Source: an optimization exercise on an open RTL-to-GDS flow (aim: small area). Production flows keep margins and buffers that such runs may drop. RTL that was checked went through simulation tests only; none was proved equivalent to the original. The series may have gaps, and a smaller design here may also do less where the tests do not look. The RTL of runs 2 and 4 was laid out without a check of its function. Power is estimated from default activity; no workload was simulated.

<file path="flow/run.sh">
#!/bin/bash
# synth_recipe.tcl (not shown) runs the flow's synth.tcl, then flattens the netlist and writes it again
# the make line also repeats each setting of config.mk as NAME=value (left out here)
make -C /OpenROAD-flow-scripts/flow DESIGN_CONFIG=/design/flow/config.mk WORK_HOME=/design/flow/orfs CLKGATE_MAP_FILE= SYNTH_SCRIPT=/design/flow/synth_recipe.tcl finish
</file>
<file path="flow/config.mk">
export PLATFORM = sky130hd
export DESIGN_NAME = PlotSignal
export DESIGN_NICKNAME = PlotSignal
export VERILOG_FILES = /design/flow/design.v
export SDC_FILE = /design/flow/constraint.sdc
export NUM_CORES = 4
export LEC_CHECK = 0
export CAP_MARGIN = 20
export CORE_MARGIN = 2
export CORE_UTILIZATION = 40
export PLACE_DENSITY = 0.6
export SLEW_MARGIN = 20
</file>
<file path="flow/constraint.sdc">
create_clock -name core_clock -period 15.0 [get_ports {Clock}]
set_input_delay 3.0000 -clock core_clock [delete_from_list [all_inputs] [get_ports {Clock}]]
set_output_delay 3.0000 -clock core_clock [all_outputs]
set_load 0.01 [all_outputs]
</file>
<file path="flow/design.v">
module PlotSignal (
  input  wire Clock,
  input  wire Reset_n,
  output wire [7:0]  X,
  output wire [7:0]  Y,
  output reg         WR,
  output reg  [11:0] RGB,
  input  wire [8:0]  DISP_VMRK1,
  input  wire [8:0]  DISP_VMRK2,
  input  wire [8:0]  DISP_HMRK1,
  input  wire [8:0]  DISP_HMRK2,
  input  wire [1:0]  INPUT_SELECT,
  output reg  [8:0]  ADC1_RDO_Add,     
  output reg         ADC1_RDO_Req,     
  input  wire        ADC1_RDO_Ack,     
  input  wire [13:0] ADC1_RDO_Q,       
  output reg         ADC1_RDO_Done,    
  input  wire [0:0]  ADC1_TDiv,        
  input  wire [1:0]  ADC1_VDiv,        
  input  wire [7:0]  ADC1_VShift,      
  input  wire [13:0] ADC1_TRG_LVL,     
  output reg  [8:0]  ADC2_RDO_Add,     
  output reg         ADC2_RDO_Req,     
  input  wire        ADC2_RDO_Ack,     
  input  wire [13:0] ADC2_RDO_Q,       
  output reg         ADC2_RDO_Done,    
  input  wire [0:0]  ADC2_TDiv,        
  input  wire [1:0]  ADC2_VDiv,        
  input  wire [7:0]  ADC2_VShift,      
  input  wire [13:0] ADC2_TRG_LVL,     
  output reg  [8:0]  DIG1_RDO_Add,     
  output reg         DIG1_RDO_Req,     
  input  wire        DIG1_RDO_Ack,     
  input  wire [0:0]  DIG1_RDO_Q,       
  output reg         DIG1_RDO_Done,    
  input  wire [0:0]  DIG1_TDiv,        
  input  wire [7:0]  DIG1_VShift,      
  output reg  [8:0]  DIG2_RDO_Add,     
  output reg         DIG2_RDO_Req,     
  input  wire        DIG2_RDO_Ack,     
  input  wire [0:0]  DIG2_RDO_Q,       
  output reg         DIG2_RDO_Done,    
  input  wire [0:0]  DIG2_TDiv,        
  input  wire [7:0]  DIG2_VShift,      
  output reg  [8:0]  DIG3_RDO_Add,     
  output reg         DIG3_RDO_Req,     
  input  wire        DIG3_RDO_Ack,     
  input  wire [0:0]  DIG3_RDO_Q,       
  output reg         DIG3_RDO_Done,    
  input  wire [0:0]  DIG3_TDiv,        
  input  wire [7:0]  DIG3_VShift,      
  output reg  [8:0]  DIG4_RDO_Add,     
  output reg         DIG4_RDO_Req,     
  input  wire        DIG4_RDO_Ack,     
  input  wire [0:0]  DIG4_RDO_Q,       
  output reg         DIG4_RDO_Done,    
  input  wire [0:0]  DIG4_TDiv,        
  input  wire [7:0]  DIG4_VShift       
);
  parameter COLOR_BLACK   = 12'b0000_0000_0000;  
  parameter COLOR_RED     = 12'b0000_0000_1111;  
  parameter COLOR_GREEN   = 12'b0000_1111_0000;  
  parameter COLOR_YELLOW  = 12'b0000_1111_1111;  
  parameter COLOR_BLUE    = 12'b1111_0000_0000;  
  parameter COLOR_FUCHSIA = 12'b1111_0000_1111;  
  parameter COLOR_AQUA    = 12'b1111_1111_0000;  
  parameter COLOR_WHITE   = 12'b1111_1111_1111;  
  parameter DISP_NCOL   = 160;
  parameter DISP_NROW   = 120;
  parameter GRID_SIDE   = 30;
  parameter GRID_COLOR  = COLOR_GREEN;
  parameter DSIG1_COLOR = COLOR_RED;
  parameter DSIG2_COLOR = COLOR_BLUE;
  parameter DSIG3_COLOR = COLOR_WHITE;
  parameter DSIG4_COLOR = COLOR_FUCHSIA;
  parameter ASIG1_COLOR = COLOR_RED;
  parameter ASIG2_COLOR = COLOR_BLUE;
  parameter TRG_COLOR   = COLOR_YELLOW;
  parameter MRK_COLOR   = COLOR_AQUA;
  parameter TDIV2 = 20;
  parameter TDIV3 = 50;
  parameter TDIV4 = 80;
  parameter TDIV5 = 110;
  parameter TDIV6 = 140;
  parameter ASCL2 = 1*GRID_SIDE;
  parameter ASCL3 = 2*GRID_SIDE;
  parameter ASCL4 = 3*GRID_SIDE;
  reg [8:0] ADC1_Sample;
  reg [8:0] ADC1_TRG_LVL_Cal;
  always @ (ADC1_RDO_Q, ADC1_VDiv, ADC1_VShift, ADC1_TRG_LVL) begin
    ADC1_Sample <= 'b0;
    ADC1_TRG_LVL_Cal <= 'b0;
    if (ADC1_RDO_Q > 'b0)
      case (ADC1_VDiv)
        0 : begin
          ADC1_Sample
            <= 120 - { 1'b0, ADC1_RDO_Q[13:6] }
             + 37 + ADC1_VShift - 120;
          ADC1_TRG_LVL_Cal
            <= 120 - { 1'b0, ADC1_TRG_LVL[13:6] }
             + 50 + ADC1_VShift - 120;
        end
        1 : begin
          ADC1_Sample
            <= 120 - { 2'b0, ADC1_RDO_Q[13:7] }
             - 27 + ADC1_VShift - 120;
          ADC1_TRG_LVL_Cal
            <= 120 - { 2'b0, ADC1_TRG_LVL[13:7] }
             - 20 + ADC1_VShift - 120;
        end
        2 : begin
          ADC1_Sample
            <= 120 - { 3'b0, ADC1_RDO_Q[13:8] }
             - 59 + ADC1_VShift - 120;
          ADC1_TRG_LVL_Cal
            <= 120 - { 3'b0, ADC1_TRG_LVL[13:8] }
             - 55 + ADC1_VShift - 120;
        end
        3 : begin
          ADC1_Sample
            <= 120 - { 4'b0, ADC1_RDO_Q[13:9] }
             - 75 + ADC1_VShift - 120;
          ADC1_TRG_LVL_Cal
            <= 120 - { 4'b0, ADC1_TRG_LVL[13:9] }
             - 73 + ADC1_VShift - 120;
        end
      endcase
  end
  reg [8:0] ADC2_Sample;
  reg [8:0] ADC2_TRG_LVL_Cal;
  always @ (ADC2_RDO_Q, ADC2_VDiv, ADC2_VShift, ADC2_TRG_LVL) begin
    ADC2_Sample <= 'b0;
    ADC2_TRG_LVL_Cal <= 'b0;
    if (ADC2_RDO_Q > 'b0)
      case (ADC2_VDiv)
        0 : begin
          ADC2_Sample
            <= 120 - { 1'b0, ADC2_RDO_Q[13:6] }
             + 98 + ADC2_VShift - 120;
          ADC2_TRG_LVL_Cal
            <= 120 - { 1'b0, ADC2_TRG_LVL[13:6] }
             + 111 + ADC2_VShift - 120;
        end
        1 : begin
          ADC2_Sample
            <= 120 - { 2'b0, ADC2_RDO_Q[13:7] }
             + 34 + ADC2_VShift - 120;
          ADC2_TRG_LVL_Cal
            <= 120 - { 2'b0, ADC2_TRG_LVL[13:7] }
             + 40 + ADC2_VShift - 120;
        end
        2 : begin
          ADC2_Sample
            <= 120 - { 3'b0, ADC2_RDO_Q[13:8] }
             + 2 + ADC2_VShift - 120;
          ADC2_TRG_LVL_Cal
            <= 120 - { 3'b0, ADC2_TRG_LVL[13:8] }
             + 5 + ADC2_VShift - 120;
        end
        3 : begin
          ADC2_Sample
            <= 120 - { 4'b0, ADC2_RDO_Q[13:9] }
             - 14 + ADC2_VShift - 120;
          ADC2_TRG_LVL_Cal
            <= 120 - { 4'b0, ADC2_TRG_LVL[13:9] }
             - 13 + ADC2_VShift - 120;
        end
      endcase
  end
  reg [7:0] ColCounter_q, RowCounter_q;
  reg [7:0] ColCounter_d, RowCounter_d;
  assign X = ColCounter_q,
         Y = RowCounter_q;
  (* syn_encoding = "user, safe" *) reg [2:0] State_q, State_d;
  parameter DRAW_ASIG_STATE = 3'b001,
            DRAW_DSIG_STATE = 3'b010,
            DRAW_MSIG_STATE = 3'b100;
  always @ (State_q, ColCounter_q, RowCounter_q,
            INPUT_SELECT,
            DISP_VMRK1, DISP_VMRK2, DISP_HMRK1, DISP_HMRK2,
            DIG1_RDO_Q,      DIG2_RDO_Q,    
            DIG1_TDiv,       DIG2_TDiv,   
            DIG1_VShift,     DIG2_VShift, 
            DIG1_RDO_Ack,    DIG2_RDO_Ack,
            DIG3_RDO_Q,      DIG4_RDO_Q,    
            DIG3_TDiv,       DIG4_TDiv,   
            DIG3_VShift,     DIG4_VShift, 
            DIG3_RDO_Ack,    DIG4_RDO_Ack,
            ADC1_Sample,      ADC2_Sample,
            ADC1_TDiv,        ADC2_TDiv,
            ADC1_VShift,      ADC2_VShift,
            ADC1_RDO_Ack,     ADC2_RDO_Ack,
            ADC1_TRG_LVL_Cal, ADC2_TRG_LVL_Cal ) begin
    ColCounter_d <= ColCounter_q;
    RowCounter_d <= RowCounter_q + 1;
    if ( RowCounter_q == DISP_NROW ) begin 
      RowCounter_d <= 'b0;
      ColCounter_d <= ColCounter_q + 1;
      if ( ColCounter_q == DISP_NCOL-1 )
        ColCounter_d <= 'b0;
    end
    WR <= 1'b1;
    RGB <= COLOR_BLACK;
    DIG1_RDO_Req  <= 1'b0;
    DIG1_RDO_Add  <= 1'b0;
    DIG1_RDO_Done <= 1'b0;
    DIG2_RDO_Req  <= 1'b0;
    DIG2_RDO_Add  <= 1'b0;
    DIG2_RDO_Done <= 1'b0;
    DIG3_RDO_Req  <= 1'b0;
    DIG3_RDO_Add  <= 1'b0;
    DIG3_RDO_Done <= 1'b0;
    DIG4_RDO_Req  <= 1'b0;
    DIG4_RDO_Add  <= 1'b0;
    DIG4_RDO_Done <= 1'b0;
    ADC1_RDO_Req  <= 1'b0;
    ADC1_RDO_Add  <= 1'b0;
    ADC1_RDO_Done <= 1'b0;
    ADC2_RDO_Req  <= 1'b0;
    ADC2_RDO_Add  <= 1'b0;
    ADC2_RDO_Done <= 1'b0;
    State_d <= State_q;
    case (State_q)
      DRAW_ASIG_STATE : begin
        if ( ColCounter_q == TDIV2  
          || ColCounter_q == TDIV3  
          || ColCounter_q == TDIV4 
          || ColCounter_q == TDIV5
          || ColCounter_q == TDIV6
          || RowCounter_q == ASCL2
          || RowCounter_q == ASCL3
          || RowCounter_q == ASCL4 )
          RGB <= GRID_COLOR;
        ADC1_RDO_Req <= 1'b1;
        ADC1_RDO_Add <= ColCounter_q;
        if ( ADC1_TDiv == 1'b1 )
          ADC1_RDO_Add <= { ColCounter_q[6:0], 1'b1 };
        if ( ADC1_RDO_Ack == 1'b1
          && {1'b0,RowCounter_q} == ADC1_Sample )
            RGB <= ASIG1_COLOR;
        ADC2_RDO_Req <= 1'b1;
        ADC2_RDO_Add <= ColCounter_q;
        if ( ADC2_TDiv == 1'b1 )
          ADC2_RDO_Add <= { ColCounter_q[6:0], 1'b1 };
        if ( ADC2_RDO_Ack == 1'b1
          && {1'b0,RowCounter_q} == ADC2_Sample )
            RGB <= ASIG2_COLOR;
        if ( ( ColCounter_q + 1 ) == DISP_VMRK1
          || ( ColCounter_q + 1 ) == DISP_VMRK2
          || ( RowCounter_q ) == 121 - DISP_HMRK1
          || ( RowCounter_q ) == 121 - DISP_HMRK2 )
          RGB <= MRK_COLOR;
        if ( ( ColCounter_q == 0 || ColCounter_q == 1 )
          && ( RowCounter_q == ( ADC1_TRG_LVL_Cal )
            || RowCounter_q == ( ADC2_TRG_LVL_Cal ) ) )
            RGB <= TRG_COLOR;
        if ( RowCounter_q == DISP_NROW
          || ColCounter_q == DISP_NCOL-1 ) begin
          ADC1_RDO_Done <= 1'b1;
          ADC2_RDO_Done <= 1'b1;
          if ( INPUT_SELECT == 1 )
            State_d <= DRAW_DSIG_STATE;
          if ( INPUT_SELECT == 2 )
            State_d <= DRAW_MSIG_STATE;
        end
      end
      DRAW_DSIG_STATE : begin
        if ( ColCounter_q == TDIV2  
          || ColCounter_q == TDIV3  
          || ColCounter_q == TDIV4 
          || ColCounter_q == TDIV5
          || ColCounter_q == TDIV6
          || RowCounter_q == ASCL2
          || RowCounter_q == ASCL3
          || RowCounter_q == ASCL4 )
          RGB <= GRID_COLOR;
        DIG1_RDO_Req <= 1'b1;
        DIG1_RDO_Add <= ColCounter_q;
        if ( DIG1_TDiv == 1'b1 )
          DIG1_RDO_Add <= { ColCounter_q[6:0], 1'b1 };
        if ( DIG1_RDO_Ack == 1'b1 ) begin
          if ( DIG1_RDO_Q[0:0] == 1'b1
            && RowCounter_q == 10 + DIG1_VShift - 120 )
              RGB <= DSIG1_COLOR;
          if ( DIG1_RDO_Q[0:0] == 1'b0
            && RowCounter_q == 20 + DIG1_VShift - 120 )
              RGB <= DSIG1_COLOR;
        end
        DIG2_RDO_Req <= 1'b1;
        DIG2_RDO_Add <= ColCounter_q;
        if ( DIG2_TDiv == 1'b1 )
          DIG2_RDO_Add <= { ColCounter_q[6:0], 1'b1 };
        if ( DIG2_RDO_Ack == 1'b1 ) begin
          if ( DIG2_RDO_Q[0:0] == 1'b1
            && RowCounter_q == 40 + DIG2_VShift - 120 )
              RGB <= DSIG2_COLOR;
          if ( DIG2_RDO_Q[0:0] == 1'b0
            && RowCounter_q == 50 + DIG2_VShift - 120 )
              RGB <= DSIG2_COLOR;
        end
        DIG3_RDO_Req <= 1'b1;
        DIG3_RDO_Add <= ColCounter_q;
        if ( DIG3_TDiv == 1'b1 )
          DIG3_RDO_Add <= { ColCounter_q[6:0], 1'b1 };
        if ( DIG3_RDO_Ack == 1'b1 ) begin
          if ( DIG3_RDO_Q[0:0] == 1'b1
            && RowCounter_q == 70 + DIG3_VShift - 120 )
              RGB <= DSIG3_COLOR;
          if ( DIG3_RDO_Q[0:0] == 1'b0
            && RowCounter_q == 80 + DIG3_VShift - 120 )
              RGB <= DSIG3_COLOR;
        end
        DIG4_RDO_Req <= 1'b1;
        DIG4_RDO_Add <= ColCounter_q;
        if ( DIG4_TDiv == 1'b1 )
          DIG4_RDO_Add <= { ColCounter_q[6:0], 1'b1 };
        if ( DIG4_RDO_Ack == 1'b1 ) begin
          if ( DIG4_RDO_Q[0:0] == 1'b1
            && RowCounter_q == 100 + DIG4_VShift - 120 )
              RGB <= DSIG4_COLOR;
          if ( DIG4_RDO_Q[0:0] == 1'b0
            && RowCounter_q == 110 + DIG4_VShift - 120 )
              RGB <= DSIG4_COLOR;
        end
        if ( ( ColCounter_q + 1 ) == DISP_VMRK1
          || ( ColCounter_q + 1 ) == DISP_VMRK2
          || ( RowCounter_q ) == 121 - DISP_HMRK1
          || ( RowCounter_q ) == 121 - DISP_HMRK2 )
          RGB <= MRK_COLOR;
        if ( RowCounter_q == DISP_NROW
          || ColCounter_q == DISP_NCOL-1 ) begin
          DIG1_RDO_Done <= 1'b1;
          DIG2_RDO_Done <= 1'b1;
          DIG3_RDO_Done <= 1'b1;
          DIG4_RDO_Done <= 1'b1;
          if ( INPUT_SELECT == 0 )
            State_d <= DRAW_ASIG_STATE;
          if ( INPUT_SELECT == 2 )
            State_d <= DRAW_MSIG_STATE;
        end
      end
      DRAW_MSIG_STATE : begin
        if ( ColCounter_q == TDIV2  
          || ColCounter_q == TDIV3  
          || ColCounter_q == TDIV4 
          || ColCounter_q == TDIV5
          || ColCounter_q == TDIV6
          || RowCounter_q == ASCL2
          || RowCounter_q == ASCL3
          || RowCounter_q == ASCL4 )
          RGB <= GRID_COLOR;
        ADC1_RDO_Req <= 1'b1;
        ADC1_RDO_Add <= ColCounter_q;
        if ( ADC1_TDiv == 1'b1 )
          ADC1_RDO_Add <= { ColCounter_q[6:0], 1'b1 };
        if ( ADC1_RDO_Ack == 1'b1
          && {1'b0,RowCounter_q} == ADC1_Sample - 15 )
            RGB <= ASIG1_COLOR;
        ADC2_RDO_Req <= 1'b1;
        ADC2_RDO_Add <= ColCounter_q;
        if ( ADC2_TDiv == 1'b1 )
          ADC2_RDO_Add <= { ColCounter_q[6:0], 1'b1 };
        if ( ADC2_RDO_Ack == 1'b1
          && {1'b0,RowCounter_q} == ADC2_Sample - 45 )
            RGB <= ASIG2_COLOR;
        DIG1_RDO_Req <= 1'b1;
        DIG1_RDO_Add <= ColCounter_q;
        if ( DIG1_TDiv == 1'b1 )
          DIG1_RDO_Add <= { ColCounter_q[6:0], 1'b1 };
        if ( DIG1_RDO_Ack == 1'b1 ) begin
          if ( DIG1_RDO_Q[0:0] == 1'b1
            && RowCounter_q == 70 + DIG1_VShift - 120 )
              RGB <= DSIG1_COLOR;
          if ( DIG1_RDO_Q[0:0] == 1'b0
            && RowCounter_q == 75 + DIG1_VShift - 120 )
              RGB <= DSIG1_COLOR;
        end
        DIG2_RDO_Req <= 1'b1;
        DIG2_RDO_Add <= ColCounter_q;
        if ( DIG2_TDiv == 1'b1 )
          DIG2_RDO_Add <= { ColCounter_q[6:0], 1'b1 };
        if ( DIG2_RDO_Ack == 1'b1 ) begin
          if ( DIG2_RDO_Q[0:0] == 1'b1
            && RowCounter_q == 80 + DIG2_VShift - 120 )
              RGB <= DSIG2_COLOR;
          if ( DIG2_RDO_Q[0:0] == 1'b0
            && RowCounter_q == 85 + DIG2_VShift - 120 )
              RGB <= DSIG2_COLOR;
        end
        DIG3_RDO_Req <= 1'b1;
        DIG3_RDO_Add <= ColCounter_q;
        if ( DIG3_TDiv == 1'b1 )
          DIG3_RDO_Add <= { ColCounter_q[6:0], 1'b1 };
        if ( DIG3_RDO_Ack == 1'b1 ) begin
          if ( DIG3_RDO_Q[0:0] == 1'b1
            && RowCounter_q == 95 + DIG3_VShift - 120 )
              RGB <= DSIG3_COLOR;
          if ( DIG3_RDO_Q[0:0] == 1'b0
            && RowCounter_q == 100 + DIG3_VShift - 120 )
              RGB <= DSIG3_COLOR;
        end
        DIG4_RDO_Req <= 1'b1;
        DIG4_RDO_Add <= ColCounter_q;
        if ( DIG4_TDiv == 1'b1 )
          DIG4_RDO_Add <= { ColCounter_q[6:0], 1'b1 };
        if ( DIG4_RDO_Ack == 1'b1 ) begin
          if ( DIG4_RDO_Q[0:0] == 1'b1
            && RowCounter_q == 105 + DIG4_VShift - 120 )
              RGB <= DSIG4_COLOR;
          if ( DIG4_RDO_Q[0:0] == 1'b0
            && RowCounter_q == 110 + DIG4_VShift - 120 )
              RGB <= DSIG4_COLOR;
        end
        if ( ( ColCounter_q + 1 ) == DISP_VMRK1
          || ( ColCounter_q + 1 ) == DISP_VMRK2
          || ( RowCounter_q ) == 121 - DISP_HMRK1
          || ( RowCounter_q ) == 121 - DISP_HMRK2 )
          RGB <= MRK_COLOR;
        if ( ( ColCounter_q == 0 || ColCounter_q == 1 )
          && ( RowCounter_q == ( ADC1_TRG_LVL_Cal - 15 )
            || RowCounter_q == ( ADC2_TRG_LVL_Cal - 45 ) ) )
            RGB <= TRG_COLOR;
        if ( RowCounter_q == DISP_NROW
          || ColCounter_q == DISP_NCOL-1 ) begin
          ADC1_RDO_Done <= 1'b1;
          ADC2_RDO_Done <= 1'b1;
          DIG1_RDO_Done <= 1'b1;
          DIG2_RDO_Done <= 1'b1;
          DIG3_RDO_Done <= 1'b1;
          DIG4_RDO_Done <= 1'b1;
          if ( INPUT_SELECT == 0 )
            State_d <= DRAW_ASIG_STATE;
          if ( INPUT_SELECT == 1 )
            State_d <= DRAW_DSIG_STATE;
        end
      end
    endcase
  end
  always @ (posedge Clock or negedge Reset_n) begin
    if ( Reset_n == 1'b0 ) begin
      State_q <= DRAW_ASIG_STATE;
      ColCounter_q <= 'b0;
      RowCounter_q <= 'b0;
    end
    else begin
      State_q <= State_d;
      ColCounter_q <= ColCounter_d;
      RowCounter_q <= RowCounter_d;
    end
  end
endmodule
</file>
==> impl_metrics.ini, run 1 <==
[outcome]
status = no timing/DRC/antenna violations

[timing]
period_share_pct = 77.7
maxSlewViolCount = 0
max_freq_mhz = 85.9
whs_ns = 0.558
slew_headroom_pct = 31.9
rsz0062_at_grt = no
post-route-min-period_ns = 11.65
hold_viol_final = 0

[critical_path]
arrival_ns = 8.65
cp.required_ns = 12.00
endpoint = RGB[1]
path_depth = 21
crit_path_max_fanout = 8
path_buf_inv = 5
worst_setup_path_start_kind = primary input
rr_endpoint = State_q[2]
crit_start = ADC2_TRG_LVL[10]
cp_top_family = compound AO/OA/AOI/OAI gates

[routing]
highest_layer = met4
routed-wl-met2_um = 24800
num_vias = 16715
drt_iter0_drc = 1045
vias_per_cell = 5.74
wire_per_inst_um = 18.2
wirelength_um = 52900

[place]
dp.cells = 2907
place.detailed.hpwl_um = 42500
numPortBuffers = 239

[worst_hold_path]
whs_endpoint = State_q[0]

[job]
drv_cap = 0

[layout]
seq_share_pct = 2.52
nets = 2857
inverters = 252
multi_input_area_share_pct = 75.3
multiInputGateArea_mm2 = 0.0143
final-clk-cell-share_pct = 0.423

[synth]
synth_area_per_cell_um2 = 7.22
synth_top_area_share_pct = 22.2
synthAdderAreaFrac_pct = 24.2
synthMuxAreaShare_pct = 5.81
ys_ff_latch = 19
synth.most_common_cell = ha_1
synth_flop_cell = dfrtp_1
yosys_warnings = 1
postSynthCellCount = 2261

[power]
ir_drop_uv = 45.6
powerClk_uw = 56.9
total_power_uw = 920
power_leader = combinational logic
power.density_mw_per_mm2 = 48.6
leakagePower_nw = 8.24

[floorplan]
rows = 73
start_util_pct = 40.8
core-area_mm2 = 0.0400
taps = 525
die_area_mm2 = 0.0424

[global_routing]
met2_usage_pct = 41.4
grt_pass1_vias = 15948
grt_antenna_before_repair = 0

[cts]
ctsResizeCount = 0
htreeDepth = 1
cts_sinks = 19
cts_hold_buffers = 0
run_1/met1.png
Drawn at 2 px/um. Supply wires on this layer in gray.
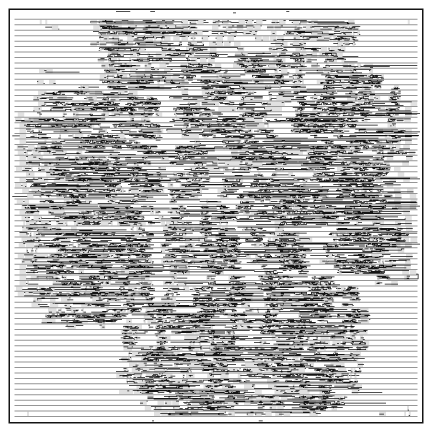
The longest straight run is 65.8 um. The layer carries 24.4 mm of wire. The layer holds 46% of the routed length. 2584 nets have wire on it.

run_1/registers.png
Drawn at 2 px/um.
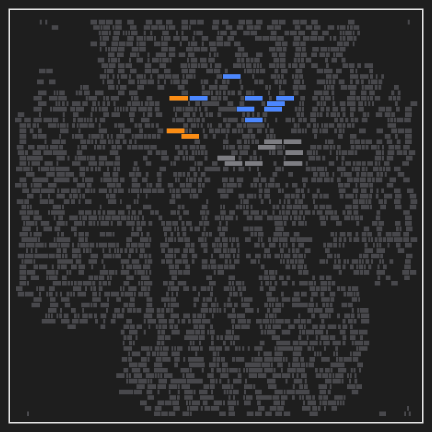
Key: orange = State_q [flops 3]; blue = ColCounter_q [flops 8, where top center]
Another 8 sequential cells are not colored.

run_1/pdn.png
Drawn at 2 px/um. Pins as bars on the die edge.
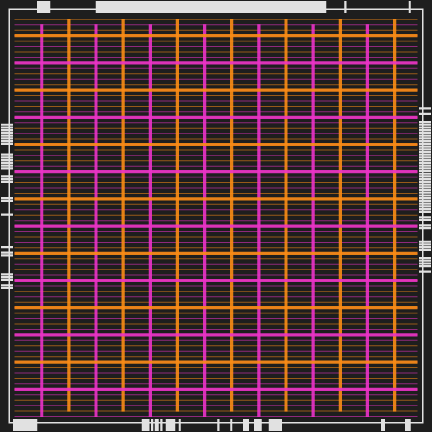
Key: orange = VDD; magenta = VSS
14 straps on met4. 74 met1 rails follow the rows. The core has 73 rows. 259 signal pins sit on the boundary. 14 straps on met5.
DIE HEIGHT: 206 um
DIE WIDTH: 206 um

## Run 2: files that changed since run 1, shown whole
removed: flow/run.sh
==> flow/design.v <==
module PlotSignal (
  input  wire Clock,
  input  wire Reset_n,
  output wire [7:0]  X,
  output wire [7:0]  Y,
  output wire        WR,
  output wire [11:0] RGB,
  input  wire [8:0]  DISP_VMRK1,
  input  wire [8:0]  DISP_VMRK2,
  input  wire [8:0]  DISP_HMRK1,
  input  wire [8:0]  DISP_HMRK2,
  input  wire [1:0]  INPUT_SELECT,
  output wire [8:0]  ADC1_RDO_Add,     
  output wire        ADC1_RDO_Req,     
  input  wire        ADC1_RDO_Ack,     
  input  wire [13:0] ADC1_RDO_Q,       
  output wire        ADC1_RDO_Done,    
  input  wire [0:0]  ADC1_TDiv,        
  input  wire [1:0]  ADC1_VDiv,        
  input  wire [7:0]  ADC1_VShift,      
  input  wire [13:0] ADC1_TRG_LVL,     
  output wire [8:0]  ADC2_RDO_Add,     
  output wire        ADC2_RDO_Req,     
  input  wire        ADC2_RDO_Ack,     
  input  wire [13:0] ADC2_RDO_Q,       
  output wire        ADC2_RDO_Done,    
  input  wire [0:0]  ADC2_TDiv,        
  input  wire [1:0]  ADC2_VDiv,        
  input  wire [7:0]  ADC2_VShift,      
  input  wire [13:0] ADC2_TRG_LVL,     
  output wire [8:0]  DIG1_RDO_Add,     
  output wire        DIG1_RDO_Req,     
  input  wire        DIG1_RDO_Ack,     
  input  wire [0:0]  DIG1_RDO_Q,       
  output wire        DIG1_RDO_Done,    
  input  wire [0:0]  DIG1_TDiv,        
  input  wire [7:0]  DIG1_VShift,      
  output wire [8:0]  DIG2_RDO_Add,     
  output wire        DIG2_RDO_Req,     
  input  wire        DIG2_RDO_Ack,     
  input  wire [0:0]  DIG2_RDO_Q,       
  output wire        DIG2_RDO_Done,    
  input  wire [0:0]  DIG2_TDiv,        
  input  wire [7:0]  DIG2_VShift,      
  output wire [8:0]  DIG3_RDO_Add,     
  output wire        DIG3_RDO_Req,     
  input  wire        DIG3_RDO_Ack,     
  input  wire [0:0]  DIG3_RDO_Q,       
  output wire        DIG3_RDO_Done,    
  input  wire [0:0]  DIG3_TDiv,        
  input  wire [7:0]  DIG3_VShift,      
  output wire [8:0]  DIG4_RDO_Add,     
  output wire        DIG4_RDO_Req,     
  input  wire        DIG4_RDO_Ack,     
  input  wire [0:0]  DIG4_RDO_Q,       
  output wire        DIG4_RDO_Done,    
  input  wire [0:0]  DIG4_TDiv,        
  input  wire [7:0]  DIG4_VShift       
);
  reg [7:0] col;
  reg [6:0] row;
  reg       adc, dig;
  wire row_end = &row[6:3];                
  wire col_end = col[7] & (&col[4:0]);     
  wire eoc     = row_end | col_end;
  wire [7:0] col_inc = col + 8'd1;
  wire       keep  = ~eoc | (INPUT_SELECT[1] & INPUT_SELECT[0]);
  wire [6:0] row_n = row_end ? 7'd0 : row + 7'd1;
  wire [7:0] col_n = ~row_end ? col : col_end ? 8'd0 : col_inc;
  wire       adc_n = keep ? adc : ~INPUT_SELECT[0];
  wire       dig_n = keep ? dig : INPUT_SELECT[1] | INPUT_SELECT[0];
  wire mix = adc & dig;
  assign X  = col;
  assign Y  = {1'b0, row};
  assign WR = 1'b1;
  wire [7:0] add0 = col;
  wire [7:0] add1 = {col[6:0], 1'b1};
  assign ADC1_RDO_Req  = adc;
  assign ADC2_RDO_Req  = adc;
  assign DIG1_RDO_Req  = dig;
  assign DIG2_RDO_Req  = dig;
  assign DIG3_RDO_Req  = dig;
  assign DIG4_RDO_Req  = dig;
  assign ADC1_RDO_Done = adc & eoc;
  assign ADC2_RDO_Done = adc & eoc;
  assign DIG1_RDO_Done = dig & eoc;
  assign DIG2_RDO_Done = dig & eoc;
  assign DIG3_RDO_Done = dig & eoc;
  assign DIG4_RDO_Done = dig & eoc;
  assign ADC1_RDO_Add  = {1'b0, {8{adc}} & (ADC1_TDiv ? add1 : add0)};
  assign ADC2_RDO_Add  = {1'b0, {8{adc}} & (ADC2_TDiv ? add1 : add0)};
  assign DIG1_RDO_Add  = {1'b0, {8{dig}} & (DIG1_TDiv ? add1 : add0)};
  assign DIG2_RDO_Add  = {1'b0, {8{dig}} & (DIG2_TDiv ? add1 : add0)};
  assign DIG3_RDO_Add  = {1'b0, {8{dig}} & (DIG3_TDiv ? add1 : add0)};
  assign DIG4_RDO_Add  = {1'b0, {8{dig}} & (DIG4_TDiv ? add1 : add0)};
  wire grid = col == 8'd20 || col == 8'd50 || col == 8'd80 || col == 8'd110
           || col == 8'd140 || row == 7'd30 || row == 7'd60 || row == 7'd90;
  wire [6:0] hrow = 7'd121 - row;           
  wire mrk = {1'b0, col_inc} == DISP_VMRK1 || {1'b0, col_inc} == DISP_VMRK2
          || {2'b0, hrow} == DISP_HMRK1 || {2'b0, hrow} == DISP_HMRK2;
  function [7:0] vsh(input [13:0] q, input [1:0] v);
    case (v)
      2'd0: vsh = q[13:6];
      2'd1: vsh = {1'b0, q[13:7]};
      2'd2: vsh = {2'b0, q[13:8]};
      default: vsh = {3'b0, q[13:9]};
    endcase
  endfunction
  function [8:0] kofs(input [1:0] v, input m, input [8:0] k0, input [8:0] k1,
                      input [8:0] k2, input [8:0] k3, input [8:0] off);
    case (v)
      2'd0: kofs = (m ? off : 9'd0) - k0;
      2'd1: kofs = (m ? off : 9'd0) - k1;
      2'd2: kofs = (m ? off : 9'd0) - k2;
      default: kofs = (m ? off : 9'd0) - k3;
    endcase
  endfunction
  wire [8:0] p1 = {1'b0, ADC1_VShift} - {2'b0, row};
  wire [8:0] p2 = {1'b0, ADC2_VShift} - {2'b0, row};
  wire [7:0] s1 = vsh(ADC1_RDO_Q,   ADC1_VDiv);
  wire [7:0] t1 = vsh(ADC1_TRG_LVL, ADC1_VDiv);
  wire [7:0] s2 = vsh(ADC2_RDO_Q,   ADC2_VDiv);
  wire [7:0] t2 = vsh(ADC2_TRG_LVL, ADC2_VDiv);
  wire zero_at_row = ~dig & (row == 7'd0);
  wire q1z = ADC1_RDO_Q == 14'd0;
  wire q2z = ADC2_RDO_Q == 14'd0;
  wire a1_hit = q1z ? zero_at_row : (p1 - {1'b0, s1}) ==
                kofs(ADC1_VDiv, dig, 9'd37, -9'd27, -9'd59, -9'd75, 9'd15);
  wire t1_hit = q1z ? zero_at_row : (p1 - {1'b0, t1}) ==
                kofs(ADC1_VDiv, dig, 9'd50, -9'd20, -9'd55, -9'd73, 9'd15);
  wire a2_hit = q2z ? zero_at_row : (p2 - {1'b0, s2}) ==
                kofs(ADC2_VDiv, dig, 9'd98, 9'd34, 9'd2, -9'd14, 9'd45);
  wire t2_hit = q2z ? zero_at_row : (p2 - {1'b0, t2}) ==
                kofs(ADC2_VDiv, dig, 9'd111, 9'd40, 9'd5, -9'd13, 9'd45);
  wire a1  = adc & ADC1_RDO_Ack & a1_hit;
  wire a2  = adc & ADC2_RDO_Ack & a2_hit;
  wire trg = adc & (col[7:1] == 7'd0) & (t1_hit | t2_hit);
  function dhit(input [7:0] vs, input [6:0] r, input [6:0] c);
    dhit = {1'b0, vs} == {2'b0, r} + {2'b0, c};
  endfunction
  wire d1 = dig & DIG1_RDO_Ack & dhit(DIG1_VShift, row,
              adc ? (DIG1_RDO_Q ? 7'd50 : 7'd45) : (DIG1_RDO_Q ? 7'd110 : 7'd100));
  wire d2 = dig & DIG2_RDO_Ack & dhit(DIG2_VShift, row,
              adc ? (DIG2_RDO_Q ? 7'd40 : 7'd35) : (DIG2_RDO_Q ? 7'd80 : 7'd70));
  wire d3 = dig & DIG3_RDO_Ack & dhit(DIG3_VShift, row,
              adc ? (DIG3_RDO_Q ? 7'd25 : 7'd20) : (DIG3_RDO_Q ? 7'd50 : 7'd40));
  wire d4 = dig & DIG4_RDO_Ack & dhit(DIG4_VShift, row,
              adc ? (DIG4_RDO_Q ? 7'd15 : 7'd10) : (DIG4_RDO_Q ? 7'd20 : 7'd10));
  reg [2:0] bgr;
  always @* begin
    if (trg)      bgr = 3'b011;
    else if (mrk) bgr = 3'b110;
    else if (d4)  bgr = 3'b101;
    else if (d3)  bgr = 3'b111;
    else if (d2)  bgr = 3'b100;
    else if (d1)  bgr = 3'b001;
    else if (a2)  bgr = 3'b100;
    else if (a1)  bgr = 3'b001;
    else if (grid) bgr = 3'b010;
    else          bgr = 3'b000;
  end
  assign RGB = {{4{bgr[2]}}, {4{bgr[1]}}, {4{bgr[0]}}};
  always @(posedge Clock or negedge Reset_n) begin
    if (!Reset_n) begin
      col <= 8'd0;
      row <= 7'd0;
      adc <= 1'b1;
      dig <= 1'b0;
    end else begin
      col <= col_n;
      row <= row_n;
      adc <= adc_n;
      dig <= dig_n;
    end
  end
endmodule
==> flow/flow/run.sh <==
#!/bin/bash
set -euo pipefail
export BUFFER_PORTS_ARGS="-buffer_cell sky130_fd_sc_hd__buf_1"
bash standard.sh > standard.log 2>&1
==> flow/standard.sh <==
#!/bin/bash
# synth_recipe.tcl (not shown) runs the flow's synth.tcl, then flattens the netlist and writes it again
# the make line also repeats each setting of config.mk as NAME=value (left out here)
make -C /OpenROAD-flow-scripts/flow DESIGN_CONFIG=/design/flow/config.mk WORK_HOME=/design/flow/orfs CLKGATE_MAP_FILE= SYNTH_SCRIPT=/design/flow/synth_recipe.tcl "${@:-finish}"
==> impl_metrics.ini, run 2 <==
[floorplan]
fp.dieH_um = 142
core-area_mm2 = 0.0188
die_w_um = 142
die_area_mm2 = 0.0203
start_util_pct = 40.8
taps = 234

[routing]
wire_per_inst_um = 15.8
vias_per_cell = 5.50
drt_iter0_drc = 407
drt-met1-wl_um = 10400
highest_layer = met4
routed-wl-met2_um = 11100

[layout]
final-clk-cell-share_pct = 0.918
inverters = 53
nets = 1487
multiInputGateArea_mm2 = 0.00665
fin_util_pct = 45.7
nNonClkBuffers = 244
layout-drive-gt1-share_pct = 2.95
area_delta_synth_final_pct = 12.1
seq_share_pct = 4.97
multi_input_area_share_pct = 77.4

[cts]
cts_setup_buffers = 0
htreeDepth = 1
cts_hold_buffers = 0
ctsResizeCount = 0
cts_sinks = 17

[critical_path]
cp.required_ns = 12.00
crit_path_max_fanout = 5
cp_top_family = compound AO/OA/AOI/OAI gates
path_buf_inv = 4
cp_slowest_cell = a211oi_2
arrival_ns = 7.48
endpoint = RGB[10]
worst_setup_path_start_kind = primary input
path_depth = 19
crit_start = ADC2_VShift[0]
critPathCaptureType = primary output
rr_endpoint = dig

[power]
powerClk_uw = 52.9
power_leader = combinational logic
leakagePower_nw = 3.60
pwr-share-seq_pct = 12.9
power.density_mw_per_mm2 = 43.5

[timing]
period_share_pct = 69.9
rsz0062_at_grt = no
whs_ns = 0.718
max_freq_mhz = 95.4
post-route-min-period_ns = 10.48
slew_headroom_pct = 31.4
maxSlewViolCount = 0

[synth]
ys_ff_latch = 17
synth_area_per_cell_um2 = 7.30
yosysSeqAreaShare_pct = 5.57
synth_flop_cell = dfrtp_1
synthMuxAreaShare_pct = 7.32
synthAdderAreaFrac_pct = 18.2
yosys_warnings = 1
postSynthCellCount = 1049
synth.most_common_cell = nor2_1
synth_top_area_share_pct = 14.7

[global_routing]
grt_antenna_before_repair = 0
met2_usage_pct = 38.9
grt_pass1_vias = 7310

[outcome]
status = no timing/DRC/antenna violations

[place]
place.detailed.hpwl_um = 18400
numPortBuffers = 238
dp.cells = 1451

[worst_hold_path]
whs_endpoint = adc
hold_start = adc

[job]
drv_cap = 0
run_2/met1.png
Drawn at 3 px/um. Supply wires on this layer in gray.
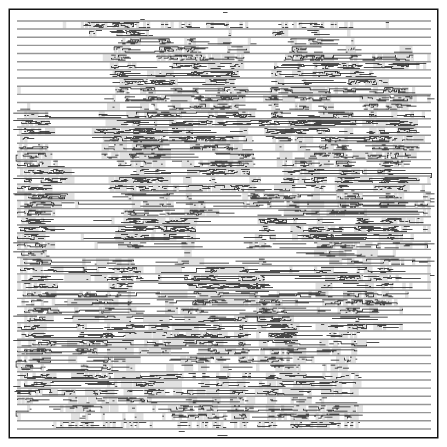
The layer carries 10400 um of wire. The layer holds 45% of the routed length.
routing usage on met1: 28.8%
DR vias: 8015
Routed WL: 23000 um

run_2/pdn.png
Drawn at 3 px/um. Pins as bars on the die edge.
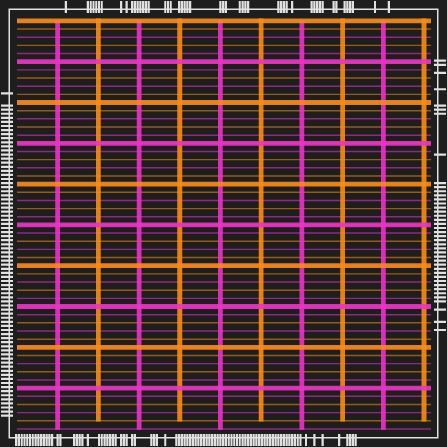
Key: magenta = VSS; orange = VDD
The core has 50 rows. 259 signal pins sit on the boundary.

==> run 3: changes to the inputs <==
--- a/flow/design.v
+++ b/flow/design.v
@@ -66,7 +66,18 @@
   wire [7:0] col_inc = col + 8'd1;
-  wire       keep  = ~eoc | (INPUT_SELECT[1] & INPUT_SELECT[0]);
-  wire [6:0] row_n = row_end ? 7'd0 : row + 7'd1;
-  wire [7:0] col_n = ~row_end ? col : col_end ? 8'd0 : col_inc;
-  wire       adc_n = keep ? adc : ~INPUT_SELECT[0];
-  wire       dig_n = keep ? dig : INPUT_SELECT[1] | INPUT_SELECT[0];
+  always @(posedge Clock or negedge Reset_n) begin
+    if (!Reset_n) begin
+      col <= 8'd0;
+      row <= 7'd0;
+      adc <= 1'b1;
+      dig <= 1'b0;
+    end else begin
+      row <= row_end ? 7'd0 : row + 7'd1;
+      if (row_end)
+        col <= col_end ? 8'd0 : col_inc;
+      if (eoc && !(INPUT_SELECT[1] && INPUT_SELECT[0])) begin
+        adc <= ~INPUT_SELECT[0];
+        dig <= INPUT_SELECT[1] | INPUT_SELECT[0];
+      end
+    end
+  end
   wire mix = adc & dig;
@@ -162,15 +173,2 @@
   assign RGB = {{4{bgr[2]}}, {4{bgr[1]}}, {4{bgr[0]}}};
-  always @(posedge Clock or negedge Reset_n) begin
-    if (!Reset_n) begin
-      col <= 8'd0;
-      row <= 7'd0;
-      adc <= 1'b1;
-      dig <= 1'b0;
-    end else begin
-      col <= col_n;
-      row <= row_n;
-      adc <= adc_n;
-      dig <= dig_n;
-    end
-  end
 endmodule
==> flow/run.sh (new file) <==
#!/bin/bash
# synth_recipe.tcl (not shown) runs the flow's synth.tcl, then flattens the netlist and writes it again
# the make line also repeats each setting of config.mk as NAME=value (left out here)
make -C /OpenROAD-flow-scripts/flow DESIGN_CONFIG=/design/flow/config.mk WORK_HOME=/design/flow/orfs CLKGATE_MAP_FILE= SYNTH_SCRIPT=/design/flow/synth_recipe.tcl finish
removed: flow/flow/run.sh
removed: flow/standard.sh
==> impl_metrics.ini, run 3 <==
[worst_hold_path]
holdPathStages = 2
hp-class = flop to flop
hold_start = adc
whs_endpoint = adc

[floorplan]
die_w_um = 142
fp.dieH_um = 142
core-area_mm2 = 0.0188
rows = 50
start_util_pct = 40.8
taps = 234
pin_count = 259
die_area_mm2 = 0.0203

[synth]
async_reset_ff_share_pct = 100
synth.area.top_cells = ha_1, xnor2_1, mux2i_1
synth_flop_cell = dfrtp_1
synth-xor-area-share_pct = 16.9
ys_ff_latch = 17
synthAdderAreaFrac_pct = 18.2
synthMuxAreaShare_pct = 7.32
yosys_warnings = 1
synth_top_family_by_area = simple AND/OR/NAND/NOR gates
yosysSeqAreaShare_pct = 5.57
synth_top_area_cell = ha_1
post_synth_num_cell_types = 82
postSynthCellCount = 1049
synth_top_area_share_pct = 14.7
synth_enable_flop_cells = 0
syn_area_mm2 = 0.00766
synth_area_per_cell_um2 = 7.30
synth_compound_area_share_pct = 21.8
yosys.area_share.simple_pct = 22.3
synth.most_common_cell = nor2_1
synthTopCellsByCount = nor2_1, xnor2_1, ha_1, nand2_1, a21oi_1

[critical_path]
rr_startpoint = col[0]
path_buf_inv = 3
cpMostUsedCell = nor2_1
rr_endpoint = dig
worst_setup_path_start_kind = primary input
crit_start = ADC2_VDiv[1]
endpoint = RGB[10]
arrival_ns = 8.34
cp_slowest_cell = clkdlybuf4s50_1
crit_type = primary input to primary output
path_depth = 19
path_cells = clkdlybuf4s50_1, ha_1, inv_1, nor2_1, a21oi_1, ha_1, fa_1, nor2b_1, o21a_1, o21ai_0, nor4_1, o311ai_1, mux2i_1, nor4_1, nor2_1, o21bai_1, nor2_1, nor3_1, clkdlybuf4s50_1
worst_path_largest_cell_delay_ns = 0.64
cp.required_ns = 12.00
r2r_setup_slack_ns = 12.60
cp_top_family = buffers and inverters
crit_path_max_fanout = 22
worstRegToRegCells = 7
critPathCaptureType = primary output

[place]
postPlaceCellArea_mm2 = 0.00999
place.detailed.hpwl_um = 19400
place_ws_ns = 3.69
numPortBuffers = 238
gp_congestion = 0.869
dp.cells = 1452

[cts]
htreeDepth = 1
cts_tree = built
cts_setup_buffers = 0
cts_root_buffer = clkbuf_16
cts_hold_buffers = 0
cts_made_buffers = 3
ctsResizeCount = 0
clk_pin_slew_ns = 0.05
cts_buffer_depth = 2
cts_sinks = 17
worstSkewPairLatency_ns = 0.24

[power]
p_sw_uw = 172
ir_drop_uv = 36.0
power_leader = combinational logic
sw_frac_of_total_pct = 42.4
pwr-share-seq_pct = 12.1
comb_cell_power_uw = 304
power_frac_comb_pct = 74.9
power.density_mw_per_mm2 = 40.3
powerClk_uw = 52.7
pwr-share-clk_pct = 13.0
total_power_uw = 405
p_int_uw = 234
leakagePower_nw = 4.21

[routing]
num_vias = 8066
routed-wl-met2_um = 11600
drt_first_pass_iters = 8
drc_errors = 0
drt_iter0_drc = 479
wire_per_inst_um = 16.9
drtAntennaViolNets = 0
route.met3.wl_um = 1440
vias_per_cell = 5.54

[layout]
nNonClkBuffers = 244
multiInputGateArea_mm2 = 0.00665
multi_input_area_share_pct = 66.0
num-multi-input-gates = 904
final_area_mm2 = 0.0101
regMostFlops = col
bufAreaShareNonClock_pct = 24.1
fillers = 1905
final_common_cell = clkdlybuf4s50_1
fin_cells = 1456
reg_top3 = col (8), row (7)
antenna_cells = 0
layout_common_cells = clkdlybuf4s50_1, nor2_1, xnor2_1
clock_buffers = 4
largest_reg_flops = 8
nets = 1487
inverters = 53
layout-drive-gt1-share_pct = 2.95
largest_class = multi-input gates
nFlopsAndLatches = 17
area_delta_synth_final_pct = 31.5
final-clk-cell-share_pct = 0.783

[job]
drv_cap = 0

[timing]
tns_ns = 0
maxSlewViolCount = 0
hold_viol_final = 0
post-route-min-period_ns = 11.34
rsz0062_at_grt = no
period_share_pct = 75.6
slew_headroom_pct = 25.7
max_freq_mhz = 88.2
setup_viol = 0
whs_ns = 0.742
worst_pin_slew_ns = 1.09
fin_skew_ns = 0.00235
fin_ws_ns = 3.66

[global_routing]
use_met1_pct = 31.1
use_met3_pct = 3.06
grt_pass1_wl_um = 38700
met2_usage_pct = 41.7
overflow = 0
grt_max_degree = 43
grt_pass1_vias = 7539
grt_usage_pct = 23.3
grt_antenna_before_repair = 0
busiest_layer = met2

[outcome]
status = no timing/DRC/antenna violations
run_3/registers.png
Drawn at 3 px/um.
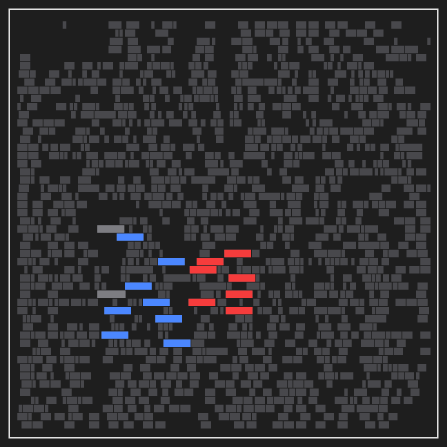
Key: blue = col [flops 8]; red = row [flops 7]
Another 2 sequential cells are not colored.
sequential share of cell area: 4.24%
Final Util: 53.7%
storage element area: 427 um2
flip-flop and latch power: 49.0 uW

run_3/final_routing.png
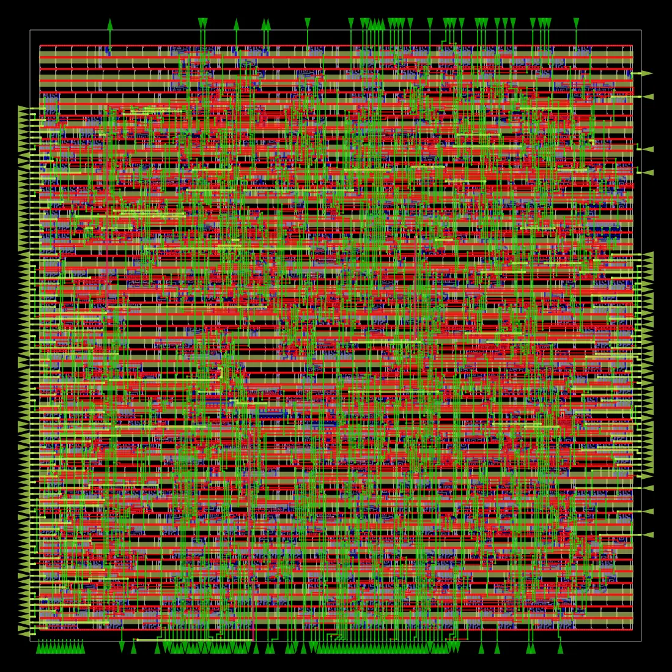
top layer reached by signal wires: met4
wl on met1: 11500 um
Routed WL: 24600 um

==> run 4: changes to the inputs <==
--- a/flow/design.v
+++ b/flow/design.v
@@ -66,18 +66,7 @@
   wire [7:0] col_inc = col + 8'd1;
-  always @(posedge Clock or negedge Reset_n) begin
-    if (!Reset_n) begin
-      col <= 8'd0;
-      row <= 7'd0;
-      adc <= 1'b1;
-      dig <= 1'b0;
-    end else begin
-      row <= row_end ? 7'd0 : row + 7'd1;
-      if (row_end)
-        col <= col_end ? 8'd0 : col_inc;
-      if (eoc && !(INPUT_SELECT[1] && INPUT_SELECT[0])) begin
-        adc <= ~INPUT_SELECT[0];
-        dig <= INPUT_SELECT[1] | INPUT_SELECT[0];
-      end
-    end
-  end
+  wire       keep  = ~eoc | (INPUT_SELECT[1] & INPUT_SELECT[0]);
+  wire [6:0] row_n = row_end ? 7'd0 : row + 7'd1;
+  wire [7:0] col_n = ~row_end ? col : col_end ? 8'd0 : col_inc;
+  wire       adc_n = keep ? adc : ~INPUT_SELECT[0];
+  wire       dig_n = keep ? dig : INPUT_SELECT[1] | INPUT_SELECT[0];
   wire mix = adc & dig;
@@ -173,2 +162,15 @@
   assign RGB = {{4{bgr[2]}}, {4{bgr[1]}}, {4{bgr[0]}}};
+  always @(posedge Clock or negedge Reset_n) begin
+    if (!Reset_n) begin
+      col <= 8'd0;
+      row <= 7'd0;
+      adc <= 1'b1;
+      dig <= 1'b0;
+    end else begin
+      col <= col_n;
+      row <= row_n;
+      adc <= adc_n;
+      dig <= dig_n;
+    end
+  end
 endmodule
==> flow/flow/run.sh (new file) <==
#!/bin/bash
# Layout flow: the standard synthesis, then the combinational logic of its netlist
# re-mapped for area (registers and tie cells kept as the standard synthesis made them),
# then the standard layout with the port buffers made of the smallest buffer cell.
set -euo pipefail
here=$(pwd)
res=$here/orfs/results/$FLOW_PLATFORM/PlotSignal/base
yosys_bin=$FLOW_HOME/../tools/install/yosys/bin/yosys
[[ -x $yosys_bin ]] || yosys_bin=$(command -v yosys)

# 1. standard synthesis (netlist only)
bash standard.sh "$res/1_2_yosys.v" > synth_std.log 2>&1
cp "$res/1_2_yosys.v" "$here/synth_std.v"

# 2. area re-mapping of the combinational logic
RESYN_LIB=$FLOW_HOME/platforms/$FLOW_PLATFORM/lib/sky130_fd_sc_hd__tt_025C_1v80.lib \
RESYN_IN=$here/synth_std.v RESYN_TOP=$FLOW_TOP RESYN_ABC=$here/flow/resyn.abc \
RESYN_STAT=$here/resynth_stat.txt RESYN_OUT=$here/synth_resyn.v \
  "$yosys_bin" -c "$here/flow/resynth.tcl" > resynth.log 2>&1
cp "$here/synth_resyn.v" "$res/1_2_yosys.v"
touch "$res/1_2_yosys.v"

# 3. standard layout from that netlist
export BUFFER_PORTS_ARGS="-buffer_cell sky130_fd_sc_hd__buf_1"
bash standard.sh > layout.log 2>&1
==> flow/flow/resyn.abc (new file) <==
strash; &get -n; &deepsyn -T 60; &put; &get -n; &dch -f; &nf -R 1000; &put
==> flow/flow/resynth.tcl (new file) <==
# Re-map the combinational logic of the standard synthesis netlist for area.
# Registers (and tie cells) are kept as they are: same instances, names and cell types.
yosys -import
set lib $::env(RESYN_LIB)
read_liberty -ignore_miss_func $lib
read_verilog $::env(RESYN_IN)
hierarchy -top $::env(RESYN_TOP)
setattr -mod -set keep_hierarchy 1 sky130_fd_sc_hd__df* sky130_fd_sc_hd__conb_*
flatten
delete t:\$scopeinfo
opt_clean -purge
abc -script $::env(RESYN_ABC) -liberty $lib -dont_use *lpflow* -dont_use *probe*
opt_clean -purge
setundef -zero
splitnets
opt_clean -purge
hilomap -singleton -hicell sky130_fd_sc_hd__conb_1 HI -locell sky130_fd_sc_hd__conb_1 LO
insbuf -buf sky130_fd_sc_hd__buf_4 A X
opt_clean -purge
select -module $::env(RESYN_TOP)
tee -o $::env(RESYN_STAT) stat -liberty $lib
select -clear
blackbox sky130_fd_sc_hd__*

write_verilog -noattr -nohex -nodec $::env(RESYN_OUT)
==> flow/standard.sh (new file) <==
#!/bin/bash
# synth_recipe.tcl (not shown) runs the flow's synth.tcl, then flattens the netlist and writes it again
# the make line also repeats each setting of config.mk as NAME=value (left out here)
make -C /OpenROAD-flow-scripts/flow DESIGN_CONFIG=/design/flow/config.mk WORK_HOME=/design/flow/orfs CLKGATE_MAP_FILE= SYNTH_SCRIPT=/design/flow/synth_recipe.tcl "${@:-finish}"
removed: flow/run.sh
==> impl_metrics.ini, run 4 <==
[global_routing]
grt_antenna_before_repair = 0
use_met3_pct = 2.08
overflow = 0
grt_pass1_wl_um = 29000
grt_max_degree = 73
use_met1_pct = 35.4
grt_pass1_vias = 5717
busiest_layer = met2
met2_usage_pct = 38.7

[critical_path]
cp_top_family = compound AO/OA/AOI/OAI gates
cp_slowest_cell = buf_1
path_depth = 19
r2r_setup_slack_ns = 12.37
crit_type = primary input to primary output
critPathCaptureType = primary output
path_buf_inv = 3
cpMostUsedCell = maj3_1
worst_path_largest_cell_delay_ns = 0.58
crit_start = ADC2_VDiv[1]
arrival_ns = 8.18
worst_setup_path_start_kind = primary input
endpoint = RGB[1]
crit_path_max_fanout = 20
worstRegToRegCells = 7
rr_startpoint = row[6]
cp.required_ns = 12.00
path_cells = buf_1, nor2b_1, a222oi_1, nand2_1, and2_0, maj3_1, maj3_1, nor2_1, a21oi_1, maj3_1, o21ai_0, clkinv_1, maj3_1, xor2_1, a2111oi_0, o221ai_1, o211ai_1, a211o_1, buf_1
rr_endpoint = col[6]

[synth]
yosys_warnings = 1
synth_area_per_cell_um2 = 6.56
syn_area_mm2 = 0.00544
postSynthCellCount = 828

[power]
ir_drop_uv = 53.4
comb_cell_power_uw = 163
p_sw_uw = 115
power_frac_comb_pct = 61.9
powerSeq_uw = 48.0
leakagePower_nw = 2.13
p_int_uw = 148
power.density_mw_per_mm2 = 41.2
total_power_uw = 263
pwr-share-clk_pct = 19.8
powerClk_uw = 52.3
sw_frac_of_total_pct = 43.7
pwr-share-seq_pct = 18.2
power_leader = combinational logic

[layout]
layout_common_cells = buf_1, nor2_1, o21ai_0
largest_class = multi-input gates
reg_top3 = col (8), row (7)
regMostFlops = col
fillers = 1488
seq_share_pct = 6.69
largest_reg_flops = 8
inverters = 19
final-clk-cell-share_pct = 1.25
multiInputGateArea_mm2 = 0.00467
layout-drive-gt1-share_pct = 1.25
final_area_mm2 = 0.00640
fin_util_pct = 48.3
num-multi-input-gates = 759
nFlopsAndLatches = 17
nNonClkBuffers = 243
antenna_cells = 0
clock_buffers = 3
nets = 1207
bufAreaShareNonClock_pct = 14.6
multi_input_area_share_pct = 73.0
fin_cells = 1218
area_delta_synth_final_pct = 17.7
final-seq-area_um2 = 428
final_common_cell = buf_1

[cts]
ctsResizeCount = 0
worstSkewPairLatency_ns = 0.24
cts_hold_buffers = 0
htreeDepth = 1
clk_pin_slew_ns = 0.05
cts_tree = built
cts_setup_buffers = 0
cts_sinks = 17
cts_buffer_depth = 2
cts_made_buffers = 3
cts_root_buffer = clkbuf_16

[timing]
hold_viol_final = 0
period_share_pct = 74.5
maxSlewViolCount = 0
max_freq_mhz = 89.5
rsz0062_at_grt = no
whs_ns = 0.776
worst_pin_slew_ns = 0.915
post-route-min-period_ns = 11.18
fin_skew_ns = 0.00210
slew_headroom_pct = 39.0
fin_ws_ns = 3.82
tns_ns = 0
setup_viol = 0

[routing]
wire_per_inst_um = 15.6
drtAntennaViolNets = 0
highest_layer = met4
drc_errors = 0
route.met3.wl_um = 1140
routed-wl-met2_um = 8740
drt_iter0_drc = 563
drt-met1-wl_um = 8890
drt_first_pass_iters = 5
vias_per_cell = 5.63

[worst_hold_path]
whs_endpoint = row[0]
holdPathStages = 2
hold_start = row[0]
hp-class = flop to flop

[job]
drv_cap = 0

[place]
dp.cells = 1214
place.detailed.hpwl_um = 14700
postPlaceCellArea_mm2 = 0.00632
place_ws_ns = 3.93
numPortBuffers = 238
gp_congestion = 0.905

[outcome]
status = no timing/DRC/antenna violations

[floorplan]
rows = 42
die_w_um = 121
start_util_pct = 41.0
pin_count = 259
fp.dieH_um = 121
taps = 176
die_area_mm2 = 0.0145
core-area_mm2 = 0.0132
run_4/met1.png
Drawn at 4 px/um. Supply wires on this layer in gray.
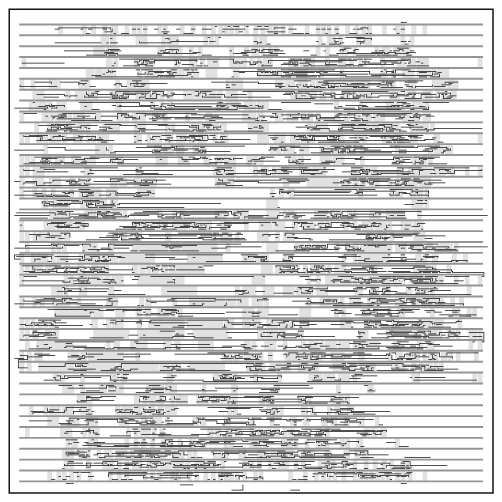
The layer carries 8890 um of wire. The layer holds 47% of the routed length. The longest straight run is 33.6 um. The wires run mostly horizontal. 1050 nets have wire on it.

run_4/final_routing.png
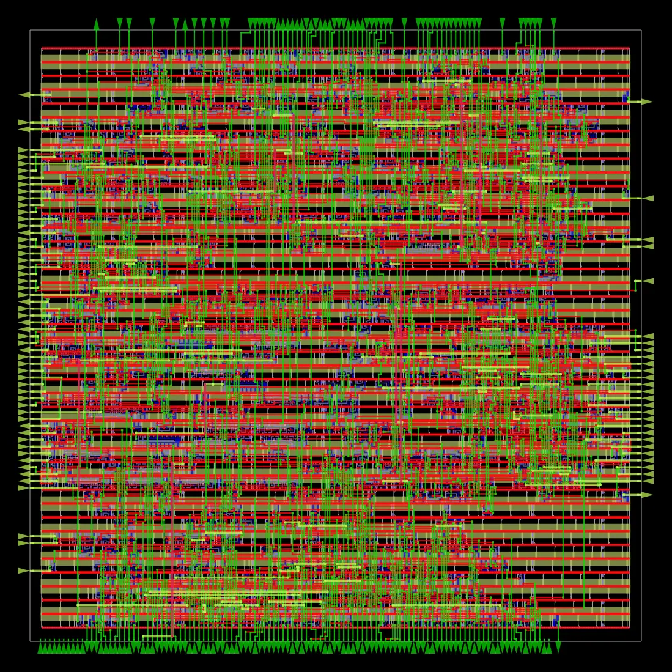
DR vias: 6853
Routed WL: 19000 um
GRT Overall Usage: 24.2%

==> run 5: changes to the inputs <==
--- a/flow/design.v
+++ b/flow/design.v
@@ -59,2 +59,24 @@
 );
+  function [8:0] add9(input [8:0] a, input [8:0] b, input ci);
+    integer i;
+    reg c;
+    begin
+      c = ci;
+      for (i = 0; i < 9; i = i + 1) begin
+        add9[i] = a[i] ^ b[i] ^ c;
+        c = (a[i] & b[i]) | (c & (a[i] ^ b[i]));
+      end
+    end
+  endfunction
+  function [7:0] inc8(input [7:0] a);
+    integer i;
+    reg c;
+    begin
+      c = 1'b1;
+      for (i = 0; i < 8; i = i + 1) begin
+        inc8[i] = a[i] ^ c;
+        c = a[i] & c;
+      end
+    end
+  endfunction
   reg [7:0] col;
@@ -65,5 +87,6 @@
   wire eoc     = row_end | col_end;
-  wire [7:0] col_inc = col + 8'd1;
+  wire [7:0] col_inc = inc8(col);
   wire       keep  = ~eoc | (INPUT_SELECT[1] & INPUT_SELECT[0]);
-  wire [6:0] row_n = row_end ? 7'd0 : row + 7'd1;
+  wire [7:0] row_inc = inc8({1'b0, row});
+  wire [6:0] row_n = row_end ? 7'd0 : row_inc[6:0];
   wire [7:0] col_n = ~row_end ? col : col_end ? 8'd0 : col_inc;
@@ -97,3 +120,4 @@
            || col == 8'd140 || row == 7'd30 || row == 7'd60 || row == 7'd90;
-  wire [6:0] hrow = 7'd121 - row;           
+  wire [8:0] hrow9 = add9(9'd121, ~{2'b0, row}, 1'b1);
+  wire [6:0] hrow = hrow9[6:0];             
   wire mrk = {1'b0, col_inc} == DISP_VMRK1 || {1'b0, col_inc} == DISP_VMRK2
@@ -117,4 +141,4 @@
   endfunction
-  wire [8:0] p1 = {1'b0, ADC1_VShift} - {2'b0, row};
-  wire [8:0] p2 = {1'b0, ADC2_VShift} - {2'b0, row};
+  wire [8:0] p1 = add9({1'b0, ADC1_VShift}, ~{2'b0, row}, 1'b1);
+  wire [8:0] p2 = add9({1'b0, ADC2_VShift}, ~{2'b0, row}, 1'b1);
   wire [7:0] s1 = vsh(ADC1_RDO_Q,   ADC1_VDiv);
@@ -126,9 +150,9 @@
   wire q2z = ADC2_RDO_Q == 14'd0;
-  wire a1_hit = q1z ? zero_at_row : (p1 - {1'b0, s1}) ==
+  wire a1_hit = q1z ? zero_at_row : add9(p1, ~{1'b0, s1}, 1'b1) ==
                 kofs(ADC1_VDiv, dig, 9'd37, -9'd27, -9'd59, -9'd75, 9'd15);
-  wire t1_hit = q1z ? zero_at_row : (p1 - {1'b0, t1}) ==
+  wire t1_hit = q1z ? zero_at_row : add9(p1, ~{1'b0, t1}, 1'b1) ==
                 kofs(ADC1_VDiv, dig, 9'd50, -9'd20, -9'd55, -9'd73, 9'd15);
-  wire a2_hit = q2z ? zero_at_row : (p2 - {1'b0, s2}) ==
+  wire a2_hit = q2z ? zero_at_row : add9(p2, ~{1'b0, s2}, 1'b1) ==
                 kofs(ADC2_VDiv, dig, 9'd98, 9'd34, 9'd2, -9'd14, 9'd45);
-  wire t2_hit = q2z ? zero_at_row : (p2 - {1'b0, t2}) ==
+  wire t2_hit = q2z ? zero_at_row : add9(p2, ~{1'b0, t2}, 1'b1) ==
                 kofs(ADC2_VDiv, dig, 9'd111, 9'd40, 9'd5, -9'd13, 9'd45);
@@ -138,3 +162,3 @@
   function dhit(input [7:0] vs, input [6:0] r, input [6:0] c);
-    dhit = {1'b0, vs} == {2'b0, r} + {2'b0, c};
+    dhit = add9({1'b0, vs}, ~{2'b0, r}, 1'b1) == {2'b0, c};
   endfunction
--- a/flow/flow/resynth.tcl
+++ b/flow/flow/resynth.tcl
@@ -7,3 +7,3 @@
 hierarchy -top $::env(RESYN_TOP)
-setattr -mod -set keep_hierarchy 1 sky130_fd_sc_hd__df* sky130_fd_sc_hd__conb_*
+setattr -mod -set keep_hierarchy 1 sky130_fd_sc_hd__df* sky130_fd_sc_hd__conb_* sky130_fd_sc_hd__fa_*
 flatten
==> impl_metrics.ini, run 5 <==
[job]
drv_cap = 0

[power]
leakagePower_nw = 2.14
sw_frac_of_total_pct = 43.6
pwr-share-clk_pct = 19.0
p_int_uw = 159
power_frac_comb_pct = 64.3
comb_cell_power_uw = 182
p_sw_uw = 123
power.density_mw_per_mm2 = 45.5
powerSeq_uw = 47.2
pwr-share-seq_pct = 16.7
powerClk_uw = 53.7
total_power_uw = 283
power_leader = combinational logic

[routing]
wire_per_inst_um = 16.3
drt_iter0_drc = 388
drc_errors = 0
drt_first_pass_iters = 4
routed-wl-met2_um = 8780
drtAntennaViolNets = 0
route.met3.wl_um = 1020
num_vias = 5699
highest_layer = met4
vias_per_cell = 5.36

[layout]
bufAreaShareNonClock_pct = 15.3
final-clk-cell-share_pct = 1.29
multi_input_area_share_pct = 68.9
area_delta_synth_final_pct = 18.7
antenna_cells = 0
nets = 1120
largest_reg_flops = 8
fin_cells = 1063
largest_class = multi-input gates
final_common_cell = buf_1
layout_common_cells = buf_1, clkinv_1, nor2_1
seq_share_pct = 6.86
reg_top3 = col (8), row (7)
layout-drive-gt1-share_pct = 1.91
fin_util_pct = 48.9
inverters = 69
nFlopsAndLatches = 17
multiInputGateArea_mm2 = 0.00429
nNonClkBuffers = 246
final-seq-area_um2 = 427
regMostFlops = col
clock_buffers = 3
num-multi-input-gates = 555
final_area_mm2 = 0.00622

[critical_path]
cp_top_family = adder cells
path_cells = buf_1, nor2_1, a221oi_1, nor2_1, fa_1, fa_1, fa_1, fa_1, fa_1, fa_1, fa_1, xnor2_1, a2111oi_0, a31oi_1, a2111oi_0, a41oi_1, o21ai_0, a21oi_1, nor3_1, clkinv_1, nand3_1, buf_1
cpMostUsedCell = fa_1
rr_endpoint = dig
cp_slowest_cell = buf_1
path_depth = 22
crit_start = ADC2_VDiv[0]
crit_path_max_fanout = 28
crit_type = primary input to primary output
rr_startpoint = col[0]
critPathCaptureType = primary output
worstRegToRegCells = 5
arrival_ns = 9.54
endpoint = RGB[4]
path_buf_inv = 3
worst_setup_path_start_kind = primary input
r2r_setup_slack_ns = 12.21
worst_path_largest_cell_delay_ns = 0.73

[cts]
clk_pin_slew_ns = 0.05
ctsResizeCount = 0
cts_tree = built
cts_root_buffer = clkbuf_16
htreeDepth = 1
worstSkewPairLatency_ns = 0.25
cts_made_buffers = 3
cts_buffer_depth = 2
cts_setup_buffers = 0

[place]
numPortBuffers = 238
place_ws_ns = 2.44
gp_congestion = 0.892
dp.cells = 1059
place.detailed.hpwl_um = 14100
postPlaceCellArea_mm2 = 0.00614

[worst_hold_path]
hold_start = row[2]
hp-class = flop to flop
whs_endpoint = row[2]
holdPathStages = 3

[timing]
max_freq_mhz = 79.8
maxSlewViolCount = 0
tns_ns = 0
setup_viol = 0
fin_ws_ns = 2.46
hold_viol_final = 0
whs_ns = 0.817
slew_headroom_pct = 33.3
period_share_pct = 83.6
worst_pin_slew_ns = 1.00

[floorplan]
pin_count = 259
taps = 172
rows = 41
start_util_pct = 41.2
die_area_mm2 = 0.0140

[global_routing]
grt_antenna_before_repair = 0
grt_max_degree = 43
grt_pass1_wl_um = 27600
use_met3_pct = 2.17
use_met1_pct = 30.9
overflow = 0
grt_pass1_vias = 5435
busiest_layer = met2
met2_usage_pct = 45.1
grt_usage_pct = 24.2

[synth]
postSynthCellCount = 674
syn_area_mm2 = 0.00524
synth_area_per_cell_um2 = 7.78
yosys_warnings = 1

[outcome]
status = no timing/DRC/antenna violations
run_5/pdn.png
Drawn at 3 px/um. Pins as bars on the die edge.
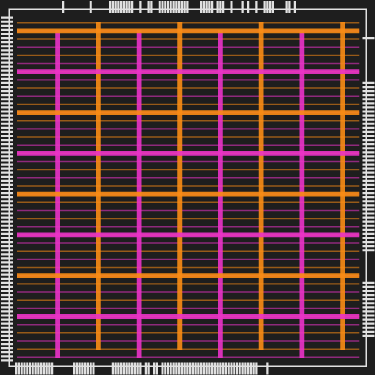
Key: orange = VDD; magenta = VSS
42 met1 rails follow the rows. 8 straps on met5. The core has 41 rows. 8 straps on met4. 259 signal pins sit on the boundary.
DIE WIDTH: 118 um
DIE HEIGHT: 118 um
core area: 0.0127 mm2
VDD IR-drop max: 34.7 uV

run_5/final_routing.png
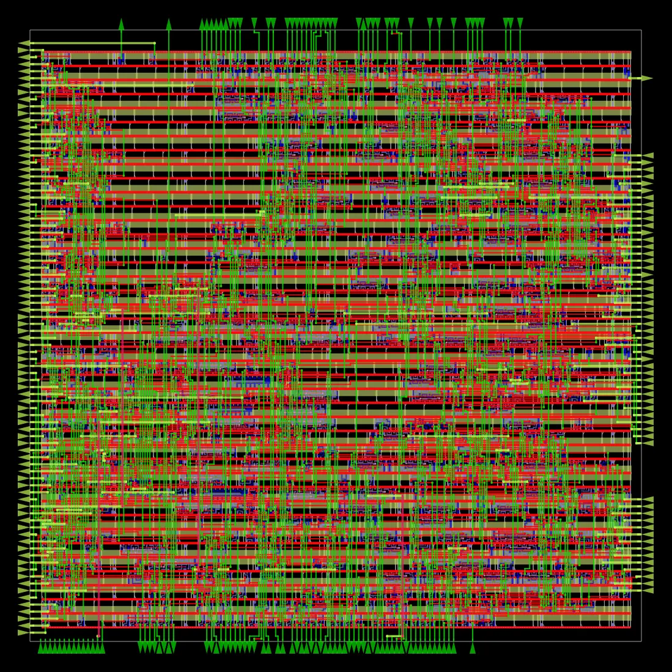
Routed WL: 17300 um
wl on met1: 7350 um

==> run 6: changes to the inputs <==
==> flow/flow/run.sh (replaced) <==
#!/bin/bash
# Layout flow: the standard synthesis; then the combinational logic of its netlist
# re-mapped for area with a few ABC scripts, keeping the smallest result that is proven
# equivalent (registers, tie cells and full adders stay as the standard synthesis made
# them); then the standard layout, with the port buffers made of the smallest buffer.
set -euo pipefail
here=$(pwd)
res=$here/orfs/results/$FLOW_PLATFORM/PlotSignal/base
yosys_bin=$FLOW_HOME/../tools/install/yosys/bin/yosys
[[ -x $yosys_bin ]] || yosys_bin=$(command -v yosys)
export RESYN_LIB=$FLOW_HOME/platforms/$FLOW_PLATFORM/lib/sky130_fd_sc_hd__tt_025C_1v80.lib
export RESYN_TOP=$FLOW_TOP

# 1. standard synthesis (netlist only)
bash standard.sh "$res/1_2_yosys.v" > synth_std.log 2>&1
cp "$res/1_2_yosys.v" "$here/synth_std.v"

# 2. area re-mapping, one run per ABC script, in parallel
mkdir -p resyn
for scr in flow/*.abc; do
  k=$(basename "$scr" .abc)
  RESYN_IN=$here/synth_std.v RESYN_ABC=$here/$scr RESYN_STAT=$here/resyn/$k.stat \
  RESYN_OUT=$here/resyn/$k.v "$yosys_bin" -c "$here/flow/resynth.tcl" > "resyn_$k.log" 2>&1 &
done
wait || true

# 3. smallest first; keep the first one proven equivalent
best=$here/synth_std.v
for k in $(for f in resyn/*.stat; do
             a=$(awk '/Chip area/ {print $NF}' "$f"); [[ -n $a ]] && echo "$a $(basename "$f" .stat)"
           done | sort -g | awk '{print $2}'); do
  if EQ_GOLD=$here/synth_std.v EQ_GATE=$here/resyn/$k.v "$yosys_bin" -c "$here/flow/equiv.tcl" \
       > "equiv_$k.log" 2>&1; then
    best=$here/resyn/$k.v
    break
  fi
done
echo "netlist: $best" > chosen.txt
cp "$best" "$res/1_2_yosys.v"
touch "$res/1_2_yosys.v"

# 4. standard layout from that netlist
export BUFFER_PORTS_ARGS="-buffer_cell sky130_fd_sc_hd__buf_1"
bash standard.sh > layout.log 2>&1
==> flow/flow/a.abc (new file) <==
strash; &get -n; &deepsyn -T 60; &put; dch -f; amap
==> flow/flow/b.abc (new file) <==
strash; &get -n; &deepsyn -T 60 -S 1; &put; &get -n; &dch -f; &nf -R 1000; &put
==> flow/flow/c.abc (new file) <==
strash; dc2; dch -f; amap
==> flow/flow/d.abc (new file) <==
strash; &get -n; &deepsyn -T 60 -S 7; &put; dch -f; amap
==> flow/flow/equiv.tcl (new file) <==
# Prove that the re-mapped netlist does what the standard synthesis netlist does.
yosys -import
read_liberty -ignore_miss_func $::env(RESYN_LIB)
read_verilog $::env(EQ_GOLD)
yosys rename $::env(RESYN_TOP) gold
read_verilog $::env(EQ_GATE)
yosys rename $::env(RESYN_TOP) gate
flatten
delete t:\$scopeinfo
opt_clean
async2sync
equiv_make gold gate eq
hierarchy -top eq
equiv_simple -seq 2
equiv_induct
equiv_status -assert
--- a/flow/flow/resynth.tcl
+++ b/flow/flow/resynth.tcl
@@ -1,3 +1,4 @@
 # Re-map the combinational logic of the standard synthesis netlist for area.
-# Registers (and tie cells) are kept as they are: same instances, names and cell types.
+# Registers, tie cells and full adders are kept as the standard synthesis made them:
+# same instances, names and cell types.
 yosys -import
@@ -19,2 +20,5 @@
 opt_clean -purge
+# every gate must be a library cell
+set unmapped "$::env(RESYN_TOP)/t:\$*"
+select -assert-none $unmapped
 select -module $::env(RESYN_TOP)
@@ -23,3 +27,2 @@
 blackbox sky130_fd_sc_hd__*
-
 write_verilog -noattr -nohex -nodec $::env(RESYN_OUT)
--- a/flow/config.mk
+++ b/flow/config.mk
@@ -10,2 +10,3 @@
 export CORE_UTILIZATION = 40
+export CTS_BUF_LIST = sky130_fd_sc_hd__clkbuf_4
 export PLACE_DENSITY = 0.6
removed: flow/flow/resyn.abc
==> impl_metrics.ini, run 6 <==
[power]
p_int_uw = 131
total_power_uw = 256
leakagePower_nw = 1.98
ir_drop_uv = 39.3
power.density_mw_per_mm2 = 43.3
powerSeq_uw = 47.0
p_sw_uw = 125
comb_cell_power_uw = 183
pwr-share-clk_pct = 10.1
pwr-share-seq_pct = 18.4
power_frac_comb_pct = 71.5
powerClk_uw = 25.9
sw_frac_of_total_pct = 48.8

[place]
numPortBuffers = 238
gp_congestion = 0.878
postPlaceCellArea_mm2 = 0.00589
place.detailed.hpwl_um = 14300
place_ws_ns = 2.42
dp.cells = 1094

[layout]
area_delta_synth_final_pct = 17.6
reg_top3 = col (8), row (7)
final-seq-area_um2 = 427
layout_common_cells = buf_1, clkinv_1, nor2_1
multi_input_area_share_pct = 65.8
fin_util_pct = 48.7
clock_buffers = 3
largest_reg_flops = 8
inverters = 118
fin_cells = 1098
final_area_mm2 = 0.00592
seq_share_pct = 7.21
bufAreaShareNonClock_pct = 15.5
fillers = 1326
multiInputGateArea_mm2 = 0.00389
final-clk-cell-share_pct = 0.465
final_common_cell = buf_1
nNonClkBuffers = 241
layout-drive-gt1-share_pct = 0.968
nets = 1159
nFlopsAndLatches = 17
regMostFlops = col
antenna_cells = 0
largest_class = multi-input gates

[critical_path]
cp_slowest_cell = clkinv_1
crit_path_max_fanout = 16
worst_setup_path_start_kind = primary input
rr_startpoint = row[4]
crit_type = primary input to primary output
cpMostUsedCell = fa_1
crit_start = ADC2_VDiv[1]
worst_path_largest_cell_delay_ns = 0.57
path_cells = buf_1, clkinv_1, o22ai_1, o21ai_0, nand2_1, fa_1, fa_1, clkinv_1, fa_1, fa_1, fa_1, fa_1, fa_1, a211oi_1, or4b_1, a2111oi_0, o221ai_1, a221oi_1, o2111ai_1, o21ai_0, clkinv_1, a21oi_1, o21ai_0, buf_1
r2r_setup_slack_ns = 11.35
path_depth = 24
endpoint = RGB[5]
cp_top_family = adder cells
path_buf_inv = 5
rr_endpoint = col[6]
arrival_ns = 9.69
critPathCaptureType = primary output
worstRegToRegCells = 16

[floorplan]
die_area_mm2 = 0.0135
pin_count = 259
taps = 168
die_w_um = 116
rows = 40
fp.dieH_um = 116
core-area_mm2 = 0.0122
start_util_pct = 41.4

[global_routing]
busiest_layer = met2
use_met3_pct = 2.54
grt_pass1_wl_um = 26400
met2_usage_pct = 40.2
grt_pass1_vias = 5220
overflow = 0
grt_usage_pct = 24.7
grt_antenna_before_repair = 0
use_met1_pct = 36.3
grt_max_degree = 31

[routing]
route.met3.wl_um = 1040
drc_errors = 0
routed-wl-met2_um = 7910
drtAntennaViolNets = 0
num_vias = 5907
drt_iter0_drc = 474
vias_per_cell = 5.38
highest_layer = met4
drt_first_pass_iters = 5

[cts]
cts_root_buffer = clkbuf_4
ctsResizeCount = 0
cts_sinks = 17
htreeDepth = 1
worstSkewPairLatency_ns = 0.30
clk_pin_slew_ns = 0.10
cts_tree = built
cts_setup_buffers = 0
cts_made_buffers = 3
cts_buffer_depth = 2
cts_hold_buffers = 0

[timing]
slew_headroom_pct = 48.1
period_share_pct = 84.6
max_freq_mhz = 78.8
worst_pin_slew_ns = 0.759
tns_ns = 0
fin_ws_ns = 2.31
rsz0062_at_grt = no
hold_viol_final = 0
whs_ns = 0.648
maxSlewViolCount = 0
setup_viol = 0

[outcome]
status = no timing/DRC/antenna violations

[synth]
yosys_warnings = 1
syn_area_mm2 = 0.00503
postSynthCellCount = 718
synth_area_per_cell_um2 = 7.01

[worst_hold_path]
holdPathStages = 2
hp-class = flop to flop
whs_endpoint = col[6]
hold_start = col[6]

[job]
drv_cap = 0
run_6/final_routing.png
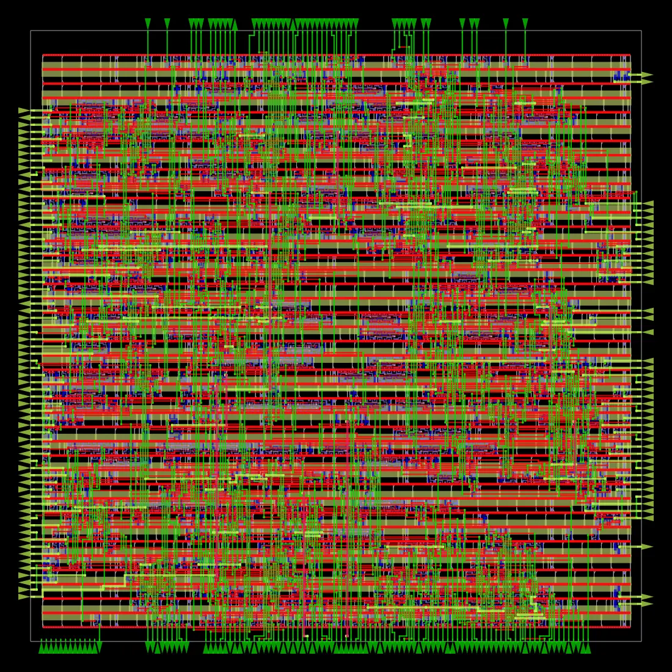
wl on met1: 7850 um
Routed WL: 17000 um
Wirelength per Cell: 15.5 um

run_6/met1.png
Drawn at 4 px/um. Supply wires on this layer in gray.
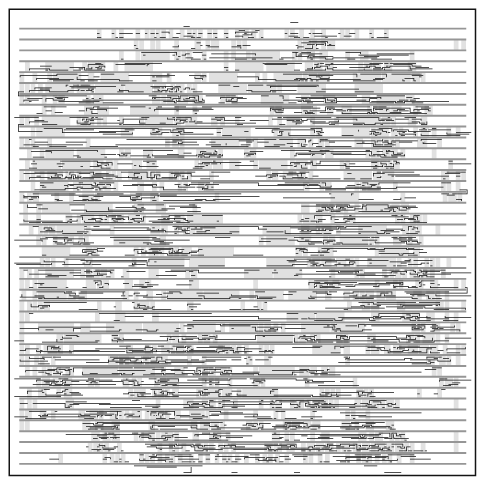
The wires run mostly horizontal. The longest straight run is 37.3 um. 992 nets have wire on it. The layer carries 7850 um of wire. The layer holds 46% of the routed length.

==> run 7: changes to the inputs <==
--- a/flow/config.mk
+++ b/flow/config.mk
@@ -10,3 +10,3 @@
 export CORE_UTILIZATION = 40
-export CTS_BUF_LIST = sky130_fd_sc_hd__clkbuf_4
+export CTS_BUF_LIST = sky130_fd_sc_hd__clkbuf_8
 export PLACE_DENSITY = 0.6
==> impl_metrics.ini, run 7 <==
[outcome]
status = no timing/DRC/antenna violations

[cts]
cts_made_buffers = 3
cts_buffer_depth = 2
htreeDepth = 1
cts_hold_buffers = 0
clk_pin_slew_ns = 0.06
cts_tree = built
cts_setup_buffers = 0
ctsResizeCount = 0
cts_root_buffer = clkbuf_8
cts_sinks = 17
worstSkewPairLatency_ns = 0.25

[timing]
hold_viol_final = 0
setup_viol = 0
max_freq_mhz = 78.7
fin_ws_ns = 2.30
worst_pin_slew_ns = 0.799
whs_ns = 0.625
post-route-min-period_ns = 12.70
maxSlewViolCount = 0
tns_ns = 0
slew_headroom_pct = 45.3
rsz0062_at_grt = no
fin_skew_ns = 0.00658
period_share_pct = 84.7

[layout]
fin_cells = 1098
area_delta_synth_final_pct = 17.9
reg_top3 = col (8), row (7)
final_area_mm2 = 0.00594
clock_buffers = 3
final_common_cell = buf_1
layout_common_cells = buf_1, clkinv_1, nor2_1
bufAreaShareNonClock_pct = 15.4
inverters = 118
largest_class = multi-input gates
final-seq-area_um2 = 427
layout-drive-gt1-share_pct = 0.968
num-multi-input-gates = 550
nNonClkBuffers = 241
seq_share_pct = 7.19
fillers = 1320
fin_util_pct = 48.8
regMostFlops = col
multiInputGateArea_mm2 = 0.00389
multi_input_area_share_pct = 65.6
nets = 1159
nFlopsAndLatches = 17
largest_reg_flops = 8
final-clk-cell-share_pct = 0.780
antenna_cells = 0

[critical_path]
crit_start = ADC2_VDiv[1]
path_depth = 24
crit_path_max_fanout = 16
arrival_ns = 9.70
critPathCaptureType = primary output
endpoint = RGB[5]
crit_type = primary input to primary output
r2r_setup_slack_ns = 11.36
path_buf_inv = 5
cp_top_family = adder cells
rr_endpoint = col[6]
worst_setup_path_start_kind = primary input
cpMostUsedCell = fa_1
cp_slowest_cell = clkinv_1
worst_path_largest_cell_delay_ns = 0.57
cp.required_ns = 12.00
worstRegToRegCells = 16
rr_startpoint = row[4]
path_cells = buf_1, clkinv_1, o22ai_1, o21ai_0, nand2_1, fa_1, fa_1, clkinv_1, fa_1, fa_1, fa_1, fa_1, fa_1, a211oi_1, or4b_1, a2111oi_0, o221ai_1, a221oi_1, o2111ai_1, o21ai_0, clkinv_1, a21oi_1, o21ai_0, buf_1

[synth]
syn_area_mm2 = 0.00503
postSynthCellCount = 718
synth_area_per_cell_um2 = 7.01
yosys_warnings = 1

[power]
pwr-share-seq_pct = 17.8
power_leader = combinational logic
p_sw_uw = 125
sw_frac_of_total_pct = 47.3
ir_drop_uv = 30.0
pwr-share-clk_pct = 13.0
comb_cell_power_uw = 183
total_power_uw = 264
leakagePower_nw = 1.99
power.density_mw_per_mm2 = 44.5
power_frac_comb_pct = 69.2
powerSeq_uw = 47.1
powerClk_uw = 34.3
p_int_uw = 139

[floorplan]
pin_count = 259
die_area_mm2 = 0.0135
die_w_um = 116
start_util_pct = 41.4
core-area_mm2 = 0.0122
taps = 168
fp.dieH_um = 116
rows = 40

[worst_hold_path]
whs_endpoint = col[6]
hold_start = col[6]
hp-class = flop to flop
holdPathStages = 2

[routing]
drtAntennaViolNets = 0
drt-met1-wl_um = 7810
drt_first_pass_iters = 5
wire_per_inst_um = 15.5
highest_layer = met4
vias_per_cell = 5.36
drt_iter0_drc = 420
drc_errors = 0

[global_routing]
overflow = 0
grt_pass1_vias = 5219
grt_antenna_before_repair = 0
met2_usage_pct = 40.1
grt_pass1_wl_um = 26400
use_met3_pct = 2.54
busiest_layer = met2
use_met1_pct = 36.3
grt_usage_pct = 24.6
grt_max_degree = 31

[place]
dp.cells = 1094
postPlaceCellArea_mm2 = 0.00589
numPortBuffers = 238
gp_congestion = 0.878
place.detailed.hpwl_um = 14300
place_ws_ns = 2.42

[job]
drv_cap = 0
run_7/registers.png
Drawn at 3 px/um.
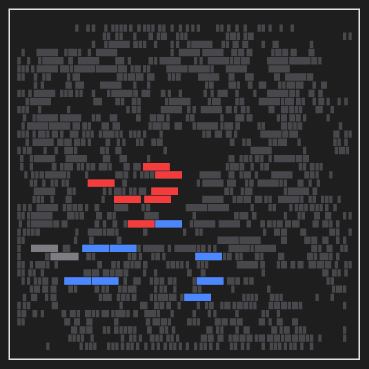
Key: blue = col [flops 8]; red = row [flops 7, where center]
Another 2 sequential cells are not colored.

run_7/final_routing.png
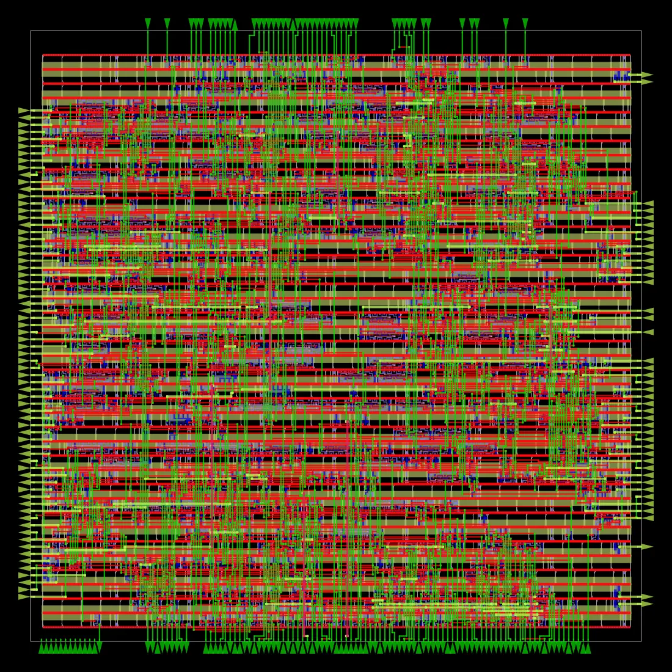
Routed WL: 17000 um
DR vias: 5882
met2 routed wirelength: 7870 um
wire length on met3: 1120 um

==> run 8: changes to the inputs <==
==> flow/flow/run.sh (replaced) <==
#!/bin/bash
# Layout flow: the standard synthesis; then the combinational logic of its netlist
# re-mapped for area, keeping the smallest result that is proven equivalent (registers,
# tie cells and full adders stay as the standard synthesis made them); then the standard layout, with the port buffers made of the
# smallest buffer cell.
set -euo pipefail
here=$(pwd)
res=$here/orfs/results/$FLOW_PLATFORM/PlotSignal/base
yosys_bin=$FLOW_HOME/../tools/install/yosys/bin/yosys
[[ -x $yosys_bin ]] || yosys_bin=$(command -v yosys)
export RESYN_LIB=$FLOW_HOME/platforms/$FLOW_PLATFORM/lib/sky130_fd_sc_hd__tt_025C_1v80.lib
export RESYN_TOP=$FLOW_TOP
export yosys_bin here

# 1. standard synthesis (netlist only)
bash standard.sh "$res/1_2_yosys.v" > synth_std.log 2>&1
cp "$res/1_2_yosys.v" "$here/synth_std.v"

# 2. area re-mapping, one run per ABC script
mkdir -p resyn
one() {
  local start=$1 scr=$2 k=$1_$(basename "$2" .abc)
  RESYN_IN=$here/synth_$start.v RESYN_ABC=$here/$scr RESYN_STAT=$here/resyn/$k.stat \
  RESYN_OUT=$here/resyn/$k.v "$yosys_bin" -c "$here/flow/resynth.tcl" > "resyn_$k.log" 2>&1 || true
}
export -f one
for s in std; do for scr in flow/*.abc; do echo "$s $scr"; done; done \
  | xargs -P "${NUM_CORES:-4}" -L 1 bash -c 'one "$0" "$1"'

# 3. smallest first; keep the first one proven equivalent to the standard netlist
best=$here/synth_std.v
for k in $(for f in resyn/*.stat; do
             a=$(awk '/Chip area/ {print $NF}' "$f"); [[ -n $a && -s resyn/$(basename "$f" .stat).v ]] \
               && echo "$a $(basename "$f" .stat)"
           done | sort -g | awk '{print $2}'); do
  if EQ_GOLD=$here/synth_std.v EQ_GATE=$here/resyn/$k.v "$yosys_bin" -c "$here/flow/equiv.tcl" \
       > "equiv_$k.log" 2>&1; then
    best=$here/resyn/$k.v
    break
  fi
done
echo "netlist: $best" > chosen.txt
cp "$best" "$res/1_2_yosys.v"
touch "$res/1_2_yosys.v"

# 4. standard layout from that netlist
export BUFFER_PORTS_ARGS="-buffer_cell sky130_fd_sc_hd__buf_1"
bash standard.sh > layout.log 2>&1
--- a/flow/flow/equiv.tcl
+++ b/flow/flow/equiv.tcl
@@ -1,2 +1,3 @@
-# Prove that the re-mapped netlist does what the standard synthesis netlist does.
+# Prove that the re-mapped netlist does what the standard synthesis netlist does,
+# matching the ports and the registers by name (other nets are hidden first).
 yosys -import
@@ -11,2 +12,4 @@
 async2sync
+yosys rename -hide w:_*
+opt_clean
 equiv_make gold gate eq
==> flow/flow/m11.abc (new file) <==
strash; &get -n; &deepsyn -T 60; &put; dch -f; amap -m -F 20 -A 50
==> flow/flow/m12.abc (new file) <==
strash; &get -n; &deepsyn -T 60; &put; dch -f; amap -F 50 -A 200 -C 2000
==> flow/flow/m16.abc (new file) <==
strash; &get -n; &deepsyn -T 60; &put; dch -f; amap -F 20 -A 50 -E 0.01
--- a/flow/config.mk
+++ b/flow/config.mk
@@ -11,2 +11,4 @@
 export CTS_BUF_LIST = sky130_fd_sc_hd__clkbuf_8
+export CTS_CLUSTER_DIAMETER = 300
+export CTS_CLUSTER_SIZE = 30
 export PLACE_DENSITY = 0.6
removed: flow/flow/b.abc
removed: flow/flow/c.abc
removed: flow/flow/d.abc
==> impl_metrics.ini, run 8 <==
[timing]
maxSlewViolCount = 0
fin_ws_ns = 2.03
tns_ns = 0
slew_headroom_pct = 37.3
fin_skew_ns = 0.00687
setup_viol = 0
period_share_pct = 86.4
worst_pin_slew_ns = 0.917
whs_ns = 0.698
max_freq_mhz = 77.1
hold_viol_final = 0
rsz0062_at_grt = no
post-route-min-period_ns = 12.97

[routing]
drt_iter0_drc = 361
drt_first_pass_iters = 5
drtAntennaViolNets = 0
drc_errors = 0
wirelength_um = 17500
route.met3.wl_um = 1210
highest_layer = met4
drt-met1-wl_um = 7990
vias_per_cell = 5.52
num_vias = 5923
routed-wl-met2_um = 7940
wire_per_inst_um = 16.3

[worst_hold_path]
hp-class = flop to flop
holdPathStages = 1
whs_endpoint = col[1]
hold_start = col[1]

[global_routing]
overflow = 0
use_met1_pct = 35.7
busiest_layer = met2
use_met3_pct = 2.93
grt_pass1_vias = 5361
grt_usage_pct = 25.7
grt_antenna_before_repair = 0
grt_pass1_wl_um = 27200
met2_usage_pct = 43.5
grt_max_degree = 28

[layout]
clock_buffers = 3
nets = 1134
layout-drive-gt1-share_pct = 0.884
reg_top3 = col (8), row (7)
regMostFlops = col
layout_common_cells = buf_1, clkinv_1, o22ai_1
largest_class = multi-input gates
largest_reg_flops = 8
num-multi-input-gates = 516
fin_util_pct = 48.6
nNonClkBuffers = 241
final-clk-cell-share_pct = 0.786
multi_input_area_share_pct = 64.7
final-seq-area_um2 = 427
nFlopsAndLatches = 17
final_area_mm2 = 0.00589
multiInputGateArea_mm2 = 0.00381
antenna_cells = 0
final_common_cell = buf_1
fin_cells = 1073
inverters = 127
area_delta_synth_final_pct = 18.2
bufAreaShareNonClock_pct = 15.6
seq_share_pct = 7.24
fillers = 1316

[power]
p_int_uw = 140
power_frac_comb_pct = 69.1
pwr-share-clk_pct = 13.2
power_leader = combinational logic
comb_cell_power_uw = 184
power.density_mw_per_mm2 = 45.2
total_power_uw = 266
powerClk_uw = 35.2
pwr-share-seq_pct = 17.7
leakagePower_nw = 1.90
ir_drop_uv = 22.6
sw_frac_of_total_pct = 47.6
powerSeq_uw = 47.2
p_sw_uw = 127

[critical_path]
path_cells = buf_1, clkinv_1, o22ai_1, nor2_1, a221oi_1, nor2_1, fa_1, fa_1, fa_1, fa_1, fa_1, fa_1, fa_1, a2111oi_0, o211ai_1, a2111oi_0, or2_0, a31oi_1, o21a_1, o21ai_0, buf_1
cp_slowest_cell = clkinv_1
cpMostUsedCell = fa_1
crit_start = ADC1_VDiv[1]
crit_path_max_fanout = 19
path_depth = 21
worstRegToRegCells = 12
endpoint = RGB[2]
cp.required_ns = 12.00
path_buf_inv = 3
critPathCaptureType = primary output
worst_path_largest_cell_delay_ns = 0.64
arrival_ns = 9.97
crit_type = primary input to primary output
rr_endpoint = col[6]
r2r_setup_slack_ns = 11.80
worst_setup_path_start_kind = primary input
rr_startpoint = row[4]
cp_top_family = adder cells

[floorplan]
pin_count = 259
start_util_pct = 41.2
die_area_mm2 = 0.0134
rows = 40
taps = 168

[outcome]
status = no timing/DRC/antenna violations

[synth]
syn_area_mm2 = 0.00498
yosys_warnings = 1
synth_area_per_cell_um2 = 7.19
postSynthCellCount = 693

[place]
dp.cells = 1068
postPlaceCellArea_mm2 = 0.00583
gp_congestion = 0.865
place.detailed.hpwl_um = 14500
numPortBuffers = 238
place_ws_ns = 2.13

[cts]
htreeDepth = 1
ctsResizeCount = 0
worstSkewPairLatency_ns = 0.26
cts_root_buffer = clkbuf_8
cts_buffer_depth = 2
cts_sinks = 17
cts_hold_buffers = 0
clk_pin_slew_ns = 0.07
cts_setup_buffers = 0
cts_tree = built
cts_made_buffers = 3

[job]
drv_cap = 0
run_8/pdn.png
Drawn at 3 px/um. Pins as bars on the die edge.
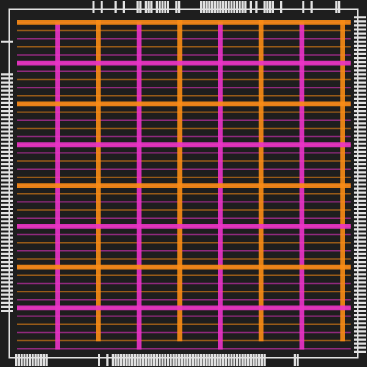
Key: magenta = VSS; orange = VDD
41 met1 rails follow the rows. 8 straps on met5. 259 signal pins sit on the boundary. 8 straps on met4.
DIE WIDTH: 116 um
core area: 0.0121 mm2

run_8/met1.png
Drawn at 4 px/um. Supply wires on this layer in gray.
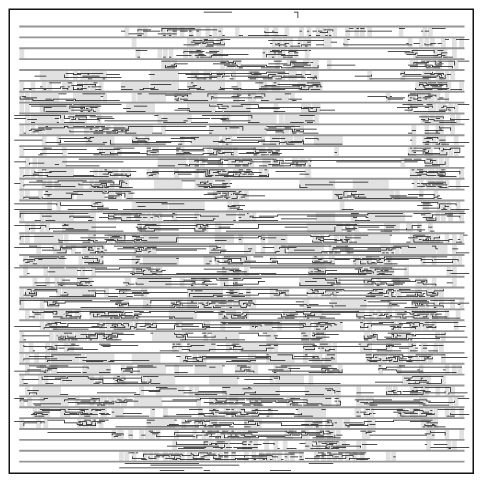
973 nets have wire on it. The layer carries 7990 um of wire. The layer holds 46% of the routed length. The longest straight run is 51.5 um.

==> run 9: changes to the inputs <==
--- a/flow/config.mk
+++ b/flow/config.mk
@@ -11,4 +11,2 @@
 export CTS_BUF_LIST = sky130_fd_sc_hd__clkbuf_8
-export CTS_CLUSTER_DIAMETER = 300
-export CTS_CLUSTER_SIZE = 30
 export PLACE_DENSITY = 0.6
==> impl_metrics.ini, run 9 <==
[routing]
num_vias = 5923
highest_layer = met4

[critical_path]
path_buf_inv = 3
crit_path_max_fanout = 19
cp_top_family = adder cells
cp_slowest_cell = clkinv_1
critPathCaptureType = primary output
cp.required_ns = 12.00
worstRegToRegCells = 12
crit_start = ADC1_VDiv[1]
endpoint = RGB[2]
arrival_ns = 9.97

[place]
gp_congestion = 0.865
place.detailed.hpwl_um = 14500
numPortBuffers = 238
postPlaceCellArea_mm2 = 0.00583

[layout]
multi_input_area_share_pct = 64.7
clock_buffers = 3
multiInputGateArea_mm2 = 0.00381
final-clk-cell-share_pct = 0.786
regMostFlops = col
final_area_mm2 = 0.00589
antenna_cells = 0
fin_util_pct = 48.6
largest_class = multi-input gates
final-seq-area_um2 = 427
reg_top3 = col (8), row (7)

[power]
ir_drop_uv = 22.6
power_frac_comb_pct = 69.1
leakagePower_nw = 1.90
pwr-share-clk_pct = 13.2
powerClk_uw = 35.2
total_power_uw = 266

[cts]
cts_hold_buffers = 0
htreeDepth = 1
cts_made_buffers = 3
cts_root_buffer = clkbuf_8
cts_buffer_depth = 2
ctsResizeCount = 0
cts_setup_buffers = 0
cts_tree = built

[timing]
maxSlewViolCount = 0
period_share_pct = 86.4
worst_pin_slew_ns = 0.917
max_freq_mhz = 77.1

[floorplan]
pin_count = 259
start_util_pct = 41.2
taps = 168
rows = 40
core-area_mm2 = 0.0121

[synth]
yosys_warnings = 1
syn_area_mm2 = 0.00498

[global_routing]
grt_max_degree = 28
busiest_layer = met2
use_met3_pct = 2.93
grt_antenna_before_repair = 0
grt_pass1_wl_um = 27200

[worst_hold_path]
whs_endpoint = col[1]
hold_start = col[1]
hp-class = flop to flop

[outcome]
status = no timing/DRC/antenna violations
run_9/registers.png
Drawn at 3 px/um.
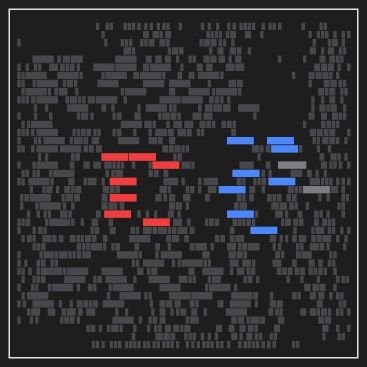
Key: blue = col [flops 8]; red = row [flops 7]
Another 2 sequential cells are not colored.

run_9/zoom.png
Region (43, 66) to (73, 96) um. Cells in gray, sequential cells in the stronger gray; small squares are vias.
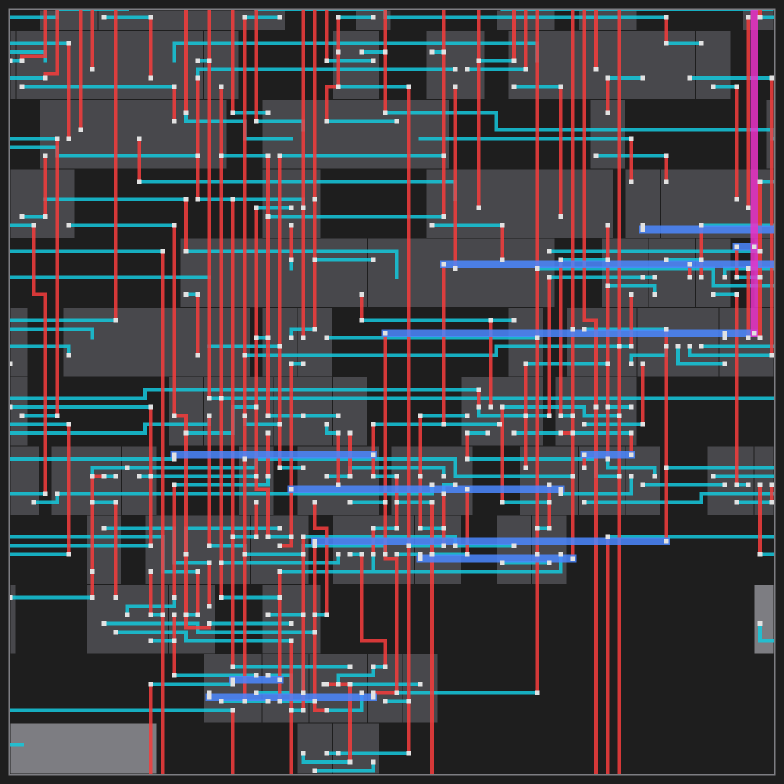
Key: magenta = met4; red = met2; cyan = met1; blue = met3
60 logic cells have their middle in the window. Most frequent: clkinv_1 (13), fa_1 (9), nor2_1 (6). Netlist names of flops here include row (1). Sequential cells in the window: 1.

==> run 10: changes to the inputs <==
--- a/flow/flow/run.sh
+++ b/flow/flow/run.sh
@@ -3,3 +3,4 @@
 # re-mapped for area, keeping the smallest result that is proven equivalent (registers,
-# tie cells and full adders stay as the standard synthesis made them); then the standard layout, with the port buffers made of the
+# tie cells and full adders stay as the standard synthesis made them; full adders may be
+# used in inverted form); then the standard layout, with the port buffers made of the
 # smallest buffer cell.
@@ -18,3 +19,6 @@
 
-# 2. area re-mapping, one run per ABC script
+# 2. a second starting point: full adders flipped where that saves inverters
+python3 flow/flipfa.py synth_std.v synth_flip.v > flipfa.log 2>&1 || cp synth_std.v synth_flip.v
+
+# 3. area re-mapping, one run per starting point and ABC script
 mkdir -p resyn
@@ -26,6 +30,6 @@
 export -f one
-for s in std; do for scr in flow/*.abc; do echo "$s $scr"; done; done \
+for s in std flip; do for scr in flow/*.abc; do echo "$s $scr"; done; done \
   | xargs -P "${NUM_CORES:-4}" -L 1 bash -c 'one "$0" "$1"'
 
-# 3. smallest first; keep the first one proven equivalent to the standard netlist
+# 4. smallest first; keep the first one proven equivalent to the standard netlist
 best=$here/synth_std.v
@@ -45,3 +49,3 @@
 
-# 4. standard layout from that netlist
+# 5. standard layout from that netlist
 export BUFFER_PORTS_ARGS="-buffer_cell sky130_fd_sc_hd__buf_1"
==> flow/flow/c.abc (new file) <==
strash; dc2; dch -f; amap
==> flow/flow/d.abc (new file) <==
strash; &get -n; &deepsyn -T 60 -S 7; &put; dch -f; amap
==> flow/flow/e.abc (new file) <==
strash; dc2; dch -f; amap; strash; dc2; dch -f; amap
==> flow/flow/flipfa.py (new file) <==
#!/usr/bin/env python3
"""Choose which full adders of a gate-level netlist to use in inverted form.

A full adder is self-dual: fa(~a, ~b, ~c) = (~sum, ~cout).  Where a full adder pin is
joined to another full adder, a register, or a port only through inverters, the
inversion cannot be absorbed into other logic and costs an inverter cell.  This
picks, per full adder, whether to flip it (inverters on all its pins, which the
following logic optimisation cancels or absorbs) so that as few such hard
connections as possible are inverted.

usage: flipfa.py in.v out.v
"""
import re, sys, random

src = open(sys.argv[1]).read()
cell_re = re.compile(r'^(\s*)(sky130_fd_sc_hd__\w+)\s+(\S+)\s*\((.*?)\);', re.S | re.M)
pin_re = re.compile(r'\.(\w+)\(\s*([^()]*?)\s*\)')
OUTP = {'X', 'Y', 'Q', 'Q_N', 'SUM', 'COUT', 'HI', 'LO'}

cells = []
for m in cell_re.finditer(src):
    typ, name, body = m.group(2), m.group(3), m.group(4)
    pins = dict(pin_re.findall(body))
    cells.append((typ, name, pins, m.start(), m.end()))

drv = {}
for i, (typ, name, pins, a, b) in enumerate(cells):
    for p, n in pins.items():
        if p in OUTP:
            drv[n] = (i, p)

def kind(typ):
    t = typ.split('__')[1]
    if t.startswith('fa_'): return 'fa'
    if t.startswith(('inv_', 'clkinv_')): return 'inv'
    if t.startswith(('buf_', 'clkbuf_')): return 'buf'
    if t.startswith('df'): return 'ff'
    return 'logic'

def source(net):
    """Follow inverters and buffers back from net: (source, parity); source is
    ('fa', index) for a full adder output, 'hard' for a port, register or constant,
    None for other logic."""
    par = 0
    for _ in range(100):
        d = drv.get(net)
        if d is None:
            return 'hard', par          # input port or constant
        i, p = d
        k = kind(cells[i][0])
        if k == 'inv':
            par ^= 1; net = cells[i][2]['A']; continue
        if k == 'buf':
            net = cells[i][2]['A']; continue
        if k == 'fa':
            return ('fa', i), par
        if k == 'ff':
            return 'hard', par
        return None, par
    return None, par

fas = [i for i, c in enumerate(cells) if kind(c[0]) == 'fa']
# edges: (u, v, parity); u/v are fa indices or -1 for fixed polarity
edges = []
for i in fas:
    for p in ('A', 'B', 'CIN'):
        s, par = source(cells[i][2][p])
        if s is None:
            continue
        u = s[1] if isinstance(s, tuple) else -1
        edges.append((u, i, par))
# full adder outputs that reach registers or output ports through inverters only
outs = set(re.findall(r'^\s*output\s+(?:\[[^\]]*\]\s*)?([^;]+);', src, re.M))
outnets = []
for o in outs:
    for n in o.split(','):
        outnets.append(n.strip())
sinks = []
for i, (typ, name, pins, a, b) in enumerate(cells):
    if kind(typ) in ('ff',):
        for p, n in pins.items():
            if p == 'D':
                sinks.append(n)
for n in sinks:
    s, par = source(n)
    if isinstance(s, tuple):
        edges.append((s[1], -1, par))

flip = {i: 0 for i in fas}
def cost():
    return sum(par ^ flip.get(u, 0) ^ flip.get(v, 0) for u, v, par in edges)
adj = {i: [] for i in fas}
for e in edges:
    for x in e[:2]:
        if x in adj: adj[x].append(e)
before = cost()
changed = True
while changed:
    changed = False
    for i in fas:
        cur = sum(par ^ flip.get(u, 0) ^ flip.get(v, 0) for u, v, par in adj[i])
        flip[i] ^= 1
        new = sum(par ^ flip.get(u, 0) ^ flip.get(v, 0) for u, v, par in adj[i])
        if new < cur:
            changed = True
        else:
            flip[i] ^= 1
after = cost()

# rewrite: a flipped full adder gets inverters on every pin
out = []
last = 0
k = 0
for i, (typ, name, pins, a, b) in enumerate(cells):
    if not flip.get(i):
        continue
    out.append(src[last:a]); last = b
    newpins = {}
    extra = []
    for p, n in pins.items():
        w = 'flipfa_%d' % k; k += 1
        newpins[p] = w
        if p in OUTP:
            extra.append('  sky130_fd_sc_hd__inv_1 flipfa_inv_%d (.A(%s), .Y(%s));' % (k, w, n))
        else:
            extra.append('  sky130_fd_sc_hd__inv_1 flipfa_inv_%d (.A(%s), .Y(%s));' % (k, n, w))
    out.append('\n  %s %s (%s);\n%s' % (typ, name, ', '.join('.%s(%s)' % kv for kv in newpins.items()), '\n'.join(extra)))
out.append(src[last:])
res = ''.join(out)
wires = ''.join('  wire flipfa_%d;\n' % j for j in range(k))
res = re.sub(r'(module\s+\w+\s*\([^;]*\);\n)', lambda m: m.group(1) + wires, res, count=1)
open(sys.argv[2], 'w').write(res)
print('full adders %d, flipped %d, inverted hard connections %d -> %d'
      % (len(fas), sum(flip.values()), before, after))
removed: flow/flow/m11.abc
removed: flow/flow/m12.abc
removed: flow/flow/m16.abc
==> impl_metrics.ini, run 10 <==
[power]
power_frac_comb_pct = 69.2
total_power_uw = 264
p_int_uw = 139
ir_drop_uv = 30.0
p_sw_uw = 125
powerClk_uw = 34.3
pwr-share-clk_pct = 13.0
pwr-share-seq_pct = 17.8
comb_cell_power_uw = 183
leakagePower_nw = 1.99
power.density_mw_per_mm2 = 44.5
power_leader = combinational logic
sw_frac_of_total_pct = 47.3

[cts]
htreeDepth = 1
cts_setup_buffers = 0
cts_buffer_depth = 2
cts_hold_buffers = 0
ctsResizeCount = 0
cts_made_buffers = 3
cts_root_buffer = clkbuf_8
cts_tree = built
cts_sinks = 17

[critical_path]
path_depth = 24
crit_start = ADC2_VDiv[1]
critPathCaptureType = primary output
cp_top_family = adder cells
worstRegToRegCells = 16
worst_path_largest_cell_delay_ns = 0.57
cp.required_ns = 12.00
path_buf_inv = 5
cp_slowest_cell = clkinv_1
endpoint = RGB[5]
crit_path_max_fanout = 16
cpMostUsedCell = fa_1
r2r_setup_slack_ns = 11.36
arrival_ns = 9.70

[timing]
period_share_pct = 84.7
max_freq_mhz = 78.7
maxSlewViolCount = 0
whs_ns = 0.625
setup_viol = 0
fin_skew_ns = 0.00658
post-route-min-period_ns = 12.70
worst_pin_slew_ns = 0.799
hold_viol_final = 0

[routing]
drt_iter0_drc = 420
highest_layer = met4
num_vias = 5882
wirelength_um = 17000
wire_per_inst_um = 15.5
route.met3.wl_um = 1120
vias_per_cell = 5.36
drt_first_pass_iters = 5

[job]
drv_cap = 0

[synth]
yosys_warnings = 1
postSynthCellCount = 718
synth_area_per_cell_um2 = 7.01
syn_area_mm2 = 0.00503

[layout]
multi_input_area_share_pct = 65.6
inverters = 118
layout-drive-gt1-share_pct = 0.968
fin_cells = 1098
nFlopsAndLatches = 17
nets = 1159
reg_top3 = col (8), row (7)
clock_buffers = 3
final_area_mm2 = 0.00594
multiInputGateArea_mm2 = 0.00389
largest_class = multi-input gates
fin_util_pct = 48.8
antenna_cells = 0
final-seq-area_um2 = 427
bufAreaShareNonClock_pct = 15.4
final-clk-cell-share_pct = 0.780
layout_common_cells = buf_1, clkinv_1, nor2_1
area_delta_synth_final_pct = 17.9
regMostFlops = col

[global_routing]
use_met3_pct = 2.54
grt_max_degree = 31
busiest_layer = met2
grt_antenna_before_repair = 0
overflow = 0
grt_pass1_wl_um = 26400
grt_usage_pct = 24.6
grt_pass1_vias = 5219

[floorplan]
core-area_mm2 = 0.0122
fp.dieH_um = 116
taps = 168
start_util_pct = 41.4
rows = 40
die_area_mm2 = 0.0135
die_w_um = 116
pin_count = 259

[worst_hold_path]
hp-class = flop to flop
hold_start = col[6]
whs_endpoint = col[6]
holdPathStages = 2

[outcome]
status = no timing/DRC/antenna violations

[place]
gp_congestion = 0.878
place.detailed.hpwl_um = 14300
numPortBuffers = 238
postPlaceCellArea_mm2 = 0.00589
run_10/met1.png
Drawn at 4 px/um. Supply wires on this layer in gray.
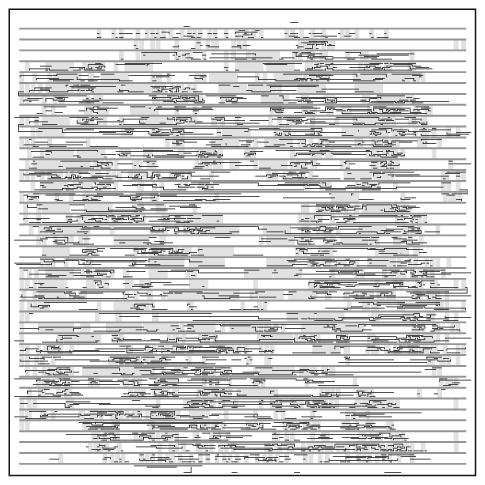
991 nets have wire on it. The wires run mostly horizontal.

run_10/zoom.png
Region (43, 66) to (73, 96) um. Cells in gray, sequential cells in the stronger gray; small squares are vias.
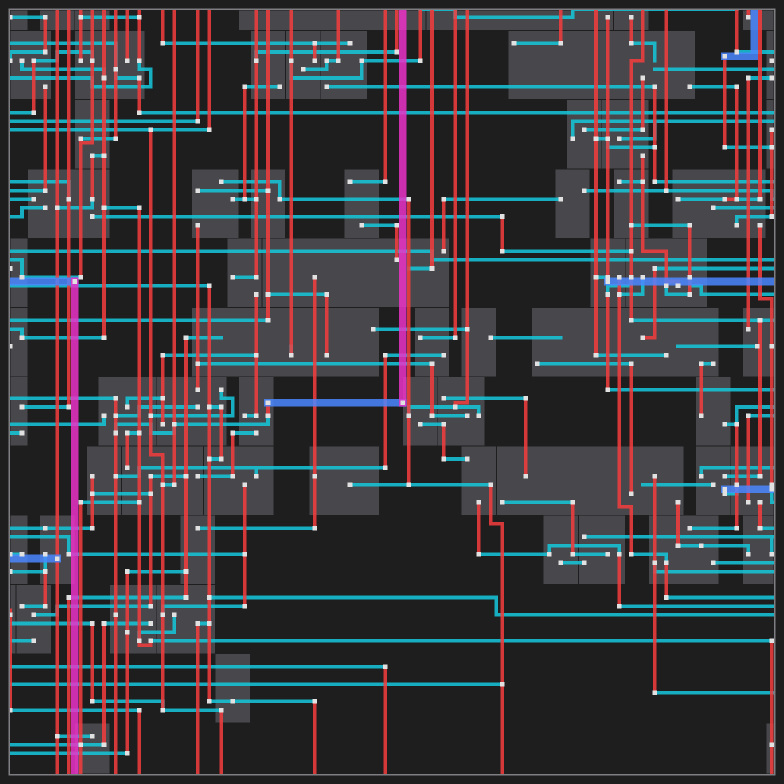
Key: magenta = met4; cyan = met1; blue = met3; red = met2
Sequential cells in the window: 0. 53 logic cells have their middle in the window. Most frequent: clkinv_1 (10), nor2_1 (10), fa_1 (5).


==> screenshots <==
Floorplan with the power grid.
Drawn at 3 px/um. Pins as bars on the die edge.
(a)
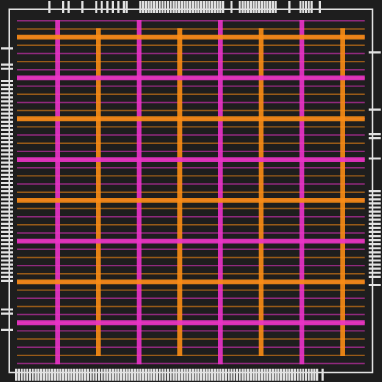
(b)
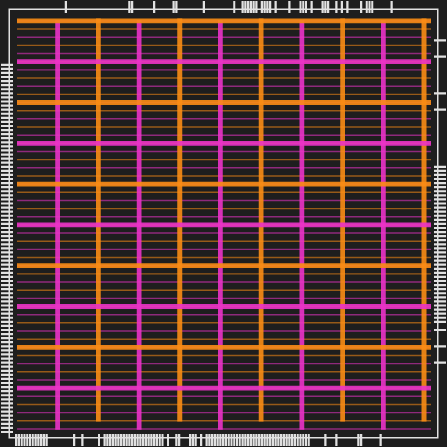
| picture | from |
|---|---|
| (b) | run 3 |
| (a) | run 4 |
Of these, largest die: (b)

[what the ideal ports hide]
How much do the figures lean on ideal ports? The routed layouts below were timed once more, with nothing changed but the port constraints. Step 1 sets driving cells, clkbuf_16 on the clock port and buf_2 on the other inputs (assumed; they add their load-dependent delay and slew). Step 2 also shifts input and output timing later by t, the mid clock arrival at the registers, as if the neighbouring blocks saw the same clock. Slacks: ideal ports / drivers / drivers and shift; pairs: ideal ports / drivers.
| run | shift t [ns] | slack for setup (ns) | hold slack, ns | worst data-port slew with drivers (ns) |
|---|---|---|---|---|
| run 1 | 0.287 | 3.352 / 3.329 / 3.329 | 0.558 / 0.558 / 0.558 | 0.10 |
| run 2 | 0.278 | 4.521 / 4.491 / 4.491 | 0.718 / 0.718 / 0.718 | 0.06 |
| run 3 | 0.278 | 3.662 / 3.635 / 3.635 | 0.742 / 0.742 / 0.742 | 0.08 |
| run 4 | 0.275 | 3.821 / 3.791 / 3.791 | 0.776 / 0.776 / 0.776 | 0.07 |
| run 5 | 0.280 | 2.463 / 2.433 / 2.433 | 0.817 / 0.817 / 0.817 | 0.07 |
| run 6 | 0.325 | 2.312 / 2.287 / 2.287 | 0.648 / 0.648 / 0.648 | 0.06 |
| run 7 | 0.280 | 2.300 / 2.275 / 2.275 | 0.625 / 0.625 / 0.625 | 0.06 |
| run 8 | 0.289 | 2.035 / 2.010 / 2.010 | 0.698 / 0.698 / 0.698 | 0.07 |
| run 9 | 0.289 | 2.035 / 2.010 / 2.010 | 0.698 / 0.698 / 0.698 | 0.07 |
| run 10 | 0.280 | 2.300 / 2.275 / 2.275 | 0.625 / 0.625 / 0.625 | 0.06 |
After both steps every run listed still meets setup and hold.
